Context: an optimization exercise on an open-source flow, tuned for small area, a short achievable clock period and few clock cycles. The choices shown serve that exercise and are no tape-out recipe.
Where RTL was checked, it was by simulation tests only, not by an equivalence proof against the original.
The series may have gaps, and a smaller design here may also do less where the tests do not look.
The RTL of run 5 was laid out without a check of its function.
Power is estimated from default activity; no workload was simulated.

==> flow/design.v <==
module alu(
    input [31:0] a,
    input [31:0] b,
    input        sub,       
    input        sra,       
    input        sel_add,
    input        sel_slt,
    input        sel_sltu,
    input        sel_xor,
    input        sel_or,
    input        sel_and,
    input        sel_sll,
    input        sel_srl,
    output [31:0] sum,
    output        eq,
    output        lt,
    output        ltu,
    output [31:0] result
);
    wire [32:0] s = {1'b0, a} + {1'b0, sub ? ~b : b} + {32'd0, sub};
    assign sum = s[31:0];
    assign eq  = (a == b);
    assign ltu = ~s[32];
    assign lt  = (a[31] ^ b[31]) ? a[31] : ltu;
    wire [31:0] shl = a << b[4:0];
    wire [31:0] shr = $signed({sra & a[31], a}) >>> b[4:0];
    assign result = ({32{sel_add}}  & sum)
                  | ({32{sel_slt}}  & {31'd0, lt})
                  | ({32{sel_sltu}} & {31'd0, ltu})
                  | ({32{sel_xor}}  & (a ^ b))
                  | ({32{sel_or}}   & (a | b))
                  | ({32{sel_and}}  & (a & b))
                  | ({32{sel_sll}}  & shl)
                  | ({32{sel_srl}}  & shr);
endmodule
module register_file(
    input clk,
    input reset,
    input [4:0] reg1_address,
    input [4:0] reg2_address,
    input write_enable,
    input [4:0] write_address,
    input [31:0] write_data,
    output [31:0] reg1_data,
    output [31:0] reg2_data
);
    reg [31:0] registers [1:31];
    reg [31:1] valid;
    wire [31:0] valid0 = {valid, 1'b0};
    wire [31:0] r1 = registers[reg1_address];
    wire [31:0] r2 = registers[reg2_address];
    wire byp1 = write_enable && (write_address == reg1_address);
    wire byp2 = write_enable && (write_address == reg2_address);
    assign reg1_data = byp1 ? write_data : (valid0[reg1_address] ? r1 : 32'd0);
    assign reg2_data = byp2 ? write_data : (valid0[reg2_address] ? r2 : 32'd0);
    always @(posedge clk) begin
        if (reset)
            valid <= 31'd0;
        else if (write_enable)
            valid[write_address] <= 1'b1;
    end
    integer i;
    always @(posedge clk) begin
        for (i = 1; i < 32; i = i + 1)
            if (write_enable && write_address == i[4:0])
                registers[i] <= write_data;
    end
endmodule
module cpu (
    input clk,
    input reset,
    output reg [31:0] iaddr,
    input [31:0] idata,
    output reg [31:0] daddr,
    input [31:0] drdata,
    output reg [31:0] dwdata,
    output reg [3:0] dwe
);
    reg [31:0] ex_a, ex_b, ex_c;
    reg        ex_valid;
    reg        ex_we;          
    reg [4:0]  ex_rd;
    reg        ex_load, ex_store, ex_branch, ex_jalr, ex_link;
    reg [2:0]  ex_f3;
    reg        ex_sub, ex_sra;
    reg        ex_sel_add, ex_sel_slt, ex_sel_sltu, ex_sel_xor, ex_sel_or,
               ex_sel_and, ex_sel_sll, ex_sel_srl;
    reg        ex_fa, ex_fb, ex_fc;
    reg        mem_we;
    reg [4:0]  mem_rd;
    reg        mem_load;
    reg [2:0]  mem_f3;
    wire [1:0] ma = daddr[1:0];
    wire [7:0] ld_byte = ma[1] ? (ma[0] ? drdata[31:24] : drdata[23:16])
                               : (ma[0] ? drdata[15:8]  : drdata[7:0]);
    wire [15:0] ld_half = ma[1] ? drdata[31:16] : drdata[15:0];
    wire ld_sign = ~mem_f3[2] & (mem_f3[0] ? ld_half[15] : ld_byte[7]);
    wire [31:0] ld_val = mem_f3[1] ? drdata :
                         mem_f3[0] ? {{16{ld_sign}}, ld_half} :
                                     {{24{ld_sign}}, ld_byte};
    wire [31:0] wb_val = mem_load ? ld_val : daddr;
    wire [31:0] ir = idata;
    wire [6:0] opcode = ir[6:0];
    wire [4:0] rd     = ir[11:7];
    wire [2:0] funct3 = ir[14:12];
    wire [4:0] rs1    = ir[19:15];
    wire [4:0] rs2    = ir[24:20];
    wire       f7b5   = ir[30];
    wire op_lui    = (opcode == 7'b0110111);
    wire op_auipc  = (opcode == 7'b0010111);
    wire op_jal    = (opcode == 7'b1101111);
    wire op_jalr   = (opcode == 7'b1100111);
    wire op_branch = (opcode == 7'b1100011);
    wire op_load   = (opcode == 7'b0000011);
    wire op_store  = (opcode == 7'b0100011);
    wire op_imm    = (opcode == 7'b0010011);
    wire op_reg    = (opcode == 7'b0110011);
    wire [31:0] imm_i = {{20{ir[31]}}, ir[31:20]};
    wire [31:0] imm_s = {{20{ir[31]}}, ir[31:25], ir[11:7]};
    wire [31:0] imm_b = {{19{ir[31]}}, ir[31], ir[7], ir[30:25], ir[11:8], 1'b0};
    wire [31:0] imm_u = {ir[31:12], 12'd0};
    wire [31:0] imm_j = {{11{ir[31]}}, ir[31], ir[19:12], ir[20], ir[30:21], 1'b0};
    wire [31:0] rv1, rv2;
    register_file RF(.clk(clk), .reset(reset),
                     .reg1_address(rs1), .reg2_address(rs2),
                     .write_enable(mem_we), .write_address(mem_rd), .write_data(wb_val),
                     .reg1_data(rv1), .reg2_data(rv2));
    wire [31:0] fd_target = iaddr + (ir[3] ? imm_j : imm_b);
    wire [31:0] pc_plus4 = iaddr + 32'd4;
    wire uses_rs1 = ~(op_lui | op_auipc | op_jal);
    wire uses_rs2 = op_reg | op_store | op_branch;
    wire writes_rd = (op_lui | op_auipc | op_jal | op_jalr | op_load | op_imm | op_reg)
                     & (rd != 5'd0);
    wire load_use = ex_we & ex_load &
                    ((uses_rs1 & (rs1 == ex_rd)) | (uses_rs2 & (rs2 == ex_rd)));
    wire a_is_rs = ~(op_lui | op_auipc);
    wire b_is_rs = op_reg | op_branch;
    wire [31:0] fa = ex_fa ? daddr : ex_a;
    wire [31:0] fb = ex_fb ? daddr : ex_b;
    wire [31:0] fc = ex_fc ? daddr : ex_c;
    wire [31:0] sum, alu_res;
    wire eq, lt, ltu;
    alu A(.a(fa), .b(fb), .sub(ex_sub), .sra(ex_sra),
          .sel_add(ex_sel_add), .sel_slt(ex_sel_slt), .sel_sltu(ex_sel_sltu),
          .sel_xor(ex_sel_xor), .sel_or(ex_sel_or), .sel_and(ex_sel_and),
          .sel_sll(ex_sel_sll), .sel_srl(ex_sel_srl),
          .sum(sum), .eq(eq), .lt(lt), .ltu(ltu), .result(alu_res));
    wire cond = (ex_f3[2] ? (ex_f3[1] ? ltu : lt) : eq) ^ ex_f3[0];
    wire ex_redirect = ex_valid & (ex_jalr | (ex_branch & cond));
    wire [31:0] ex_target = ex_jalr ? {sum[31:1], 1'b0} : ex_c;
    wire [31:0] ex_res = ex_link ? ex_c : alu_res;
    wire [3:0] st_mask = ex_f3[1] ? 4'b1111 :
                         ex_f3[0] ? (sum[1] ? 4'b1100 : 4'b0011) :
                         (4'b0001 << sum[1:0]);
    wire [31:0] st_data = ex_f3[1] ? fc :
                          ex_f3[0] ? {2{fc[15:0]}} : {4{fc[7:0]}};
    always @(posedge clk) begin
        if (reset)
            iaddr <= 32'd0;
        else if (ex_redirect)
            iaddr <= ex_target;
        else if (load_use)
            iaddr <= iaddr;
        else if (op_jal)
            iaddr <= fd_target;
        else
            iaddr <= pc_plus4;
    end
    wire issue = ~reset & ~ex_redirect & ~load_use;
    always @(posedge clk) begin
        ex_valid <= issue;
        ex_we    <= issue & writes_rd;
        ex_rd    <= rd;
        ex_load  <= op_load;
        ex_store <= op_store;
        ex_branch <= op_branch;
        ex_jalr  <= op_jalr;
        ex_link  <= op_jal | op_jalr;
        ex_f3    <= funct3;
        ex_sub   <= op_branch | (op_reg & f7b5 & (funct3 == 3'b000)) |
                    ((op_reg | op_imm) & (funct3 == 3'b010 || funct3 == 3'b011));
        ex_sra   <= f7b5;
        ex_sel_add  <= op_lui | op_auipc | op_load | op_store |
                       ((op_reg | op_imm) & (funct3 == 3'b000));
        ex_sel_slt  <= (op_reg | op_imm) & (funct3 == 3'b010);
        ex_sel_sltu <= (op_reg | op_imm) & (funct3 == 3'b011);
        ex_sel_xor  <= (op_reg | op_imm) & (funct3 == 3'b100);
        ex_sel_or   <= (op_reg | op_imm) & (funct3 == 3'b110);
        ex_sel_and  <= (op_reg | op_imm) & (funct3 == 3'b111);
        ex_sel_sll  <= (op_reg | op_imm) & (funct3 == 3'b001);
        ex_sel_srl  <= (op_reg | op_imm) & (funct3 == 3'b101);
        ex_a <= op_auipc ? iaddr : op_lui ? 32'd0 : rv1;
        ex_b <= b_is_rs ? rv2 : op_store ? imm_s : (op_lui | op_auipc) ? imm_u : imm_i;
        ex_c <= op_store ? rv2 : op_branch ? fd_target : pc_plus4;
        ex_fa <= a_is_rs & ex_we & (ex_rd == rs1);
        ex_fb <= b_is_rs & ex_we & (ex_rd == rs2);
        ex_fc <= op_store & ex_we & (ex_rd == rs2);
    end
    always @(posedge clk) begin
        daddr    <= ex_res;
        dwdata   <= st_data;
        dwe      <= (~reset & ex_valid & ex_store) ? st_mask : 4'b0000;
        mem_we   <= ~reset & ex_we;
        mem_rd   <= ex_rd;
        mem_load <= ex_load;
        mem_f3   <= ex_f3;
    end
endmodule
==> flow/run.sh <==
#!/bin/bash
# synth_recipe.tcl (not shown) runs the flow's synth.tcl, then flattens the netlist and writes it again
# the make line also repeats each setting of config.mk as NAME=value (left out here)
make -C /OpenROAD-flow-scripts/flow DESIGN_CONFIG=/design/flow/config.mk WORK_HOME=/design/flow/orfs CLKGATE_MAP_FILE= SYNTH_SCRIPT=/design/flow/synth_recipe.tcl finish
==> flow/config.mk <==
export PLATFORM = sky130hd
export DESIGN_NAME = cpu
export DESIGN_NICKNAME = cpu
export VERILOG_FILES = /design/flow/design.v
export SDC_FILE = /design/flow/constraint.sdc
export NUM_CORES = 4
export LEC_CHECK = 0
export CAP_MARGIN = 20
export CORE_MARGIN = 2
export CORE_UTILIZATION = 40
export PLACE_DENSITY = 0.6
export SLEW_MARGIN = 20
==> flow/constraint.sdc <==
create_clock -name core_clock -period 11.0 [get_ports {clk}]
set_input_delay 2.2000 -clock core_clock [delete_from_list [all_inputs] [get_ports {clk}]]
set_output_delay 2.2000 -clock core_clock [all_outputs]
set_load 0.01 [all_outputs]
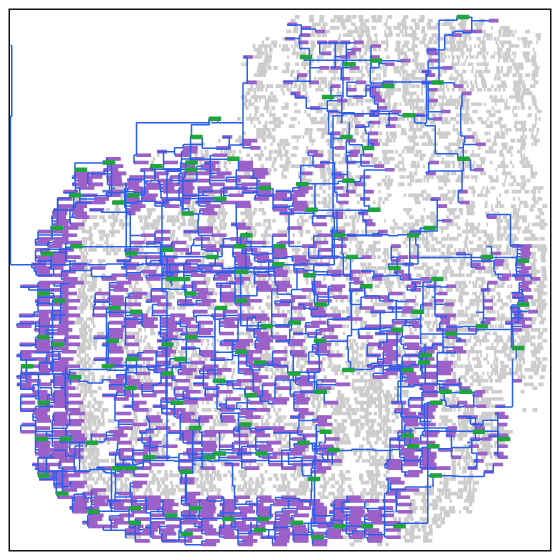
Figure 1: run 1, clock distribution.
legend:
  clock wires:
    colour: blue
    length: 15,900 um
  cells driving clock nets:
    colour: green
    count: 134
  flip-flops:
    colour: purple
    count: 1,257
routed clock nets: 135
clock network power share: 0.437
clock group power: 0.00473 W

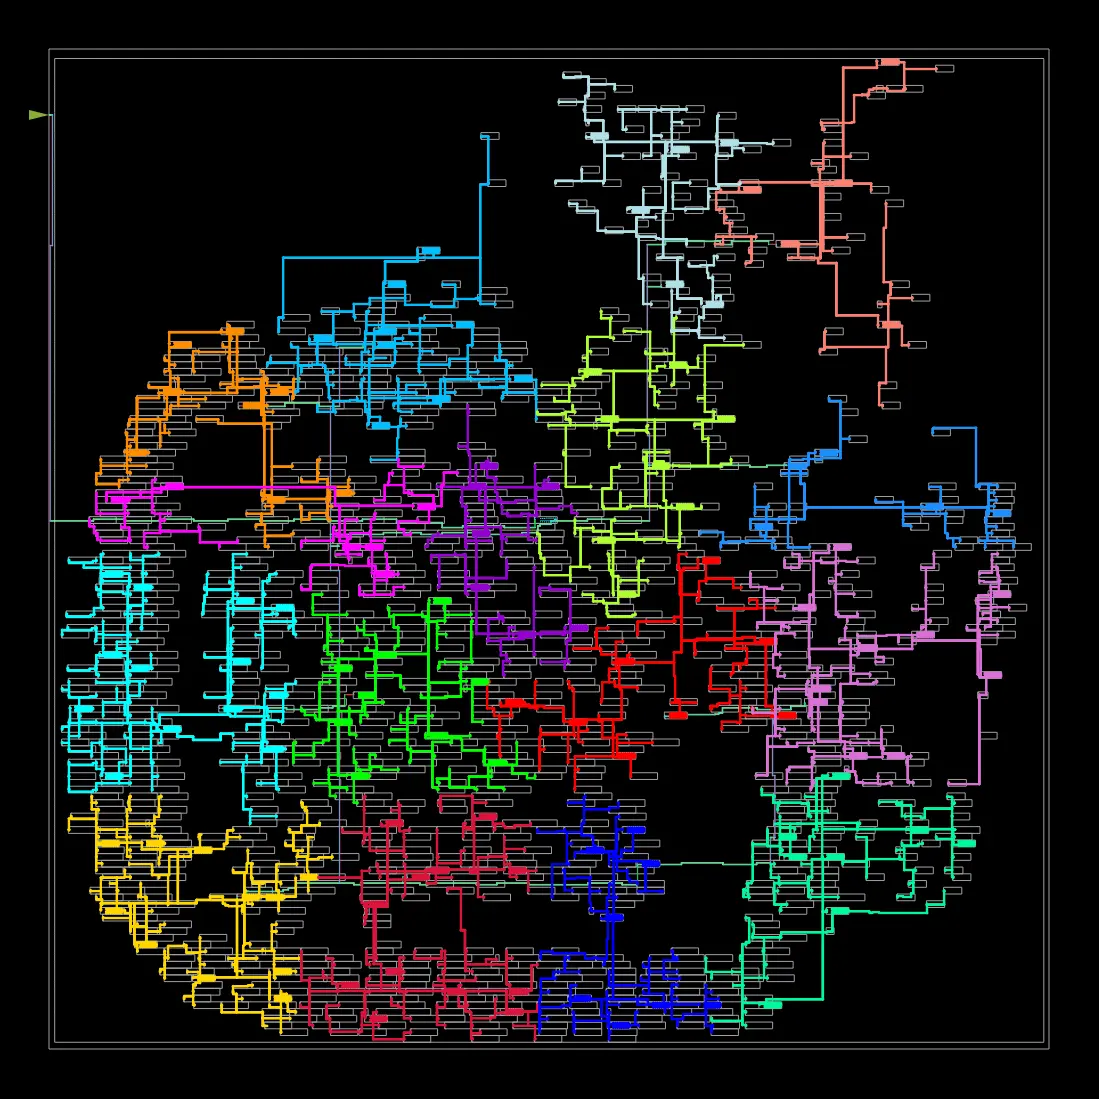
Figure 2: run 1, the clock tree on the layout.
clock root cell: sky130_fd_sc_hd__clkbuf_16
number of flip-flops and latches: 1,257
Inserted Clock Buffers: 134
number of clock sinks: 1,257
number of H-tree levels: 4

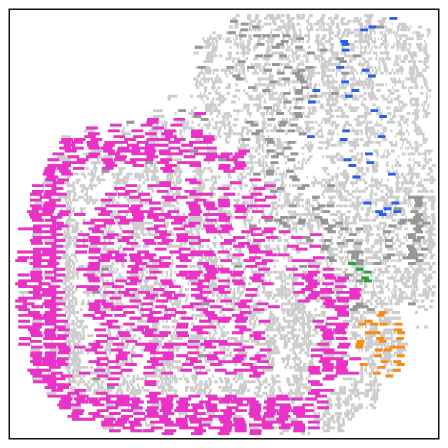
Figure 3: run 1, where the registers sit.
Other sequential cells in the stronger grey, the rest of the logic in the fainter grey.
legend:
  RF.valid:
    colour: orange
    sequential_cells: 31
    where: bottom right
  ex_rd:
    colour: green
    sequential_cells: 5
    where: right middle
  RF.registers:
    colour: magenta
    sequential_cells: 992
  daddr:
    colour: blue
    sequential_cells: 32
not coloured: 197
share of cell area taken by flip-flops and latches: 0.478
Sequential Power: 0.00517 W
fraction of the core area covered by cells at the end of the flow: 0.463

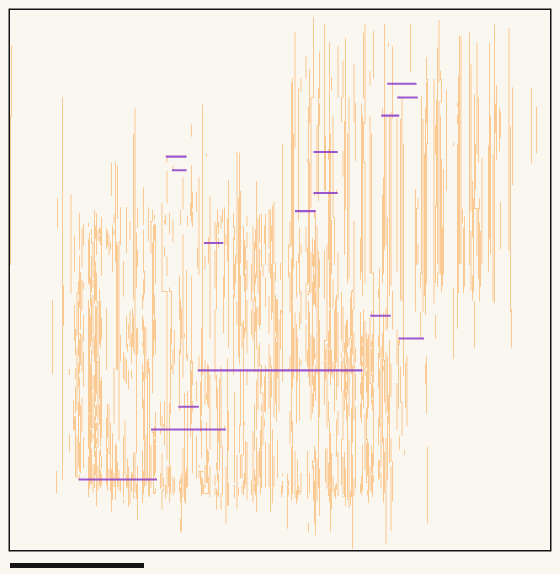
Figure 4: run 1, signal wires by layer.
The bar under the picture is 100 um long. Only two layers are drawn.
legend:
  met5:
    colour: purple
    wire_length: 407 um
  met4:
    colour: orange
    wire_length: 31.3 mm
Via Count: 59,900
global routing usage summed across all routing layers: 0.402

==> results.sh, run 1 <==
export IMPL_syn_avg_cell_area_um2=11.2
export IMPL_synth_area_leader_cell="sky130_fd_sc_hd__edfxtp_1"
export IMPL_synth_top_cells_by_area="sky130_fd_sc_hd__edfxtp_1, sky130_fd_sc_hd__dfxtp_1, sky130_fd_sc_hd__a22oi_1, sky130_fd_sc_hd__a21oi_1, sky130_fd_sc_hd__mux2i_1"
export IMPL_cts_setup_buffers=0
export IMPL_routed_wire_length_per_instance_um=42.7
export IMPL_top_layer_used="met5"
export IMPL_synth_seq_cells=1257
export IMPL_post_route_min_period_ps=7000
export IMPL_syn_area_um2=63900
export IMPL_drt_initial_drc_count=13600
export IMPL_die_width_um=404
export IMPL_yosysWarningCount=35
export IMPL_gr_max_usage_layer="met2"
export IMPL_cts_repair_resized=0
export IMPL_ys_async_sr_fraction=0
export IMPL_grtUsageMet1=0.510
export IMPL_met1_wl_um=119000
export IMPL_placement_cell_area_um2=68800
export IMPL_final_common_cell="sky130_fd_sc_hd__edfxtp_1"
export IMPL_grt_met2_usage=0.547
export IMPL_post_drt_via_cell_ratio=7.53
export IMPL_timing_critical_path_to_type="flop"
export IMPL_grt_met3_usage=0.177
export IMPL_cts_max_path_buffers=3
export IMPL_dp_cells=7699
export IMPL_fillerInstances=14300
export IMPL_fp_coreArea_um2=159000
export IMPL_initial_utilization=0.403
export IMPL_postLayoutCellArea_um2=73400
export IMPL_synthDistinctLibCells=100
export IMPL_total_setup_violations_reported_at_the_end_of_the_flow=0
export IMPL_grt_overflow=0
export IMPL_synthMostInstantiatedCell="sky130_fd_sc_hd__edfxtp_1"
export IMPL_commonest_cells_in_the_synthesized_netlist="sky130_fd_sc_hd__edfxtp_1, sky130_fd_sc_hd__a22oi_1, sky130_fd_sc_hd__nor2_1"
export IMPL_run_status="finished clean"
export IMPL_power_leakage_nw=23.4
export IMPL_skew_ps=73.6
Testbench counts for the RTL of run 1, summed over its fixed seeds: cycles 69,023.
run 1: layout make-up:
cell class | count | area, um^2 | area share
inverters | 126 | 473 | 0.00645
well taps | 2072 | 2590 | 0.0353
multi-input cells | 3864 | 27400 | 0.373
clock inverters | 71 | 915 | 0.0125
flip-flops and latches | 1257 | 35100 | 0.478
clock buffers | 176 | 3640 | 0.0497
repair buffers | 380 | 3270 | 0.0446
diodes | 14 | 35.0 | 0.000477
run 1: state kept, by name (all words and copies together), names as in the netlist, 3 cells and up:
name          flops
RF.registers    992
daddr            32
mem_rd            5
ex_a             32
dwe               4
ex_f3             3
ex_c             32
iaddr            32
ex_rd             5
dwdata           32
RF.valid         31
mem_f3            3
ex_b             32
run 1: worst paths after layout:
path / startpoint / endpoint / slack (ps) / depth (start not counted)
hold reg to reg: ex_rd[3]$_DFF_P_ / mem_rd[3]$_DFF_P_ / 410 / 0
hold / removal: ex_rd[3]$_DFF_P_ / mem_rd[3]$_DFF_P_ / 410 / 0
setup / recovery: idata[22] / ex_c[17]$_DFF_P_ / 4000 / 11
setup reg to reg: ex_fb$_DFF_P_ / iaddr[17]$_SDFFE_PP0P_ / 5210 / 14
run 1: where the power goes:
part	internal, W	total [W]	switching [W]	leakage [nW]
combinational	0.000297	0.000922	0.000625	11.1
sequential	0.00512	0.00517	0.0000538	10.0
clock	0.00263	0.00473	0.00210	2.19
total	0.00804	0.0108	0.00278	23.4
run 1: kinds of logic (layout without fill, tap and decap cells):
logic type      after synthesis  after routing  synth area share
mux                         251            251            0.0460
compound gates             1929           1929             0.213
fa+ha+maj                   141            141            0.0278
xor+xnor                    138            138            0.0189
other cells                   0             14                 0
simple gates               1405           1405             0.108
flops                      1257           1257             0.549
buf+inv                     566            753            0.0369
run 1: critical path: stages:
cell and delay (ps):
sky130_fd_sc_hd__clkdlybuf4s50_1 1140, sky130_fd_sc_hd__nand3b_1 540, sky130_fd_sc_hd__nor2_4 750, sky130_fd_sc_hd__buf_4 680
sky130_fd_sc_hd__a22oi_1 190, sky130_fd_sc_hd__and3_1 220, sky130_fd_sc_hd__nand4_1 100, sky130_fd_sc_hd__nor3_1 130
sky130_fd_sc_hd__nor4_1 970, sky130_fd_sc_hd__a21oi_1 400, sky130_fd_sc_hd__o21ai_0 310
Figure 5. Met2 routing (run 1).
The bar under the picture is 100 um long.
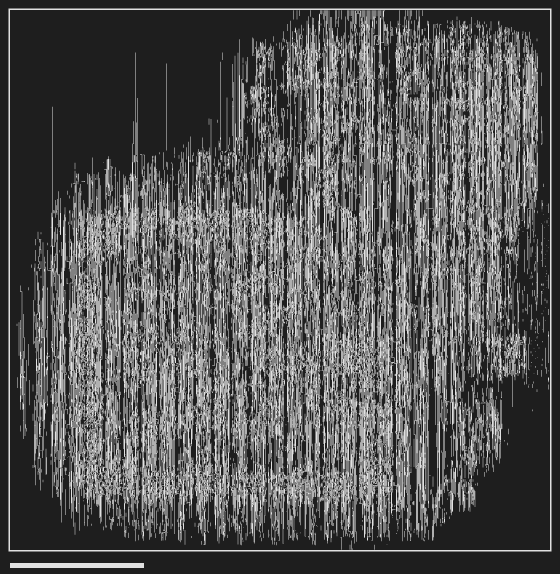

## Run 2: files that changed since run 1, shown whole
removed: flow/run.sh
==> flow/design.v <==
module prefix_add #(parameter W = 32) (
    input  [W-1:0] a,
    input  [W-1:0] b,
    input          cin,
    output [W-1:0] s,
    output         cout
);
    localparam L = (W + 1 <= 2) ? 1 : (W + 1 <= 4) ? 2 : (W + 1 <= 8) ? 3 :
                   (W + 1 <= 16) ? 4 : (W + 1 <= 32) ? 5 : 6;
    wire [W:0] g [0:L];
    wire [W:0] p [0:L];
    wire [W-1:0] hp = a ^ b;
    assign g[0] = {a & b, cin};
    assign p[0] = {hp, 1'b0};
    genvar k, i;
    generate
        for (k = 0; k < L; k = k + 1) begin : lvl
            for (i = 0; i <= W; i = i + 1) begin : bitk
                if (i >= (1 << k)) begin : comb
                    assign g[k+1][i] = g[k][i] | (p[k][i] & g[k][i - (1 << k)]);
                    assign p[k+1][i] = p[k][i] & p[k][i - (1 << k)];
                end else begin : pass
                    assign g[k+1][i] = g[k][i];
                    assign p[k+1][i] = p[k][i];
                end
            end
        end
    endgenerate
    assign s = hp ^ g[L][W-1:0];
    assign cout = g[L][W];
endmodule
module pc_rel #(parameter N = 13) (
    input  [31:0] pc,
    input  [N-1:0] imm,
    output [31:0] t
);
    wire [N-1:0] lo;
    wire c;
    prefix_add #(.W(N)) add_lo(.a(pc[N-1:0]), .b(imm), .cin(1'b0), .s(lo), .cout(c));
    wire [31-N:0] hi = pc[31:N];
    wire [31-N:0] hi_inc, hi_dec;
    wire ci, cd;
    prefix_add #(.W(32-N)) inc(.a(hi), .b({(32-N){1'b0}}), .cin(1'b1), .s(hi_inc), .cout(ci));
    prefix_add #(.W(32-N)) dec(.a(hi), .b({(32-N){1'b1}}), .cin(1'b0), .s(hi_dec), .cout(cd));
    wire sg = imm[N-1];
    assign t = {(c & ~sg) ? hi_inc : (~c & sg) ? hi_dec : hi, lo};
endmodule
module alu(
    input [31:0] a,
    input [31:0] b,
    input        sub,       
    input        sra,       
    input        sel_add,
    input        sel_slt,
    input        sel_sltu,
    input        sel_xor,
    input        sel_or,
    input        sel_and,
    input        sel_sll,
    input        sel_srl,
    output [31:0] sum,
    output        eq,
    output        lt,
    output        ltu,
    output [31:0] result
);
    wire co;
    prefix_add #(.W(32)) add(.a(a), .b(sub ? ~b : b), .cin(sub), .s(sum), .cout(co));
    assign eq  = (a == b);
    assign ltu = ~co;
    assign lt  = (a[31] ^ b[31]) ? a[31] : ltu;
    wire [31:0] shl = a << b[4:0];
    wire [31:0] shr = $signed({sra & a[31], a}) >>> b[4:0];
    assign result = ({32{sel_add}}  & sum)
                  | ({32{sel_slt}}  & {31'd0, lt})
                  | ({32{sel_sltu}} & {31'd0, ltu})
                  | ({32{sel_xor}}  & (a ^ b))
                  | ({32{sel_or}}   & (a | b))
                  | ({32{sel_and}}  & (a & b))
                  | ({32{sel_sll}}  & shl)
                  | ({32{sel_srl}}  & shr);
endmodule
module register_file(
    input clk,
    input reset,
    input [4:0] reg1_address,
    input [4:0] reg2_address,
    input write_enable,
    input [4:0] write_address,
    input [31:0] write_data,
    output reg [31:0] reg1_data,
    output reg [31:0] reg2_data
);
    reg [31:0] registers [1:31];
    reg [31:1] valid;
    integer i;
    always @(*) begin
        reg1_data = 32'd0;
        reg2_data = 32'd0;
        for (i = 1; i < 32; i = i + 1) begin
            reg1_data = reg1_data | ({32{valid[i] && reg1_address == i[4:0]}} & registers[i]);
            reg2_data = reg2_data | ({32{valid[i] && reg2_address == i[4:0]}} & registers[i]);
        end
    end
    always @(posedge clk) begin
        for (i = 1; i < 32; i = i + 1) begin
            if (reset)
                valid[i] <= 1'b0;
            else if (write_enable && write_address == i[4:0])
                valid[i] <= 1'b1;
        end
    end
    always @(posedge clk) begin
        for (i = 1; i < 32; i = i + 1)
            if (write_enable && write_address == i[4:0])
                registers[i] <= write_data;
    end
endmodule
module cpu (
    input clk,
    input reset,
    output [31:0] iaddr,
    input [31:0] idata,
    output reg [31:0] daddr,
    input [31:0] drdata,
    output reg [31:0] dwdata,
    output reg [3:0] dwe
);
    reg [31:2] pc;
    reg [31:0] ex_a, ex_b, ex_c;
    reg        ex_issued;      
    reg        ex_killed;      
    reg        ex_wr;          
    reg [4:0]  ex_rd;
    reg        ex_load, ex_store, ex_branch, ex_jal, ex_jalr, ex_link;
    reg [2:0]  ex_f3;
    reg        ex_sub, ex_sra;
    reg        ex_sel_add, ex_sel_slt, ex_sel_sltu, ex_sel_xor, ex_sel_or,
               ex_sel_and, ex_sel_sll, ex_sel_srl;
    reg        ex_fa, ex_fb, ex_fc;
    reg        mem_we;
    reg [4:0]  mem_rd;
    wire ex_valid = ex_issued & ~ex_killed;
    wire ex_we    = ex_wr & ~ex_killed;
    reg m_n;                          
    reg m_b0, m_b1, m_b2, m_b3;       
    reg m_h1, m_h3, m_hs;             
    reg m_w, m_ws;                    
    reg m_s0, m_s1, m_s2, m_s3;       
    wire ld_sign = (m_s0 & drdata[7]) | (m_s1 & drdata[15]) |
                   (m_s2 & drdata[23]) | (m_s3 & drdata[31]);
    wire [31:0] wb_val;
    assign wb_val[7:0] = ({8{m_b0}} & drdata[7:0]) | ({8{m_b1}} & drdata[15:8]) |
                         ({8{m_b2}} & drdata[23:16]) | ({8{m_b3}} & drdata[31:24]) |
                         ({8{m_n}} & daddr[7:0]);
    assign wb_val[15:8] = ({8{m_h1}} & drdata[15:8]) | ({8{m_h3}} & drdata[31:24]) |
                          ({8{m_hs & ld_sign}}) | ({8{m_n}} & daddr[15:8]);
    assign wb_val[31:16] = ({16{m_w}} & drdata[31:16]) | ({16{m_ws & ld_sign}}) |
                           ({16{m_n}} & daddr[31:16]);
    wire [31:0] ir = idata;
    wire [6:0] opcode = ir[6:0];
    wire [4:0] rd     = ir[11:7];
    wire [2:0] funct3 = ir[14:12];
    wire [4:0] rs1    = ir[19:15];
    wire [4:0] rs2    = ir[24:20];
    wire       f7b5   = ir[30];
    wire op_lui    = (opcode == 7'b0110111);
    wire op_auipc  = (opcode == 7'b0010111);
    wire op_jal    = (opcode == 7'b1101111);
    wire op_jalr   = (opcode == 7'b1100111);
    wire op_branch = (opcode == 7'b1100011);
    wire op_load   = (opcode == 7'b0000011);
    wire op_store  = (opcode == 7'b0100011);
    wire op_imm    = (opcode == 7'b0010011);
    wire op_reg    = (opcode == 7'b0110011);
    wire [31:0] imm_i = {{20{ir[31]}}, ir[31:20]};
    wire [31:0] imm_s = {{20{ir[31]}}, ir[31:25], ir[11:7]};
    wire [31:0] imm_b = {{19{ir[31]}}, ir[31], ir[7], ir[30:25], ir[11:8], 1'b0};
    wire [31:0] imm_u = {ir[31:12], 12'd0};
    wire [31:0] imm_j = {{11{ir[31]}}, ir[31], ir[19:12], ir[20], ir[30:21], 1'b0};
    wire [31:0] rf1, rf2;
    register_file RF(.clk(clk), .reset(reset),
                     .reg1_address(rs1), .reg2_address(rs2),
                     .write_enable(mem_we), .write_address(mem_rd), .write_data(wb_val),
                     .reg1_data(rf1), .reg2_data(rf2));
    wire byp1 = mem_we & (mem_rd == rs1);
    wire byp2 = mem_we & (mem_rd == rs2);
    wire [31:0] fd_target;
    pc_rel #(.N(21)) t_pc(.pc(iaddr), .imm(ir[3] ? imm_j[20:0] : imm_b[20:0]), .t(fd_target));
    wire [29:0] pc4_hi;
    wire pc4_c;
    prefix_add #(.W(30)) inc4(.a(pc), .b(30'd0), .cin(1'b1), .s(pc4_hi), .cout(pc4_c));
    wire [31:0] pc_plus4 = {pc4_hi, 2'b00};
    wire uses_rs1 = ~(op_lui | op_auipc | op_jal);
    wire uses_rs2 = op_reg | op_store | op_branch;
    wire writes_rd = (op_lui | op_auipc | op_jal | op_jalr | op_load | op_imm | op_reg)
                     & (rd != 5'd0);
    wire load_use = ex_we & ex_load &
                    ((uses_rs1 & (rs1 == ex_rd)) | (uses_rs2 & (rs2 == ex_rd)));
    wire a_is_rs = ~(op_lui | op_auipc | op_jal);
    wire b_is_rs = op_reg | op_branch;
    wire c_is_br = op_branch | op_jal;
    wire a_rf  = a_is_rs & ~byp1;
    wire a_byp = a_is_rs & byp1;
    wire a_pc  = op_auipc | op_jal;
    wire b_rf  = b_is_rs & ~byp2;
    wire b_byp = b_is_rs & byp2;
    wire c_rf  = op_store & ~byp2;
    wire c_byp = op_store & byp2;
    wire c_br  = c_is_br;
    wire c_pc4 = ~op_store & ~c_is_br;
    wire [31:0] b_imm = op_store ? imm_s : (op_lui | op_auipc) ? imm_u :
                        op_jal ? 32'd4 : imm_i;
    wire [31:0] fd_a = ({32{a_rf}} & rf1) | ({32{a_byp}} & wb_val) | ({32{a_pc}} & iaddr);
    wire [31:0] fd_b = ({32{b_rf}} & rf2) | ({32{b_byp}} & wb_val) | ({32{~b_is_rs}} & b_imm);
    wire [31:0] fd_c = ({32{c_rf}} & rf2) | ({32{c_byp}} & wb_val) |
                       ({32{c_br}} & fd_target) | ({32{c_pc4}} & pc_plus4);
    wire [31:0] fa = ex_fa ? daddr : ex_a;
    wire [31:0] fb = ex_fb ? daddr : ex_b;
    wire [31:0] fc = ex_fc ? daddr : ex_c;
    wire [31:0] sum, alu_res;
    wire eq, lt, ltu;
    alu A(.a(fa), .b(fb), .sub(ex_sub), .sra(ex_sra),
          .sel_add(ex_sel_add), .sel_slt(ex_sel_slt), .sel_sltu(ex_sel_sltu),
          .sel_xor(ex_sel_xor), .sel_or(ex_sel_or), .sel_and(ex_sel_and),
          .sel_sll(ex_sel_sll), .sel_srl(ex_sel_srl),
          .sum(sum), .eq(eq), .lt(lt), .ltu(ltu), .result(alu_res));
    wire cond = (ex_f3[2] ? (ex_f3[1] ? ltu : lt) : eq) ^ ex_f3[0];
    wire ex_redirect = ex_valid & (ex_jal | ex_jalr | (ex_branch & cond));
    wire [31:0] ex_target = ex_jalr ? {sum[31:1], 1'b0} : ex_c;
    wire [31:0] ex_res = ex_link ? ex_c : alu_res;
    wire ld   = ex_load;
    wire ld_b = (ex_f3[1:0] == 2'b00);
    wire ld_h = (ex_f3[1:0] == 2'b01);
    wire ld_w = ex_f3[1];
    wire la0 = (sum[1:0] == 2'd0);
    wire la1 = (sum[1:0] == 2'd1);
    wire la2 = (sum[1:0] == 2'd2);
    wire la3 = (sum[1:0] == 2'd3);
    wire [3:0] st_mask = ex_f3[1] ? 4'b1111 :
                         ex_f3[0] ? (sum[1] ? 4'b1100 : 4'b0011) :
                         (4'b0001 << sum[1:0]);
    wire [31:0] st_data = ex_f3[1] ? fc :
                          ex_f3[0] ? {2{fc[15:0]}} : {4{fc[7:0]}};
    assign iaddr = {pc, 2'b00};
    always @(posedge clk) begin
        if (reset)
            pc <= 30'd0;
        else if (ex_redirect)
            pc <= ex_target[31:2];
        else if (load_use)
            pc <= pc;
        else
            pc <= pc_plus4[31:2];
    end
    wire issue = ~reset & ~load_use;
    always @(posedge clk) begin
        ex_issued <= issue;
        ex_killed <= ex_redirect;
        ex_wr    <= issue & writes_rd;
        ex_rd    <= rd;
        ex_load  <= op_load;
        ex_store <= op_store;
        ex_branch <= op_branch;
        ex_jal   <= op_jal;
        ex_jalr  <= op_jalr;
        ex_link  <= op_jalr;
        ex_f3    <= funct3;
        ex_sub   <= op_branch | (op_reg & f7b5 & (funct3 == 3'b000)) |
                    ((op_reg | op_imm) & (funct3 == 3'b010 || funct3 == 3'b011));
        ex_sra   <= f7b5;
        ex_sel_add  <= op_lui | op_auipc | op_jal | op_load | op_store |
                       ((op_reg | op_imm) & (funct3 == 3'b000));
        ex_sel_slt  <= (op_reg | op_imm) & (funct3 == 3'b010);
        ex_sel_sltu <= (op_reg | op_imm) & (funct3 == 3'b011);
        ex_sel_xor  <= (op_reg | op_imm) & (funct3 == 3'b100);
        ex_sel_or   <= (op_reg | op_imm) & (funct3 == 3'b110);
        ex_sel_and  <= (op_reg | op_imm) & (funct3 == 3'b111);
        ex_sel_sll  <= (op_reg | op_imm) & (funct3 == 3'b001);
        ex_sel_srl  <= (op_reg | op_imm) & (funct3 == 3'b101);
        ex_a <= fd_a;
        ex_b <= fd_b;
        ex_c <= fd_c;
        ex_fa <= a_is_rs & ex_we & (ex_rd == rs1);
        ex_fb <= b_is_rs & ex_we & (ex_rd == rs2);
        ex_fc <= op_store & ex_we & (ex_rd == rs2);
    end
    always @(posedge clk) begin
        daddr    <= ex_res;
        dwdata   <= st_data;
        dwe      <= (~reset & ex_valid & ex_store) ? st_mask : 4'b0000;
        mem_we   <= ~reset & ex_we;
        mem_rd   <= ex_rd;
        m_n  <= ~ld;
        m_b0 <= ld & (ld_w | (ld_h & la0) | (ld_b & la0));
        m_b1 <= ld & ld_b & la1;
        m_b2 <= ld & (ld_h | ld_b) & la2;
        m_b3 <= ld & ld_b & la3;
        m_h1 <= ld & (ld_w | (ld_h & la0));
        m_h3 <= ld & ld_h & la2;
        m_hs <= ld & ld_b & ~ex_f3[2];
        m_w  <= ld & ld_w;
        m_ws <= ld & (ld_b | ld_h) & ~ex_f3[2];
        m_s0 <= ld_b & la0;
        m_s1 <= (ld_b & la1) | (ld_h & la0);
        m_s2 <= ld_b & la2;
        m_s3 <= (ld_b & la3) | (ld_h & la2);
    end
endmodule
==> flow/flow/run.sh <==
#!/bin/bash
# The standard layout (standard.sh), with two extra ORFS settings from
# flow/extra.mk: repair_timing aims for extra setup slack (SETUP_SLACK_MARGIN),
# and ports are buffered with a regular buffer instead of a delay cell.
# The clock period, SDC and every other setting are the standard flow's.
set -euo pipefail
cat flow/extra.mk >> config.mk
bash standard.sh finish > standard_flow.log 2>&1
==> flow/flow/extra.mk <==
export SETUP_SLACK_MARGIN = 7
export BUFFER_PORTS_ARGS = -buffer_cell sky130_fd_sc_hd__buf_4
==> flow/standard.sh <==
#!/bin/bash
# synth_recipe.tcl (not shown) runs the flow's synth.tcl, then flattens the netlist and writes it again
# the make line also repeats each setting of config.mk as NAME=value (left out here)
make -C /OpenROAD-flow-scripts/flow DESIGN_CONFIG=/design/flow/config.mk WORK_HOME=/design/flow/orfs CLKGATE_MAP_FILE= SYNTH_SCRIPT=/design/flow/synth_recipe.tcl "${@:-finish}"
==> flow/config.mk <==
export PLATFORM = sky130hd
export DESIGN_NAME = cpu
export DESIGN_NICKNAME = cpu
export VERILOG_FILES = /design/flow/design.v
export SDC_FILE = /design/flow/constraint.sdc
export NUM_CORES = 4
export LEC_CHECK = 0
export CAP_MARGIN = 20
export CORE_MARGIN = 2
export CORE_UTILIZATION = 40
export PLACE_DENSITY = 0.6
export SLEW_MARGIN = 20
export SETUP_SLACK_MARGIN = 7
export BUFFER_PORTS_ARGS = -buffer_cell sky130_fd_sc_hd__buf_4
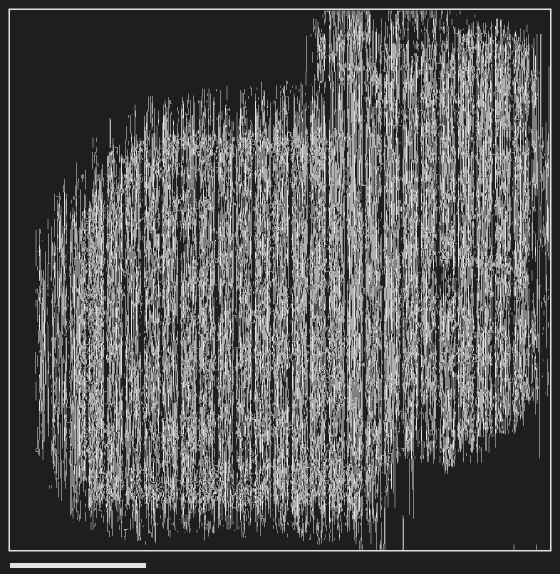
Figure 6: run 2, met2 routing.
The bar under the picture is 100 um long.
nets with wire on the layer: 4,923
main direction: vertical
Via Count: 57,800
wire length after detailed routing: 335,000 um
global routing usage on met2: 0.569

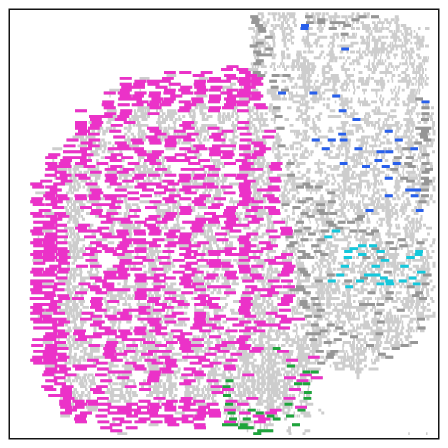
Figure 7: run 2, where the registers sit.
Other sequential cells in the stronger grey, the rest of the logic in the fainter grey.
legend:
  pc:
    colour: cyan
    sequential_cells: 30
    where: right middle
  RF.registers:
    colour: magenta
    sequential_cells: 992
  RF.valid:
    colour: green
    sequential_cells: 31
    where: bottom middle
  daddr:
    colour: blue
    sequential_cells: 32
share of cell area taken by flip-flops and latches: 0.468
fraction of the core area covered by cells at the end of the flow: 0.491

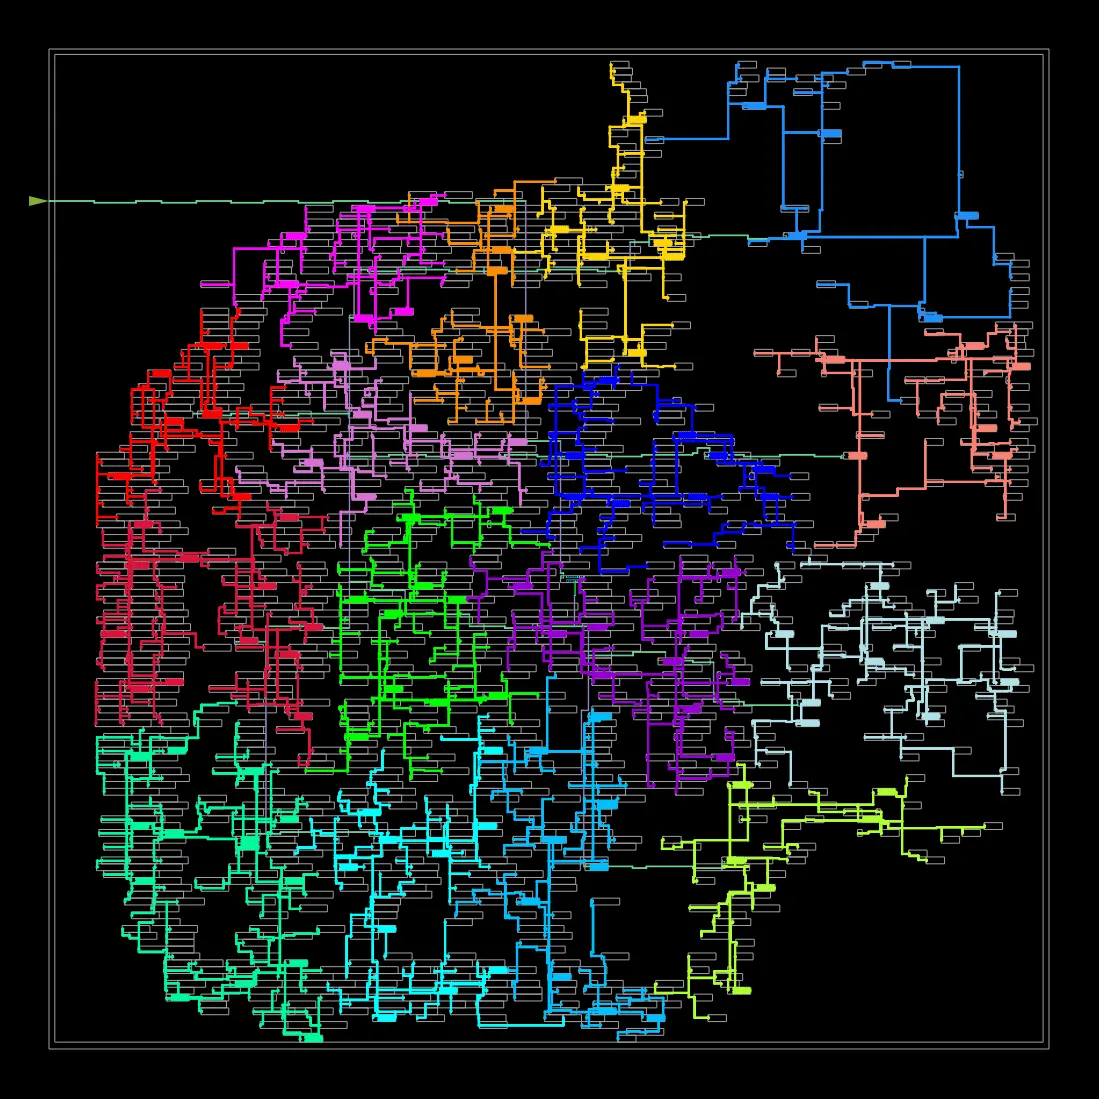
Figure 8: run 2, the clock tree on the layout.
number of flip-flops and latches: 1,266
Inserted Clock Buffers: 137
number of clock sinks: 1,266

==> run 2 against run 1 <==
Sequential cell count rose by 9. Routed wire length fell by 1.5%. Count of clock-buffer cells in the layout fell by 6. Total power fell by 3.1%. Cell area rose by 2.7%. Final cell count fell by 3.7%. Critical path type unchanged.
==> results.sh, run 2 <==
export IMPL_run_status="finished clean"
export IMPL_fillerInstances=13400
export IMPL_cp_buffers_inverters=2
export IMPL_clock_power_share=0.450
export IMPL_total_setup_violations_reported_at_the_end_of_the_flow=0
export IMPL_power_leakage_nw=25.2
export IMPL_cts_htree_levels=4
export IMPL_dp_cells=7188
export IMPL_sequential_share_of_power=0.496
export IMPL_final_common_cell="sky130_fd_sc_hd__edfxtp_1"
export IMPL_worst_path_max_delay_cell="sky130_fd_sc_hd__a2111o_1"
export IMPL_power_clock_w=0.00472
export IMPL_timing_critical_path_to_type="flop"
export IMPL_grt_overflow=0
export IMPL_syn_to_final_growth_pct=22.3
export IMPL_commonest_cells_in_the_synthesized_netlist="sky130_fd_sc_hd__edfxtp_1, sky130_fd_sc_hd__a22oi_1, sky130_fd_sc_hd__clkbuf_1"
export IMPL_switchingPower_w=0.00255
export IMPL_rsz0062_at_grt="true"
export IMPL_cell_int_power_w=0.00794
export IMPL_routed_wire_length_per_instance_um=43.7
export IMPL_comb_power_share=0.054
export IMPL_synth_seq_cells=1266
export IMPL_dp_hpwl_um=199000
export IMPL_cp_cell_sequence="buf_16 -> mux2_4 -> ha_4 -> a21o_1 -> a21o_1 -> a2111o_1 -> nor4bb_4 -> o211ai_1 -> buf_4 -> nand3_4 -> o32ai_4 -> o221ai_2 -> a22o_1"
export IMPL_ctsRootBufferMaster="sky130_fd_sc_hd__clkbuf_16"
export IMPL_post_route_min_period_ps=4300
export IMPL_critPathTopFamily="compound AO/OA/AOI/OAI gates"
export IMPL_initial_utilization=0.402
export IMPL_drt_initial_drc_count=12500
export IMPL_cts_hold_fix_buffers=0
export IMPL_yosysWarningCount=7
export IMPL_post_drt_via_cell_ratio=7.55
export IMPL_ys_async_sr_fraction=0
export IMPL_die_width_um=397
export IMPL_preCtsSetupSlack_ps=4910
export IMPL_timing_critical_path_slowest_cell_delay_ps=440
export IMPL_fin_setup_tns_ps=0
export IMPL_sw_ratio=0.243
export IMPL_combinationalPower_w=0.000570
export IMPL_layout_drive_gt1_share=0.223
export IMPL_power_top_consumer="sequential cells"
export IMPL_fp_coreArea_um2=154000
export IMPL_seq_power_w=0.00520
export IMPL_cpMostUsedCell="sky130_fd_sc_hd__a21o_1"
export IMPL_antenna_violation_net_count_after_detailed_routing=0
export IMPL_cts_max_path_buffers=3
export IMPL_synthDistinctLibCells=82
export IMPL_synth_top_cells_by_area="sky130_fd_sc_hd__edfxtp_1, sky130_fd_sc_hd__dfxtp_1, sky130_fd_sc_hd__a22oi_1, sky130_fd_sc_hd__a221oi_1, sky130_fd_sc_hd__a22o_1"
export IMPL_grt_use_total=0.408
export IMPL_synthMostInstantiatedCell="sky130_fd_sc_hd__edfxtp_1"
export IMPL_synth_area_leader_cell="sky130_fd_sc_hd__edfxtp_1"
export IMPL_syn_area_um2=61600
export IMPL_criticalPathCategory="in -> reg"
export IMPL_syn_avg_cell_area_um2=11.8
Testbench counts for the RTL of run 2, summed over its fixed seeds: cycles 70,592.
## run 2: changes by cell type after synthesis, sizes merged, moves of 56 or more
cell    before  now
a21oi      435  203
a22oi      617  406
a22o       120  277
a221oi     146  290
buf        197   74
clkbuf     243  366
nor2       459  347
nor4       100   23
nand3      113  178
and3        23   85
nand2      290  234
## run 2: final cells by class
cell class / instances / area (um^2) / share of cell area
tap: 2044 / 2560 / 0.0339
clock buffer: 170 / 3630 / 0.0482
multi-input combinational: 3428 / 27100 / 0.360
inverter: 112 / 425 / 0.00564
clock inverter: 77 / 916 / 0.0121
antenna: 15 / 37.5 / 0.000498
timing repair buffer: 551 / 5380 / 0.0714
sequential: 1266 / 35300 / 0.468
## run 2: timing repair
action,in CTS,in global routing
buffers inserted,85,102
endpoints found under the setup margin,171,140
pin swaps,71,173
gates resized for setup,313,251
gates cloned,13,10
## run 2: per-layer routing
layer | track usage | share of wire | up-vias
met5 | 0.0259 | 0.0016 | -
met4 | 0.338 | 0.11 | 16
met3 | 0.183 | 0.17 | 2123
met2 | 0.569 | 0.40 | 6399
met1 | 0.475 | 0.32 | 27700
li1 | - | - | 21600
## run 2: kinds of logic (layout without fill, tap and decap cells)
kind of cell / Yosys count / count (layout) / synth area share
adder cells (fa/ha/maj): 120 / 120 / 0.0245
other: 1 / 17 / 0.0000608
flip-flops: 1266 / 1266 / 0.572
multiplexers: 236 / 237 / 0.0396
AO/OA/AOI/OAI: 1731 / 1731 / 0.215
AND/OR/NAND/NOR: 1190 / 1195 / 0.0939
XOR/XNOR: 143 / 143 / 0.0203
buffers and inverters: 552 / 910 / 0.0340
## run 2: per-stage QoR
step / area (um^2) / hold slack (ps) / total power, W
floorplan: 62700 / 375 / 0.00554
global placement: 66000 / 387 / 0.00577
detailed placement: 66000 / 387 / 0.00577
CTS: 73100 / 400 / 0.0104
global route: 75300 / 415 / 0.0107
finish: 75400 / 405 / 0.0105
## run 2: final timing paths
path	from	to	slack (ps)	cells past startpoint
worst max-delay path	idata[3]	ex_c[24]$_DFF_P_	6700	13
worst min-delay path	ex_rd[0]$_DFF_P_	mem_rd[0]$_DFF_P_	400	0
worst max register to register	ex_fb$_DFF_P_	pc[28]$_SDFFE_PP0P_	6990	16
worst min register to register	ex_rd[0]$_DFF_P_	mem_rd[0]$_DFF_P_	400	0
Figure 9. Signal wires by layer (run 2).
The bar under the picture is 100 um long. Only two layers are drawn.
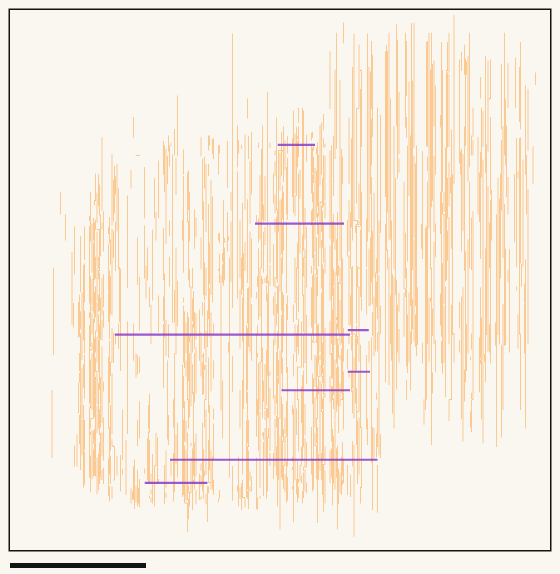

==> inputs of run 3 (changes only) <==
--- a/flow/design.v
+++ b/flow/design.v
@@ -69,8 +69,15 @@
     assign eq  = (a == b);
     assign ltu = ~co;
     assign lt  = (a[31] ^ b[31]) ? a[31] : ltu;
-    wire [31:0] shl = a << b[4:0];
-    wire [31:0] shr = $signed({sra & a[31], a}) >>> b[4:0];
+    function [31:0] rev(input [31:0] x);
+        integer k;
+        for (k = 0; k < 32; k = k + 1) rev[k] = x[31 - k];
+    endfunction
+    wire [31:0] sh_in = sel_sll ? rev(a) : a;
+    wire [32:0] sh_x  = {sra & a[31], sh_in};
+    wire [32:0] sh_r  = $signed(sh_x) >>> b[4:0];
+    wire [31:0] shl = rev(sh_r[31:0]);
+    wire [31:0] shr = sh_r[31:0];
     assign result = ({32{sel_add}}  & sum)
                   | ({32{sel_slt}}  & {31'd0, lt})
                   | ({32{sel_sltu}} & {31'd0, ltu})
@@ -128,6 +135,8 @@
 );
     reg [31:2] pc;
     reg [31:0] ex_a, ex_b, ex_c;
+    reg [12:1] ex_imm;         
+    reg        ex_pred;        
     reg        ex_issued;      
     reg        ex_killed;      
     reg        ex_wr;          
@@ -185,8 +194,8 @@
                      .reg1_data(rf1), .reg2_data(rf2));
     wire byp1 = mem_we & (mem_rd == rs1);
     wire byp2 = mem_we & (mem_rd == rs2);
-    wire [31:0] fd_target;
-    pc_rel #(.N(21)) t_pc(.pc(iaddr), .imm(ir[3] ? imm_j[20:0] : imm_b[20:0]), .t(fd_target));
+    wire [5:0] jal_lo = {1'b0, pc[6:2]} + {1'b0, imm_j[6:2]};
+    wire jal_fd = op_jal & (imm_j[20:7] == 14'd0) & ~jal_lo[5];
     wire [29:0] pc4_hi;
     wire pc4_c;
     prefix_add #(.W(30)) inc4(.a(pc), .b(30'd0), .cin(1'b1), .s(pc4_hi), .cout(pc4_c));
@@ -199,7 +208,7 @@
                     ((uses_rs1 & (rs1 == ex_rd)) | (uses_rs2 & (rs2 == ex_rd)));
     wire a_is_rs = ~(op_lui | op_auipc | op_jal);
     wire b_is_rs = op_reg | op_branch;
-    wire c_is_br = op_branch | op_jal;
+    wire c_is_br = op_branch;
     wire a_rf  = a_is_rs & ~byp1;
     wire a_byp = a_is_rs & byp1;
     wire a_pc  = op_auipc | op_jal;
@@ -210,11 +219,11 @@
     wire c_br  = c_is_br;
     wire c_pc4 = ~op_store & ~c_is_br;
     wire [31:0] b_imm = op_store ? imm_s : (op_lui | op_auipc) ? imm_u :
-                        op_jal ? 32'd4 : imm_i;
+                        op_jal ? imm_j : imm_i;
     wire [31:0] fd_a = ({32{a_rf}} & rf1) | ({32{a_byp}} & wb_val) | ({32{a_pc}} & iaddr);
     wire [31:0] fd_b = ({32{b_rf}} & rf2) | ({32{b_byp}} & wb_val) | ({32{~b_is_rs}} & b_imm);
     wire [31:0] fd_c = ({32{c_rf}} & rf2) | ({32{c_byp}} & wb_val) |
-                       ({32{c_br}} & fd_target) | ({32{c_pc4}} & pc_plus4);
+                       ({32{c_br}} & iaddr) | ({32{c_pc4}} & pc_plus4);
     wire [31:0] fa = ex_fa ? daddr : ex_a;
     wire [31:0] fb = ex_fb ? daddr : ex_b;
     wire [31:0] fc = ex_fc ? daddr : ex_c;
@@ -226,8 +235,10 @@
           .sel_sll(ex_sel_sll), .sel_srl(ex_sel_srl),
           .sum(sum), .eq(eq), .lt(lt), .ltu(ltu), .result(alu_res));
     wire cond = (ex_f3[2] ? (ex_f3[1] ? ltu : lt) : eq) ^ ex_f3[0];
-    wire ex_redirect = ex_valid & (ex_jal | ex_jalr | (ex_branch & cond));
-    wire [31:0] ex_target = ex_jalr ? {sum[31:1], 1'b0} : ex_c;
+    wire ex_redirect = ex_valid & ((ex_jal & ~ex_pred) | ex_jalr | (ex_branch & cond));
+    wire [31:0] br_target;
+    pc_rel #(.N(13)) t_br(.pc(ex_c), .imm({ex_imm, 1'b0}), .t(br_target));
+    wire [31:0] ex_target = ex_branch ? br_target : {sum[31:1], 1'b0};
     wire [31:0] ex_res = ex_link ? ex_c : alu_res;
     wire ld   = ex_load;
     wire ld_b = (ex_f3[1:0] == 2'b00);
@@ -250,6 +261,8 @@
             pc <= ex_target[31:2];
         else if (load_use)
             pc <= pc;
+        else if (jal_fd)
+            pc <= {pc[31:7], jal_lo[4:0]};
         else
             pc <= pc_plus4[31:2];
     end
@@ -264,12 +277,12 @@
         ex_branch <= op_branch;
         ex_jal   <= op_jal;
         ex_jalr  <= op_jalr;
-        ex_link  <= op_jalr;
+        ex_link  <= op_jal | op_jalr;
         ex_f3    <= funct3;
         ex_sub   <= op_branch | (op_reg & f7b5 & (funct3 == 3'b000)) |
                     ((op_reg | op_imm) & (funct3 == 3'b010 || funct3 == 3'b011));
         ex_sra   <= f7b5;
-        ex_sel_add  <= op_lui | op_auipc | op_jal | op_load | op_store |
+        ex_sel_add  <= op_lui | op_auipc | op_load | op_store |
                        ((op_reg | op_imm) & (funct3 == 3'b000));
         ex_sel_slt  <= (op_reg | op_imm) & (funct3 == 3'b010);
         ex_sel_sltu <= (op_reg | op_imm) & (funct3 == 3'b011);
@@ -281,6 +294,8 @@
         ex_a <= fd_a;
         ex_b <= fd_b;
         ex_c <= fd_c;
+        ex_imm <= imm_b[12:1];
+        ex_pred <= jal_fd;
         ex_fa <= a_is_rs & ex_we & (ex_rd == rs1);
         ex_fb <= b_is_rs & ex_we & (ex_rd == rs2);
         ex_fc <= op_store & ex_we & (ex_rd == rs2);
--- a/flow/config.mk
+++ b/flow/config.mk
@@ -8,6 +8,7 @@
 export CAP_MARGIN = 20
 export CORE_MARGIN = 2
 export CORE_UTILIZATION = 40
+export CTS_BUF_LIST = sky130_fd_sc_hd__clkbuf_8
 export PLACE_DENSITY = 0.6
 export SLEW_MARGIN = 20
 export SETUP_SLACK_MARGIN = 7
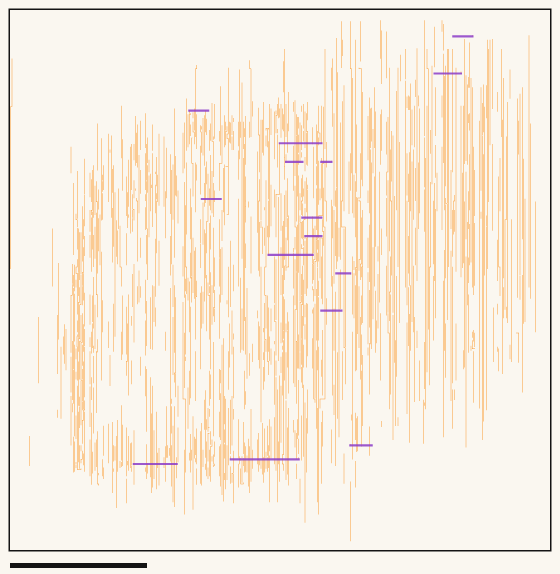
Figure 10: run 3, signal wires by layer.
The bar under the picture is 100 um long. Only two layers are drawn.
legend:
  met4:
    colour: orange
    wire_length: 37.5 mm
  met5:
    colour: purple
    wire_length: 290 um
global routing usage summed across all routing layers: 0.416
WL/cell: 44.0 um
Via Count: 57,200
wire length after detailed routing: 337,000 um

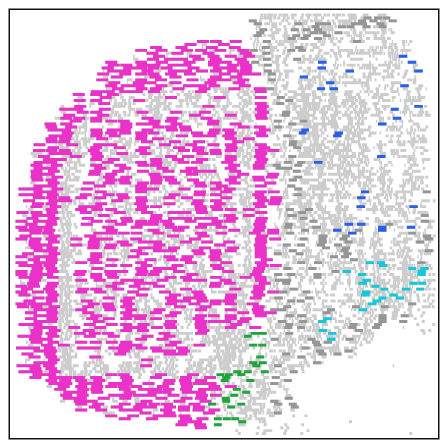
Figure 11: run 3, where the registers sit.
Other sequential cells in the stronger grey, the rest of the logic in the fainter grey.
legend:
  pc:
    colour: cyan
    sequential_cells: 30
  RF.registers:
    colour: magenta
    sequential_cells: 992
  daddr:
    colour: blue
    sequential_cells: 32
  RF.valid:
    colour: green
    sequential_cells: 31
    where: bottom middle
not coloured: 189
share of cell area taken by flip-flops and latches: 0.487
Storage cell area: 35,500 um^2
Sequential Power: 0.00525 W
fraction of the core area covered by cells at the end of the flow: 0.480

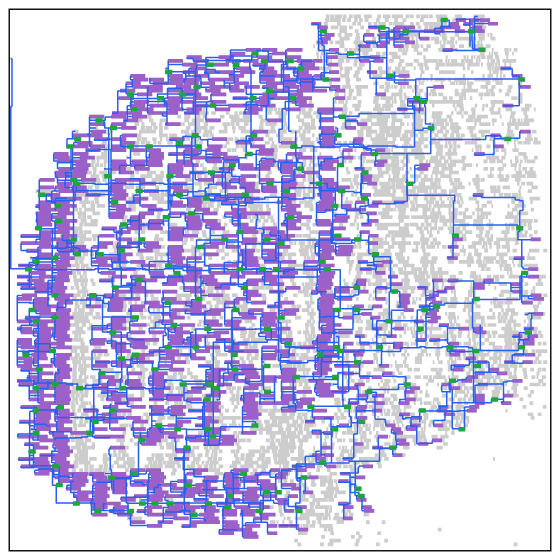
Figure 12: run 3, clock distribution.
legend:
  cells driving clock nets:
    colour: green
    count: 209
  flip-flops:
    colour: purple
    count: 1,274
  clock wires:
    colour: blue
    length: 16,800 um
routed clock nets: 210
clock group power: 0.00427 W
clock network power share: 0.424
Skew-Pair Late Insertion Delay: 1010 ps
Layout Skew: 68.8 ps

==> run 3 against run 2 <==
Cell area decreased by 3.2%. Combinational power shrank 3%. Critical path type unchanged. Sequential cell count rose by 8. Area after synthesis shrank 0.82%. Global-route usage rose by 0.83 points. Final cell count about the same. First-iteration DRC count up 1.8%. Still clean.
==> results.sh, run 3 <==
export IMPL_run_status="finished clean"
export IMPL_fin_setup_tns_ps=0
export IMPL_rsz0062_at_grt="true"
export IMPL_largest_reg_flops=992
export IMPL_synth_fa_ha_area_frac=0.0242
export IMPL_comb_power_share=0.055
export IMPL_synthMuxAreaShare=0.0356
export IMPL_post_route_min_period_ps=4420
export IMPL_ctsRootBufferMaster="sky130_fd_sc_hd__clkbuf_8"
export IMPL_grt_met2_usage=0.578
export IMPL_cts_buffers=209
export IMPL_placement_cell_area_um2=65300
export IMPL_syn_avg_cell_area_um2=11.8
export IMPL_cts_htree_levels=4
export IMPL_layout_drive_gt1_share=0.228
export IMPL_fillerInstances=13500
export IMPL_synth_area_leader_cell="sky130_fd_sc_hd__edfxtp_1"
export IMPL_cell_int_power_w=0.00754
export IMPL_hold_path_startpoint="ex_rd[3]$_DFF_P_"
export IMPL_final_common_cell="sky130_fd_sc_hd__edfxtp_1"
export IMPL_grtUsageMet1=0.476
export IMPL_cts_max_path_buffers=3
export IMPL_grt_met3_usage=0.207
export IMPL_die_width_um=395
export IMPL_sequential_share_of_power=0.521
export IMPL_synth_seq_cells=1274
export IMPL_synth_compound_gate_area_share=0.211
export IMPL_cts_hold_fix_buffers=0
export IMPL_syn_area_um2=61100
export IMPL_switchingPower_w=0.00254
export IMPL_total_setup_violations_reported_at_the_end_of_the_flow=0
export IMPL_cts_sink_count=1274
export IMPL_syn_to_final_growth_pct=19.4
export IMPL_initial_utilization=0.402
export IMPL_post_synth_and_or_nand_nor_area_fraction=0.0957
export IMPL_largest_register="RF.registers"
export IMPL_yosysWarningCount=8
export IMPL_power_leakage_nw=24.7
export IMPL_synth_top_cells_by_area="sky130_fd_sc_hd__edfxtp_1, sky130_fd_sc_hd__dfxtp_1, sky130_fd_sc_hd__a22oi_1, sky130_fd_sc_hd__a221oi_1, sky130_fd_sc_hd__a22o_1"
export IMPL_dp_hpwl_um=203000
export IMPL_timing_critical_path_to_type="flop"
export IMPL_critical_path_startpoint="idata[17]"
export IMPL_fin_worst_hold_slack_ps=472
export IMPL_criticalPathCategory="in -> reg"
export IMPL_grt_overflow=0
export IMPL_synth_top_family_by_area="compound AO/OA/AOI/OAI gates"
export IMPL_sw_ratio=0.252
export IMPL_postLayoutCellArea_um2=73000
export IMPL_post_drt_via_cell_ratio=7.47
export IMPL_post_synth_xor_area_fraction=0.0189
export IMPL_synthMostInstantiatedCell="sky130_fd_sc_hd__edfxtp_1"
Testbench counts for the RTL of run 3, summed over its fixed seeds: cycles 69,118.
[run 3: what timing repair did]
item | CTS | global route
endpoints found under the setup margin | 185 | 136
gates resized for setup | 282 | 208
cloned | 10 | 3
buffers inserted | 65 | 51
pin swaps | 37 | 56
[run 3: cell type report]
cell class,count,area (um^2),area share
flip-flops and latches,1274,35500,0.487
multi-input cells,3364,26100,0.358
repair buffers,466,4080,0.0559
clock buffers,226,3110,0.0426
well taps,2030,2540,0.0348
clock inverters,165,1100,0.0151
inverters,119,475,0.00651
diodes,11,27.5,0.000377
repair inverters,2,17.5,0.000240
[run 3: worst paths after layout]
kind                   endpoint  cells after the start  slack [ps]
max            ex_a[18]$_DFF_P_                      8        6580
min           mem_rd[3]$_DFF_P_                      0         470
max reg2reg  pc[4]$_SDFFE_PP0P_                     18        6780
min reg2reg   mem_rd[3]$_DFF_P_                      0         470
[run 3: power groups by stage]
| stage | Sequential, W | Combinational, W | Clock [W] |
|---|---|---|---|
| 6_report | 0.00525 | 0.000554 | 0.00427 |
| 2_1_floorplan | 0.00531 | 0.000261 | 0 |
| 3_5_place_dp | 0.00534 | 0.000465 | 0 |
| 3_3_place_gp | 0.00534 | 0.000464 | 0 |
| 5_1_grt | 0.00524 | 0.000573 | 0.00447 |
| 4_1_cts | 0.00524 | 0.000503 | 0.00425 |
[run 3: worst max-delay path, cell delays in order]
cell                       delay [ps]
sky130_fd_sc_hd__buf_4            150
sky130_fd_sc_hd__nor2b_1          510
sky130_fd_sc_hd__and3_2           880
sky130_fd_sc_hd__buf_4            580
sky130_fd_sc_hd__a221oi_1         180
sky130_fd_sc_hd__nand3_1          140
sky130_fd_sc_hd__nor3_2            80
sky130_fd_sc_hd__o21ai_0          480
[run 3: cell families (layout without fill, tap and decap cells)]
logic type	after synthesis	in the layout
DFF	1274	1274
AOI/OAI and AO/OA	1705	1705
xor gates and xnor gates	132	132
other	1	13
buffers and inverters	562	978
muxes	177	178
adders and majority gates	117	117
and+or+nand+nor	1229	1230
[run 3: routing by layer]
layer  vias up  wire length (um)
met3      2219             58600
met2      6441            133000
met1     27200            108000
li1      21400                 -
met5         -               289
met4        30             37500
Figure 13. The clock tree on the layout (run 3).
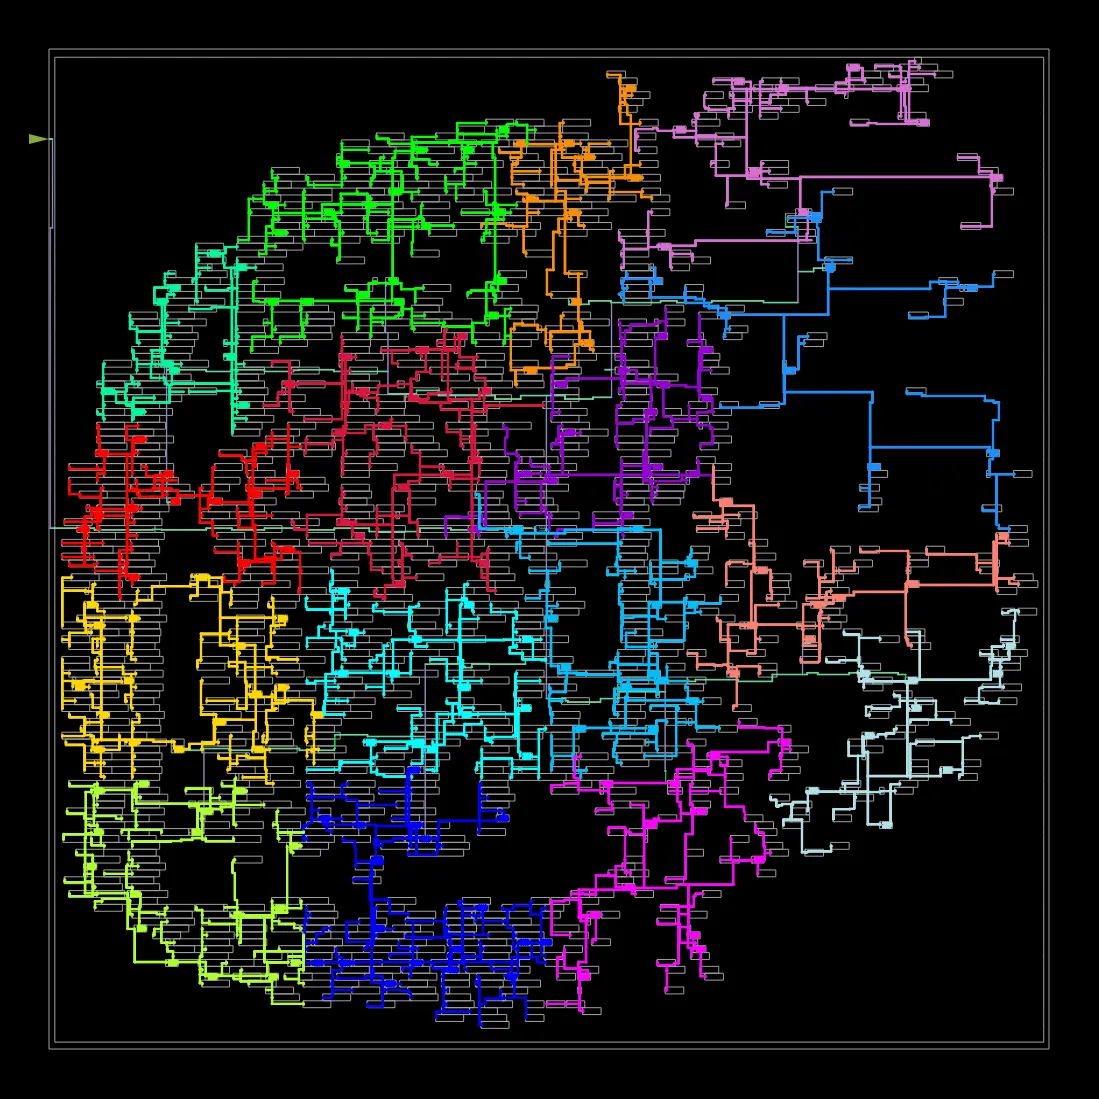

==> inputs of run 4 (changes only) <==
--- a/flow/design.v
+++ b/flow/design.v
@@ -137,6 +137,7 @@
     reg [31:0] ex_a, ex_b, ex_c;
     reg [12:1] ex_imm;         
     reg        ex_pred;        
+    reg        ex_auipc;
     reg        ex_issued;      
     reg        ex_killed;      
     reg        ex_wr;          
@@ -196,6 +197,10 @@
     wire byp2 = mem_we & (mem_rd == rs2);
     wire [5:0] jal_lo = {1'b0, pc[6:2]} + {1'b0, imm_j[6:2]};
     wire jal_fd = op_jal & (imm_j[20:7] == 14'd0) & ~jal_lo[5];
+    wire [5:0] jr_lo = {1'b0, ex_a[6:2]} + {1'b0, imm_i[6:2]};
+    wire [31:12] auipc_hi = ex_a[31:12] + ex_b[31:12];
+    wire jalr_fd = op_jalr & ex_we & ex_auipc & (ex_rd == rs1) &
+                   (imm_i[11:7] == 5'd0) & ~jr_lo[5];
     wire [29:0] pc4_hi;
     wire pc4_c;
     prefix_add #(.W(30)) inc4(.a(pc), .b(30'd0), .cin(1'b1), .s(pc4_hi), .cout(pc4_c));
@@ -235,7 +240,7 @@
           .sel_sll(ex_sel_sll), .sel_srl(ex_sel_srl),
           .sum(sum), .eq(eq), .lt(lt), .ltu(ltu), .result(alu_res));
     wire cond = (ex_f3[2] ? (ex_f3[1] ? ltu : lt) : eq) ^ ex_f3[0];
-    wire ex_redirect = ex_valid & ((ex_jal & ~ex_pred) | ex_jalr | (ex_branch & cond));
+    wire ex_redirect = ex_valid & (((ex_jal | ex_jalr) & ~ex_pred) | (ex_branch & cond));
     wire [31:0] br_target;
     pc_rel #(.N(13)) t_br(.pc(ex_c), .imm({ex_imm, 1'b0}), .t(br_target));
     wire [31:0] ex_target = ex_branch ? br_target : {sum[31:1], 1'b0};
@@ -254,17 +259,22 @@
     wire [31:0] st_data = ex_f3[1] ? fc :
                           ex_f3[0] ? {2{fc[15:0]}} : {4{fc[7:0]}};
     assign iaddr = {pc, 2'b00};
+    reg [31:2] fd_next;
+    always @(*) begin
+        if (load_use)
+            fd_next = pc;
+        else if (jal_fd)
+            fd_next = {pc[31:7], jal_lo[4:0]};
+        else if (jalr_fd)
+            fd_next = {auipc_hi, ex_a[11:7], jr_lo[4:0]};
+        else
+            fd_next = pc_plus4[31:2];
+    end
     always @(posedge clk) begin
         if (reset)
             pc <= 30'd0;
-        else if (ex_redirect)
-            pc <= ex_target[31:2];
-        else if (load_use)
-            pc <= pc;
-        else if (jal_fd)
-            pc <= {pc[31:7], jal_lo[4:0]};
         else
-            pc <= pc_plus4[31:2];
+            pc <= ex_redirect ? ex_target[31:2] : fd_next;
     end
     wire issue = ~reset & ~load_use;
     always @(posedge clk) begin
@@ -295,7 +305,8 @@
         ex_b <= fd_b;
         ex_c <= fd_c;
         ex_imm <= imm_b[12:1];
-        ex_pred <= jal_fd;
+        ex_pred <= jal_fd | jalr_fd;
+        ex_auipc <= op_auipc;
         ex_fa <= a_is_rs & ex_we & (ex_rd == rs1);
         ex_fb <= b_is_rs & ex_we & (ex_rd == rs2);
         ex_fc <= op_store & ex_we & (ex_rd == rs2);
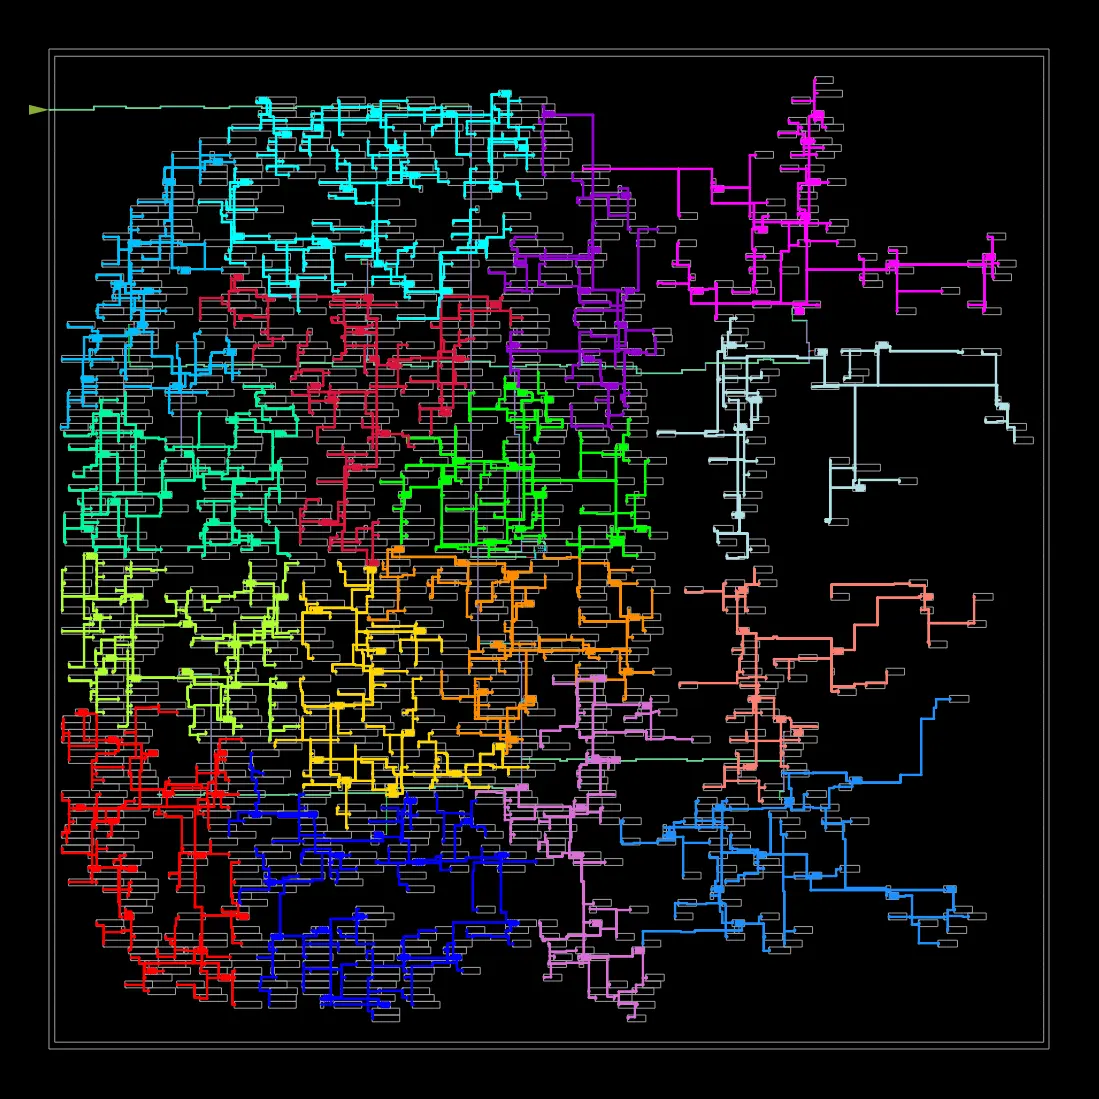
Figure 14: run 4, the clock tree on the layout.
clock root cell: sky130_fd_sc_hd__clkbuf_8
number of clock sinks: 1,275
number of flip-flops and latches: 1,275

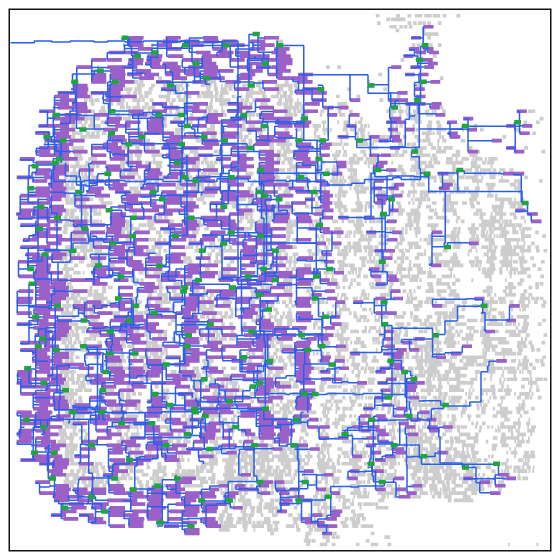
Figure 15: run 4, clock distribution.
legend:
  clock wires:
    colour: blue
    length: 17,400 um
  cells driving clock nets:
    colour: green
    count: 204
  flip-flops:
    colour: purple
    count: 1,275
flops lie: spread over the die
routed clock nets: 205
clock network power share: 0.429
Skew-Pair Late Insertion Delay: 1050 ps

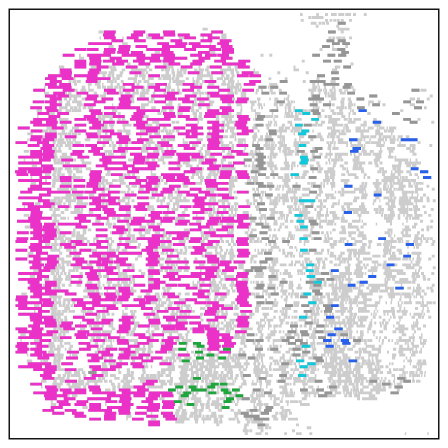
Figure 16: run 4, where the registers sit.
Other sequential cells in the stronger grey, the rest of the logic in the fainter grey.
legend:
  RF.registers:
    colour: magenta
    sequential_cells: 992
  RF.valid:
    colour: green
    sequential_cells: 31
    where: bottom middle
  daddr:
    colour: blue
    sequential_cells: 32
  pc:
    colour: cyan
    sequential_cells: 30
not coloured: 190
fraction of the core area covered by cells at the end of the flow: 0.474
Storage cell area: 35,500 um^2
share of cell area taken by flip-flops and latches: 0.481
Sequential Power: 0.00524 W

==> run 4 against run 3 <==
Synthesized cell count grew 4.1%. Count of clock-buffer cells in the layout shrank 4. Global-route usage shrank 0.48 points. Total power grew 1.2%. Clock skew grew 48 ps. Die area grew 2.6%. Sequential cell count grew 1.
==> results.sh, run 4 <==
export IMPL_cpMostUsedCell="sky130_fd_sc_hd__buf_12"
export IMPL_timing_critical_path_slowest_cell_delay_ps=420
export IMPL_timing_critical_path_to_type="flop"
export IMPL_power_leakage_nw=25.2
export IMPL_fin_max_slew_vios=0
export IMPL_sw_ratio=0.254
export IMPL_commonest_cells_in_the_synthesized_netlist="sky130_fd_sc_hd__edfxtp_1, sky130_fd_sc_hd__a22oi_1, sky130_fd_sc_hd__clkbuf_1"
export IMPL_total_setup_violations_reported_at_the_end_of_the_flow=0
export IMPL_fp_coreArea_um2=156000
export IMPL_largest_reg_flops=992
export IMPL_largest_register="RF.registers"
export IMPL_combinationalPower_w=0.000575
export IMPL_cell_int_power_w=0.00761
export IMPL_grt_first_pass_wirelength_um=452000
export IMPL_syn_avg_cell_area_um2=11.6
export IMPL_run_status="finished clean"
export IMPL_grt_overflow=0
export IMPL_cp_buffers_inverters=3
export IMPL_post_route_min_period_ps=4160
export IMPL_routed_wirelength_um=338000
export IMPL_fin_total_pwr_w=0.0102
export IMPL_cp_cell_sequence="buf_12 -> mux2i_4 -> buf_12 -> xnor2_2 -> ha_1 -> a21oi_4 -> nor2_2 -> o31a_1 -> o31a_4 -> o21ai_4 -> o211ai_4 -> a31oi_2 -> xor2_1 -> a31oi_1 -> buf_6 -> a211oi_1 -> a211oi_4"
export IMPL_synthMostInstantiatedCell="sky130_fd_sc_hd__edfxtp_1"
export IMPL_comb_power_share=0.056
export IMPL_layout_drive_gt1_share=0.210
export IMPL_die_width_um=400
export IMPL_cts_htree_levels=4
export IMPL_drt_initial_drc_count=11700
export IMPL_post_drt_via_cell_ratio=7.47
export IMPL_critPathTopFamily="compound AO/OA/AOI/OAI gates"
export IMPL_yosysWarningCount=8
export IMPL_antenna_violation_net_count_after_detailed_routing=0
export IMPL_power_clock_w=0.00438
export IMPL_syn_to_final_growth_pct=17.8
export IMPL_syn_area_um2=62700
export IMPL_rsz0062_at_grt="true"
export IMPL_synth_area_leader_cell="sky130_fd_sc_hd__edfxtp_1"
export IMPL_synthDistinctLibCells=100
export IMPL_worst_path_max_delay_cell="sky130_fd_sc_hd__dfxtp_4"
export IMPL_final_common_cell="sky130_fd_sc_hd__edfxtp_1"
export IMPL_cts_buffers=204
export IMPL_power_top_consumer="sequential cells"
export IMPL_route_vias_total=58400
export IMPL_skew_ps=117
export IMPL_criticalPathCategory="reg -> reg"
export IMPL_synth_top_cells_by_area="sky130_fd_sc_hd__edfxtp_1, sky130_fd_sc_hd__dfxtp_1, sky130_fd_sc_hd__a22oi_1, sky130_fd_sc_hd__a221oi_1, sky130_fd_sc_hd__a22o_1"
export IMPL_sequential_share_of_power=0.514
Testbench counts for the RTL of run 4, summed over its fixed seeds: cycles 67,781.
## run 4: changes by cell type after synthesis, sizes merged, moves of 25 or more
cell / previous run / this run
nand4: 105 / 130
a22oi: 469 / 370
clkbuf: 388 / 355
nand2: 288 / 349
nand3: 195 / 137
o21ai: 153 / 198
buf: 55 / 103
a21oi: 219 / 260
## run 4: stage by stage
stage	std cells	setup slack, ps	area, um^2	util	hold WS, ps
6_report	7814	6840	73900	0.474	481
2_1_floorplan	5413	6730	64200	-	388
4_1_cts	7773	6930	73000	0.468	480
3_3_place_gp	7334	4880	66900	0.429	470
3_5_place_dp	7336	4870	66900	0.429	466
5_1_grt	7807	6800	73900	0.473	484
## run 4: timing repair
item,in CTS,in global routing
resized for setup,250,145
hold buffers,0,0
pin swaps,33,44
gates cloned,17,0
setup buffers,48,27
endpoints found under the setup margin,175,146
## run 4: path summary, 6_finish.rpt
kind | cells past startpoint | startpoint | end | slack [ps]
setup / recovery | 17 | ex_fb$_DFF_P_ | pc[22]$_SDFFE_PP0P_ | 6840
hold / removal | 0 | ex_imm[4]$_DFF_P_ | mem_rd[4]$_DFF_P_ | 480
setup reg to reg | 17 | ex_fb$_DFF_P_ | pc[22]$_SDFFE_PP0P_ | 6840
hold reg to reg | 0 | ex_imm[4]$_DFF_P_ | mem_rd[4]$_DFF_P_ | 480
## run 4: cell type report
class / count / area, um^2
Timing Repair Buffer: 407 / 3580
Timing Repair inverter: 7 / 95.1
Sequential cell: 1275 / 35500
Antenna cell: 12 / 30.0
Fill cell: 14000 / 82100
Multi-Input combinational cell: 3559 / 27300
Clock inverter: 150 / 1230
Clock buffer: 222 / 3060
Inverter: 124 / 505
Tap cell: 2058 / 2570
## run 4: per-layer routing
layer  GRT usage  wire [um]  vias up  part of all wire
met5      0.0179        592        -            0.0018
met4       0.320      36800       30              0.11
met3       0.169      54800     2112              0.16
met2       0.596     138000     6334              0.41
met1       0.480     108000    27900              0.32
li1            -          -    22000                 -
## run 4: cells by family after synthesis
group                      after synthesis  share of synthesized area
AOI/OAI and AO/OA                     1791                      0.215
xor gates and xnor gates               135                     0.0188
adders and majority gates              143                     0.0290
buffers and inverters                  582                     0.0369
DFF                                   1275                      0.565
muxes                                  178                     0.0355
other                                    1                  0.0000598
and+or+nand+nor                       1307                     0.0991
Figure 17. Met2 routing (run 4).
The bar under the picture is 100 um long.
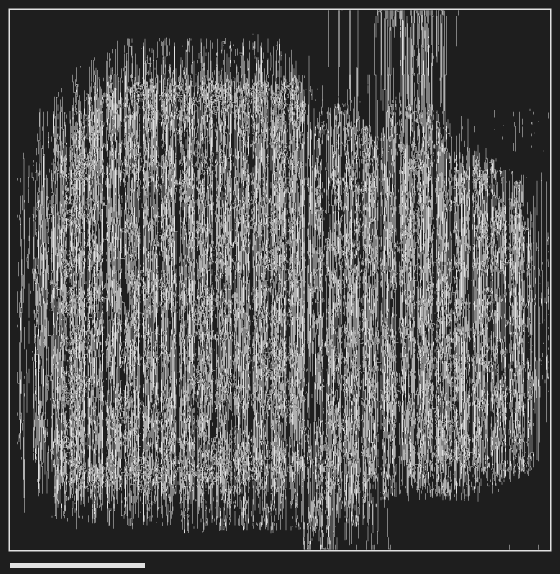

--- run 5 (changed files replaced; the others as in run 4) ---
removed: flow/flow/run.sh
removed: flow/flow/extra.mk
removed: flow/standard.sh
==> flow/design.v <==
module alu(
    input [6:0] funct7,
    input [2:0] funct3,
    input [11:0] imm,
    input [31:0] rv1,
    input [31:0] rv2,
    input [6:0] opcode,
    input [4:0] shamt,
    output reg [31:0] valout
);
    wire [31:0] imm_ext = {{20{imm[11]}}, imm};  
    always @(*) begin
        valout = 32'd0;
        case (opcode)
            7'b0010011:  
                begin
                    case (funct3)
                        3'b000: valout = imm_ext + rv1;  
                        3'b010: valout = ($signed(rv1) < $signed(imm_ext)) ? 32'd1 : 32'd0;  
                        3'b011: valout = (rv1 < imm_ext) ? 32'd1 : 32'd0;  
                        3'b100: valout = rv1 ^ imm_ext;  
                        3'b110: valout = rv1 | imm_ext;  
                        3'b111: valout = rv1 & imm_ext;  
                        3'b001: valout = rv1 << shamt;  
                        3'b101:
                            begin
                                case (funct7)
                                    7'b0000000: valout = rv1 >> shamt;  
                                    7'b0100000: valout = $signed(rv1) >>> shamt;  
                                    default: valout = 32'd0;
                                endcase 
                            end
                    endcase
                end
            7'b0110011:  
                begin
                    case (funct3)
                        3'b000:
                            case (funct7)
                                7'b0000000: valout = rv1 + rv2;  
                                7'b0100000: valout = rv1 - rv2;  
                                default: valout = 32'd0;
                            endcase
                        3'b001: valout = rv1 << rv2[4:0];  
                        3'b010: valout = ($signed(rv1) < $signed(rv2)) ? 32'd1 : 32'd0;  
                        3'b011: valout = rv1 < rv2 ? 32'd1 : 32'd0;  
                        3'b100: valout = rv1 ^ rv2;  
                        3'b101:
                            case (funct7)
                                7'b0000000: valout = rv1 >> rv2[4:0];  
                                7'b0100000: valout = $signed(rv1) >>> rv2[4:0];  
                                default: valout = 32'd0;
                            endcase
                        3'b110: valout = rv1 | rv2;  
                        3'b111: valout = rv1 & rv2;  
                    endcase
                end
            default: valout = 32'd0;
        endcase
    end
endmodule
module register_file(
    input clk,
    input reset,
    input [4:0] reg1_address,
    input [4:0] reg2_address,
    input write_enable,
    input [4:0] write_address,
    input [31:0] write_data,
    output [31:0] reg1_data,
    output [31:0] reg2_data
);
    reg[31:0] registers[31:0];
    assign reg1_data = registers[reg1_address];
    assign reg2_data = registers[reg2_address];
    integer i;
    always @(posedge clk ) begin
        if (reset) begin
            for (i = 0; i < 32 ; i++) begin
                registers[i] <= 32'd0;
            end
        end
        else begin
            if(write_enable && write_address != 5'd0) begin
                registers[write_address] <= write_data;
            end
        end
    end
endmodule
module cpu (
    input clk, 
    input reset,
    output reg [31:0] iaddr,
    input [31:0] idata,
    output reg [31:0] daddr,
    input [31:0] drdata,
    output reg [31:0] dwdata,
    output reg [3:0] dwe
);
    reg [31:0] iaddr_new;
    reg [31:0] reg_write;
    reg jump;    
    reg rf_we;
    wire[6:0] opcode;
    wire[4:0] rd;
    wire[2:0] funct3;
    wire[4:0] rs1;
    wire[4:0] rs2;
    wire[6:0] funct7;
    wire[11:0] imm;
    wire[11:0] offset_load;
    wire[11:0] offset_store;
    assign opcode = idata[6:0];
    assign rd = idata[11:7];
    assign funct3 = idata[14:12];
    assign rs1 = idata[19:15];
    assign rs2 = idata[24:20];
    assign funct7 = idata[31:25];
    assign imm = idata[31:20];
    assign offset_load = idata[31:20];
    assign offset_store = {idata[31:25], idata[11:7]};
    wire [31:0] rv1;
    wire [31:0] rv2;
    wire [31:0] alu_out;
    register_file RF(.clk(clk), .reset(reset), .reg1_address(rs1), .reg2_address(rs2), .write_enable(rf_we), .write_address(rd), .write_data(reg_write), .reg1_data(rv1), .reg2_data(rv2));
    alu A(.funct7(funct7), .funct3(funct3), .imm(imm), .rv1(rv1), .rv2(rv2), .opcode(opcode), .shamt(rs2), .valout(alu_out));
    always @(*) begin
        dwe = 4'b0000;
        jump = 1'b0;
        rf_we = 1'b1;
        reg_write = 32'd0;
        iaddr_new = 32'd0;
        daddr = 32'd0;
        dwdata = 32'd0;
        case (opcode)
            7'b1100011:  
                begin
                    rf_we = 0;
                    case(funct3)
                        3'b000 : begin  
                            if(rv1 == rv2) begin
                                jump = 1'b1;
                                iaddr_new = iaddr + {{20{idata[31]}}, idata[7], idata[30:25], idata[11:8], 1'b0 };    
                            end
                        end
                        3'b001 : begin  
                            if(rv1 != rv2) begin
                                jump = 1'b1;
                                iaddr_new = iaddr + {{20{idata[31]}}, idata[7], idata[30:25], idata[11:8], 1'b0 };    
                            end
                        end
                        3'b100 : begin  
                            if($signed(rv1) < $signed(rv2)) begin
                                jump = 1'b1;
                                iaddr_new = iaddr + {{20{idata[31]}}, idata[7], idata[30:25], idata[11:8], 1'b0 };    
                            end
                        end
                        3'b101 : begin  
                            if($signed(rv1) >= $signed(rv2)) begin
                                jump = 1'b1;
                                iaddr_new = iaddr + {{20{idata[31]}}, idata[7], idata[30:25], idata[11:8], 1'b0 };    
                            end
                        end
                        3'b110 : begin  
                            if(rv1 < rv2) begin
                                jump = 1'b1;
                                iaddr_new = iaddr + {{20{idata[31]}}, idata[7], idata[30:25], idata[11:8], 1'b0 };    
                            end
                        end
                        3'b111 : begin  
                            if(rv1 >= rv2) begin
                                jump = 1'b1;
                                iaddr_new = iaddr + {{20{idata[31]}}, idata[7], idata[30:25], idata[11:8], 1'b0 };    
                            end
                        end
                    endcase
                end            
            7'b1101111:  
                begin
                    reg_write = iaddr + 3'b100;
                    jump = 1'b1;
                    iaddr_new = iaddr + {{12{idata[31]}}, idata[19:12], idata[20], idata[30:21], 1'b0};
                end
            7'b1100111:  
                begin
                    reg_write = iaddr + 3'b100;
                    jump = 1'b1;
                    iaddr_new = (rv1 + { {20{imm[11]}},imm}) & (~32'b1);
                end
            7'b0110111: reg_write = {idata[31:12], {12'd0}};  
            7'b0010111: reg_write = {idata[31:12], {12'd0}} + iaddr;  
            7'b0010011: reg_write = alu_out;
            7'b0110011: reg_write = alu_out;
            7'b0000011:  
                begin
                    daddr = {{20{offset_load[11]}}, offset_load} + rv1;
                    case (funct3)
                        3'b000:  
                            begin
                                if     (daddr%4 == 0) reg_write = {{24{drdata[ 7]}}, drdata[ 7: 0]};
                                else if(daddr%4 == 1) reg_write = {{24{drdata[15]}}, drdata[15: 8]};
                                else if(daddr%4 == 2) reg_write = {{24{drdata[23]}}, drdata[23:16]};
                                else if(daddr%4 == 3) reg_write = {{24{drdata[31]}}, drdata[31:24]};
                            end
                        3'b001:  
                            begin
                                if     (daddr%4 == 0) reg_write = {{16{drdata[15]}}, drdata[15: 0]};
                                else if(daddr%4 == 2) reg_write = {{16{drdata[31]}}, drdata[31:16]};
                            end
                        3'b010:  
                            begin
                                reg_write = drdata;
                            end
                        3'b100:  
                            begin
                                if     (daddr%4 == 0) reg_write = {{24{1'b0}}, drdata[ 7: 0]};
                                else if(daddr%4 == 1) reg_write = {{24{1'b0}}, drdata[15: 8]};
                                else if(daddr%4 == 2) reg_write = {{24{1'b0}}, drdata[23:16]};
                                else if(daddr%4 == 3) reg_write = {{24{1'b0}}, drdata[31:24]};
                            end
                        3'b101:  
                            begin
                                if     (daddr%4 == 0) reg_write = {{16{1'b0}}, drdata[15: 0]};
                                else if(daddr%4 == 2) reg_write = {{16{1'b0}}, drdata[31:16]};
                            end
                    endcase
                end
            7'b0100011:  
                begin
                    rf_we = 0;
                    daddr = {{20{offset_store[11]}}, offset_store} + rv1;
                    case (funct3)
                        3'b000:  
                            begin
                                if     (daddr%4 == 0) begin
                                    dwe = 4'b0001;
                                    dwdata = {{24{1'b0}}, rv2[7:0]};
                                end
                                else if(daddr%4 == 1) begin
                                    dwe = 4'b0010;
                                    dwdata = {{16{1'b0}}, rv2[7:0], {8{1'b0}}};
                                end
                                else if(daddr%4 == 2) begin
                                    dwe = 4'b0100;
                                    dwdata = {{ 8{1'b0}}, rv2[7:0], {16{1'b0}}};
                                end
                                else if(daddr%4 == 3) begin
                                    dwe = 4'b1000;
                                    dwdata = {rv2[7:0], {24{1'b0}}};
                                end
                            end
                        3'b001:  
                            begin
                                if     (daddr%4 == 0) begin
                                    dwe = 4'b0011;
                                    dwdata = {{16{1'b0}}, rv2[15:0]};
                                end
                                else if(daddr%4 == 2) begin
                                    dwe = 4'b1100;
                                    dwdata = {rv2[15:0], {16{1'b0}}};
                                end
                            end
                        3'b010:  
                            begin
                                dwe = 4'b1111;
                                dwdata = rv2;
                            end
                    endcase
                end
        endcase
    end
    always @(posedge clk) begin
        if (reset) begin
            iaddr <= 0;
        end else begin 
            if(jump == 0) iaddr <= iaddr + 4;
            else begin  
                iaddr <= iaddr_new;
            end 
        end
    end
endmodule
==> flow/run.sh <==
#!/bin/bash
# synth_recipe.tcl (not shown) runs the flow's synth.tcl, then flattens the netlist and writes it again
# the make line also repeats each setting of config.mk as NAME=value (left out here)
make -C /OpenROAD-flow-scripts/flow DESIGN_CONFIG=/design/flow/config.mk WORK_HOME=/design/flow/orfs CLKGATE_MAP_FILE= SYNTH_SCRIPT=/design/flow/synth_recipe.tcl finish
==> flow/config.mk <==
export PLATFORM = sky130hd
export DESIGN_NAME = cpu
export DESIGN_NICKNAME = cpu
export VERILOG_FILES = /design/flow/design.v
export SDC_FILE = /design/flow/constraint.sdc
export NUM_CORES = 4
export LEC_CHECK = 0
export CAP_MARGIN = 20
export CORE_MARGIN = 2
export CORE_UTILIZATION = 40
export PLACE_DENSITY = 0.6
export SLEW_MARGIN = 20
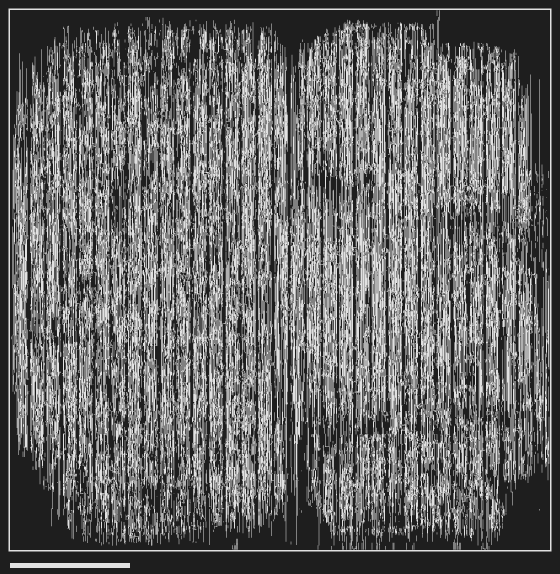
Figure 18: run 5, met2 routing.
The bar under the picture is 100 um long.
longest straight run: 152 um
nets with wire on the layer: 6,874
wire length on this layer: 192 mm
share of all routed wire: 42%
global routing usage on met2: 0.640
Via Count: 75,900
wire length after detailed routing: 457,000 um

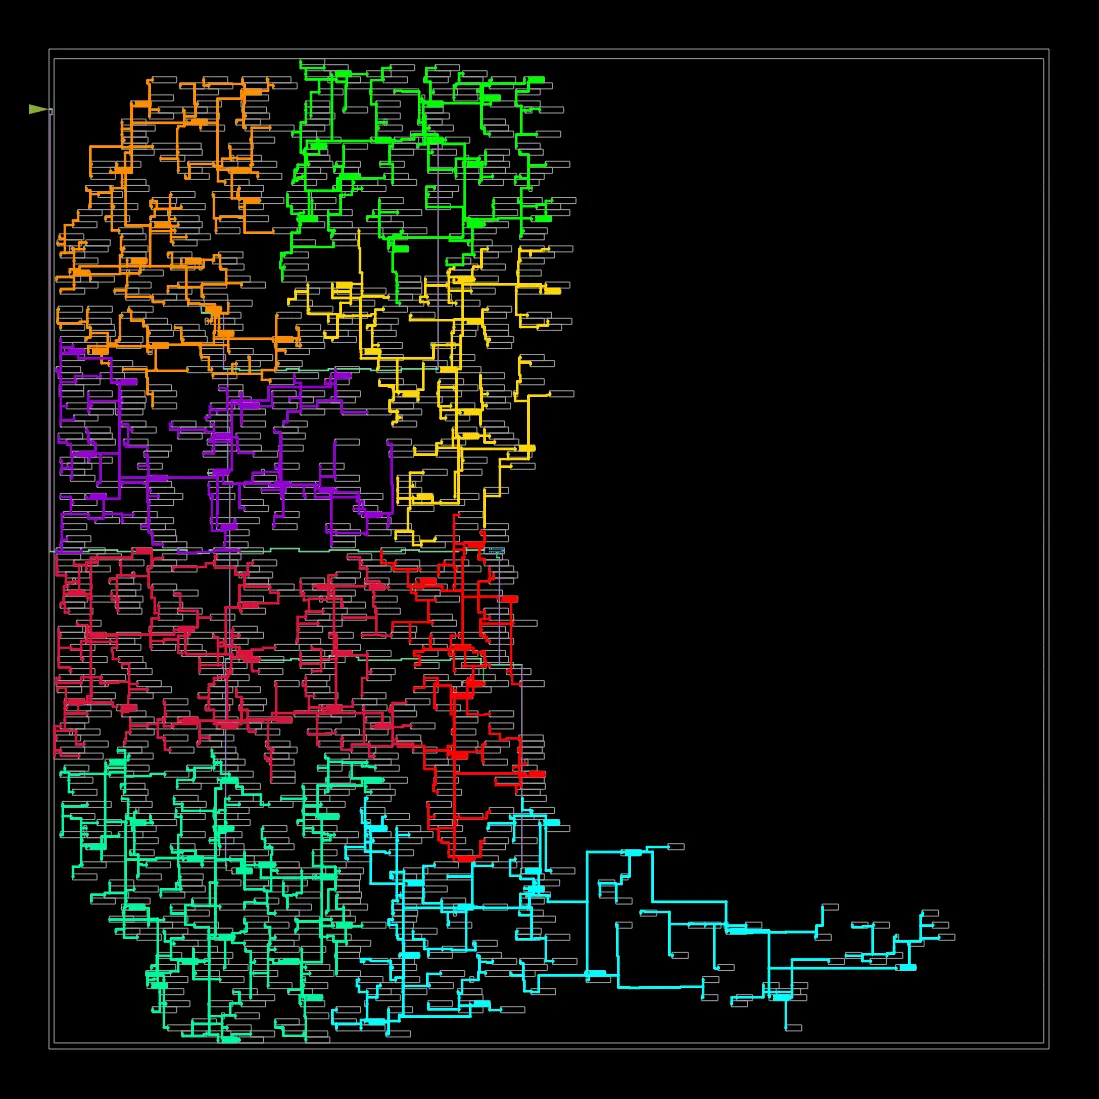
Figure 19: run 5, the clock tree on the layout.
number of clock sinks: 1,055
clock root cell: sky130_fd_sc_hd__clkbuf_16

==> run 5 against run 4 <==
Total power grew 24%. Global-route usage up 2.6 points. Combinational power increased to 7.3 times the previous value. Worst hold slack better by 240 ps. Critical endpoint is now daddr[28]. Sequential power decreased by 11%. Register-to-register slack lost 3400 ps. Clock power down 14%.
==> results.sh, run 5 <==
export IMPL_antenna_violation_net_count_after_detailed_routing=0
export IMPL_die_width_um=450
export IMPL_dp_hpwl_um=320000
export IMPL_synth_seq_cells=1055
export IMPL_routed_wire_length_per_instance_um=43.0
export IMPL_syn_area_um2=79700
export IMPL_post_drt_via_cell_ratio=7.15
export IMPL_hold_path_startpoint="iaddr[2]$_SDFF_PP0_"
export IMPL_synth_top_cells_by_area="sky130_fd_sc_hd__edfxtp_1, sky130_fd_sc_hd__mux4_2, sky130_fd_sc_hd__mux2i_1, sky130_fd_sc_hd__nor2_1, sky130_fd_sc_hd__ha_1"
export IMPL_hold_path_endpoint="iaddr[2]$_SDFF_PP0_"
export IMPL_rrSetupSlack_ps=3480
export IMPL_post_synth_xor_area_fraction=0.0168
export IMPL_cts_buffers=112
export IMPL_grt_first_pass_wirelength_um=613000
export IMPL_grtUsageMet1=0.542
export IMPL_largest_reg_flops=1024
export IMPL_ff_to_ff_path_depth=20
export IMPL_grt_met3_usage=0.130
export IMPL_r2r_end="RF.registers[25][9]$_SDFFCE_PN0P_"
export IMPL_gr_max_usage_layer="met2"
export IMPL_fillerInstances=18500
export IMPL_cts_htree_levels=3
export IMPL_syn_avg_cell_area_um2=10.2
export IMPL_grt_overflow=0
export IMPL_timing_critical_path_depth=19
export IMPL_timing_critical_path_slowest_cell_delay_ps=900
export IMPL_timing_critical_path_to_type="output port"
export IMPL_criticalPathCategory="in -> out"
export IMPL_fp_coreArea_um2=198000
export IMPL_worstReg2RegStart="RF.registers[22][1]$_SDFFCE_PN0P_"
export IMPL_post_route_util=0.453
export IMPL_critPathTopFamily="buffers and inverters"
export IMPL_final_common_cell="sky130_fd_sc_hd__nor2_1"
export IMPL_instances_no_fill=10600
export IMPL_detailroute_wirelength_met3_um=58700
export IMPL_total_setup_violations_reported_at_the_end_of_the_flow=0
export IMPL_fin_setup_tns_ps=0
export IMPL_yosysWarningCount=3
export IMPL_run_status="finished clean"
export IMPL_cts_max_path_buffers=3
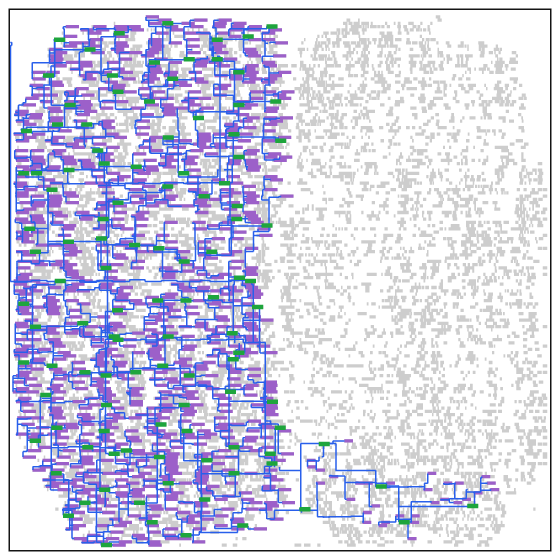
Figure 20: run 5, clock distribution.
legend:
  cells driving clock nets:
    colour: green
    count: 112
  clock wires:
    colour: blue
    length: 13,700 um
  flip-flops:
    colour: purple
    count: 1,055
routed clock nets: 113
clock group power: 0.00378 W
Layout Skew: 100 ps
Skew-Pair Late Insertion Delay: 800 ps
clock network power share: 0.299

run 5: cell types whose count changed after synthesis, sizes merged, moves of 188 or more:
cell    before   now
a221oi     296    73
nor2       347  1312
dfxtp      283    31
a22o       273    20
buf        103   291
mux2i      138   634
a21oi      260   535
mux4        31   415
run 5: final cells by class:
type,count,area (um^2),area share
Inverter,152,576,0.00643
Multi-Input combinational cell,5898,45100,0.504
Clock inverter,54,623,0.00697
Timing Repair Buffer,642,5500,0.0614
Antenna cell,27,67.6,0.000755
Sequential cell,1055,31400,0.351
Tap cell,2640,3300,0.0369
Clock buffer,146,2930,0.0328
run 5: report_power, final:
group          switching (W)  internal, W
Combinational        0.00297      0.00126
Sequential         0.0000909      0.00455
Clock                0.00169      0.00209
Total                0.00475      0.00790
run 5: worst reg2reg max path: stages, from the launching register on:
cell                        delay (ps)
sky130_fd_sc_hd__edfxtp_1          400
sky130_fd_sc_hd__mux4_1            550
sky130_fd_sc_hd__a22o_1            230
sky130_fd_sc_hd__a221oi_1          230
sky130_fd_sc_hd__and3_1            440
sky130_fd_sc_hd__inv_2             140
sky130_fd_sc_hd__fa_1              760
sky130_fd_sc_hd__buf_4             390
sky130_fd_sc_hd__or2_2             300
sky130_fd_sc_hd__o21ai_1            90
sky130_fd_sc_hd__buf_4             190
sky130_fd_sc_hd__a22oi_1           190
sky130_fd_sc_hd__a21oi_1           220
sky130_fd_sc_hd__a211oi_1         1010
sky130_fd_sc_hd__o2111ai_1         440
sky130_fd_sc_hd__a21oi_1           360
sky130_fd_sc_hd__a32oi_2           290
sky130_fd_sc_hd__buf_6             280
sky130_fd_sc_hd__a221oi_4          190
sky130_fd_sc_hd__buf_4             380
sky130_fd_sc_hd__nor2_1            110
run 5: metrics by stage:
stage | setup slack (ps) | hold WS, ps | area [um^2]
after floorplan | 2000 | 617 | 79800
after global placement | 756 | 714 | 85700
after detailed placement | 826 | 717 | 85800
after CTS | 789 | 732 | 89300
after global routing | 455 | 754 | 89400
final | 478 | 724 | 89400
run 5: logic make-up (layout without fill, tap and decap cells):
kind of cell,after synthesis,count (layout)
AO/OA/AOI/OAI,1974,1974
XOR/XNOR,153,153
adder cells (fa/ha/maj),266,266
buffers and inverters,884,994
flip-flops,1055,1055
multiplexers,1082,1082
other,1,60
AND/OR/NAND/NOR,2390,2390

## port drivers added, routing unchanged
How much do the figures lean on ideal ports? The routed layouts below were timed once more, with nothing changed but the port constraints. Step 1 (the two cells are an assumption about what drives the block):
set clk [get_ports {clk}]
set_driving_cell -lib_cell sky130_fd_sc_hd__clkbuf_16 $clk
set_driving_cell -lib_cell sky130_fd_sc_hd__buf_2 [delete_from_list [all_inputs] $clk]
Step 2, shift: input delay + t, output delay - t, t = (earliest + latest rising clock arrival at the registers) / 2. This alone moves slack from input paths to output paths. Three values: ideal, step 1, step 2; two values: the first two.
run | t, ns | setup slack, ns | worst setup path at the end | worst slew at a driven data input, ns | pins driven straight from the clock port
run 1 | 0.879 | 4.004 / 4.061 / 3.182 | input to register | 0.09 | 1
run 2 | 0.913 | 6.704 / 6.588 / 5.675 | input to register | 0.21 | 1
run 3 | 1.055 | 6.583 / 6.633 / 5.577 | input to register | 0.05 | 1
run 4 | 1.071 | 6.840 / 6.840 / 5.837 | input to register | 0.11 | 1
run 5 | 0.841 | 0.478 / 0.398 / 0.398 | input to output | 0.26 | 1
After both steps setup and hold are still met in every run listed. The setup slack of run 2, which loses most, moves by -0.116 ns with the drivers and by -1.029 ns with both steps.
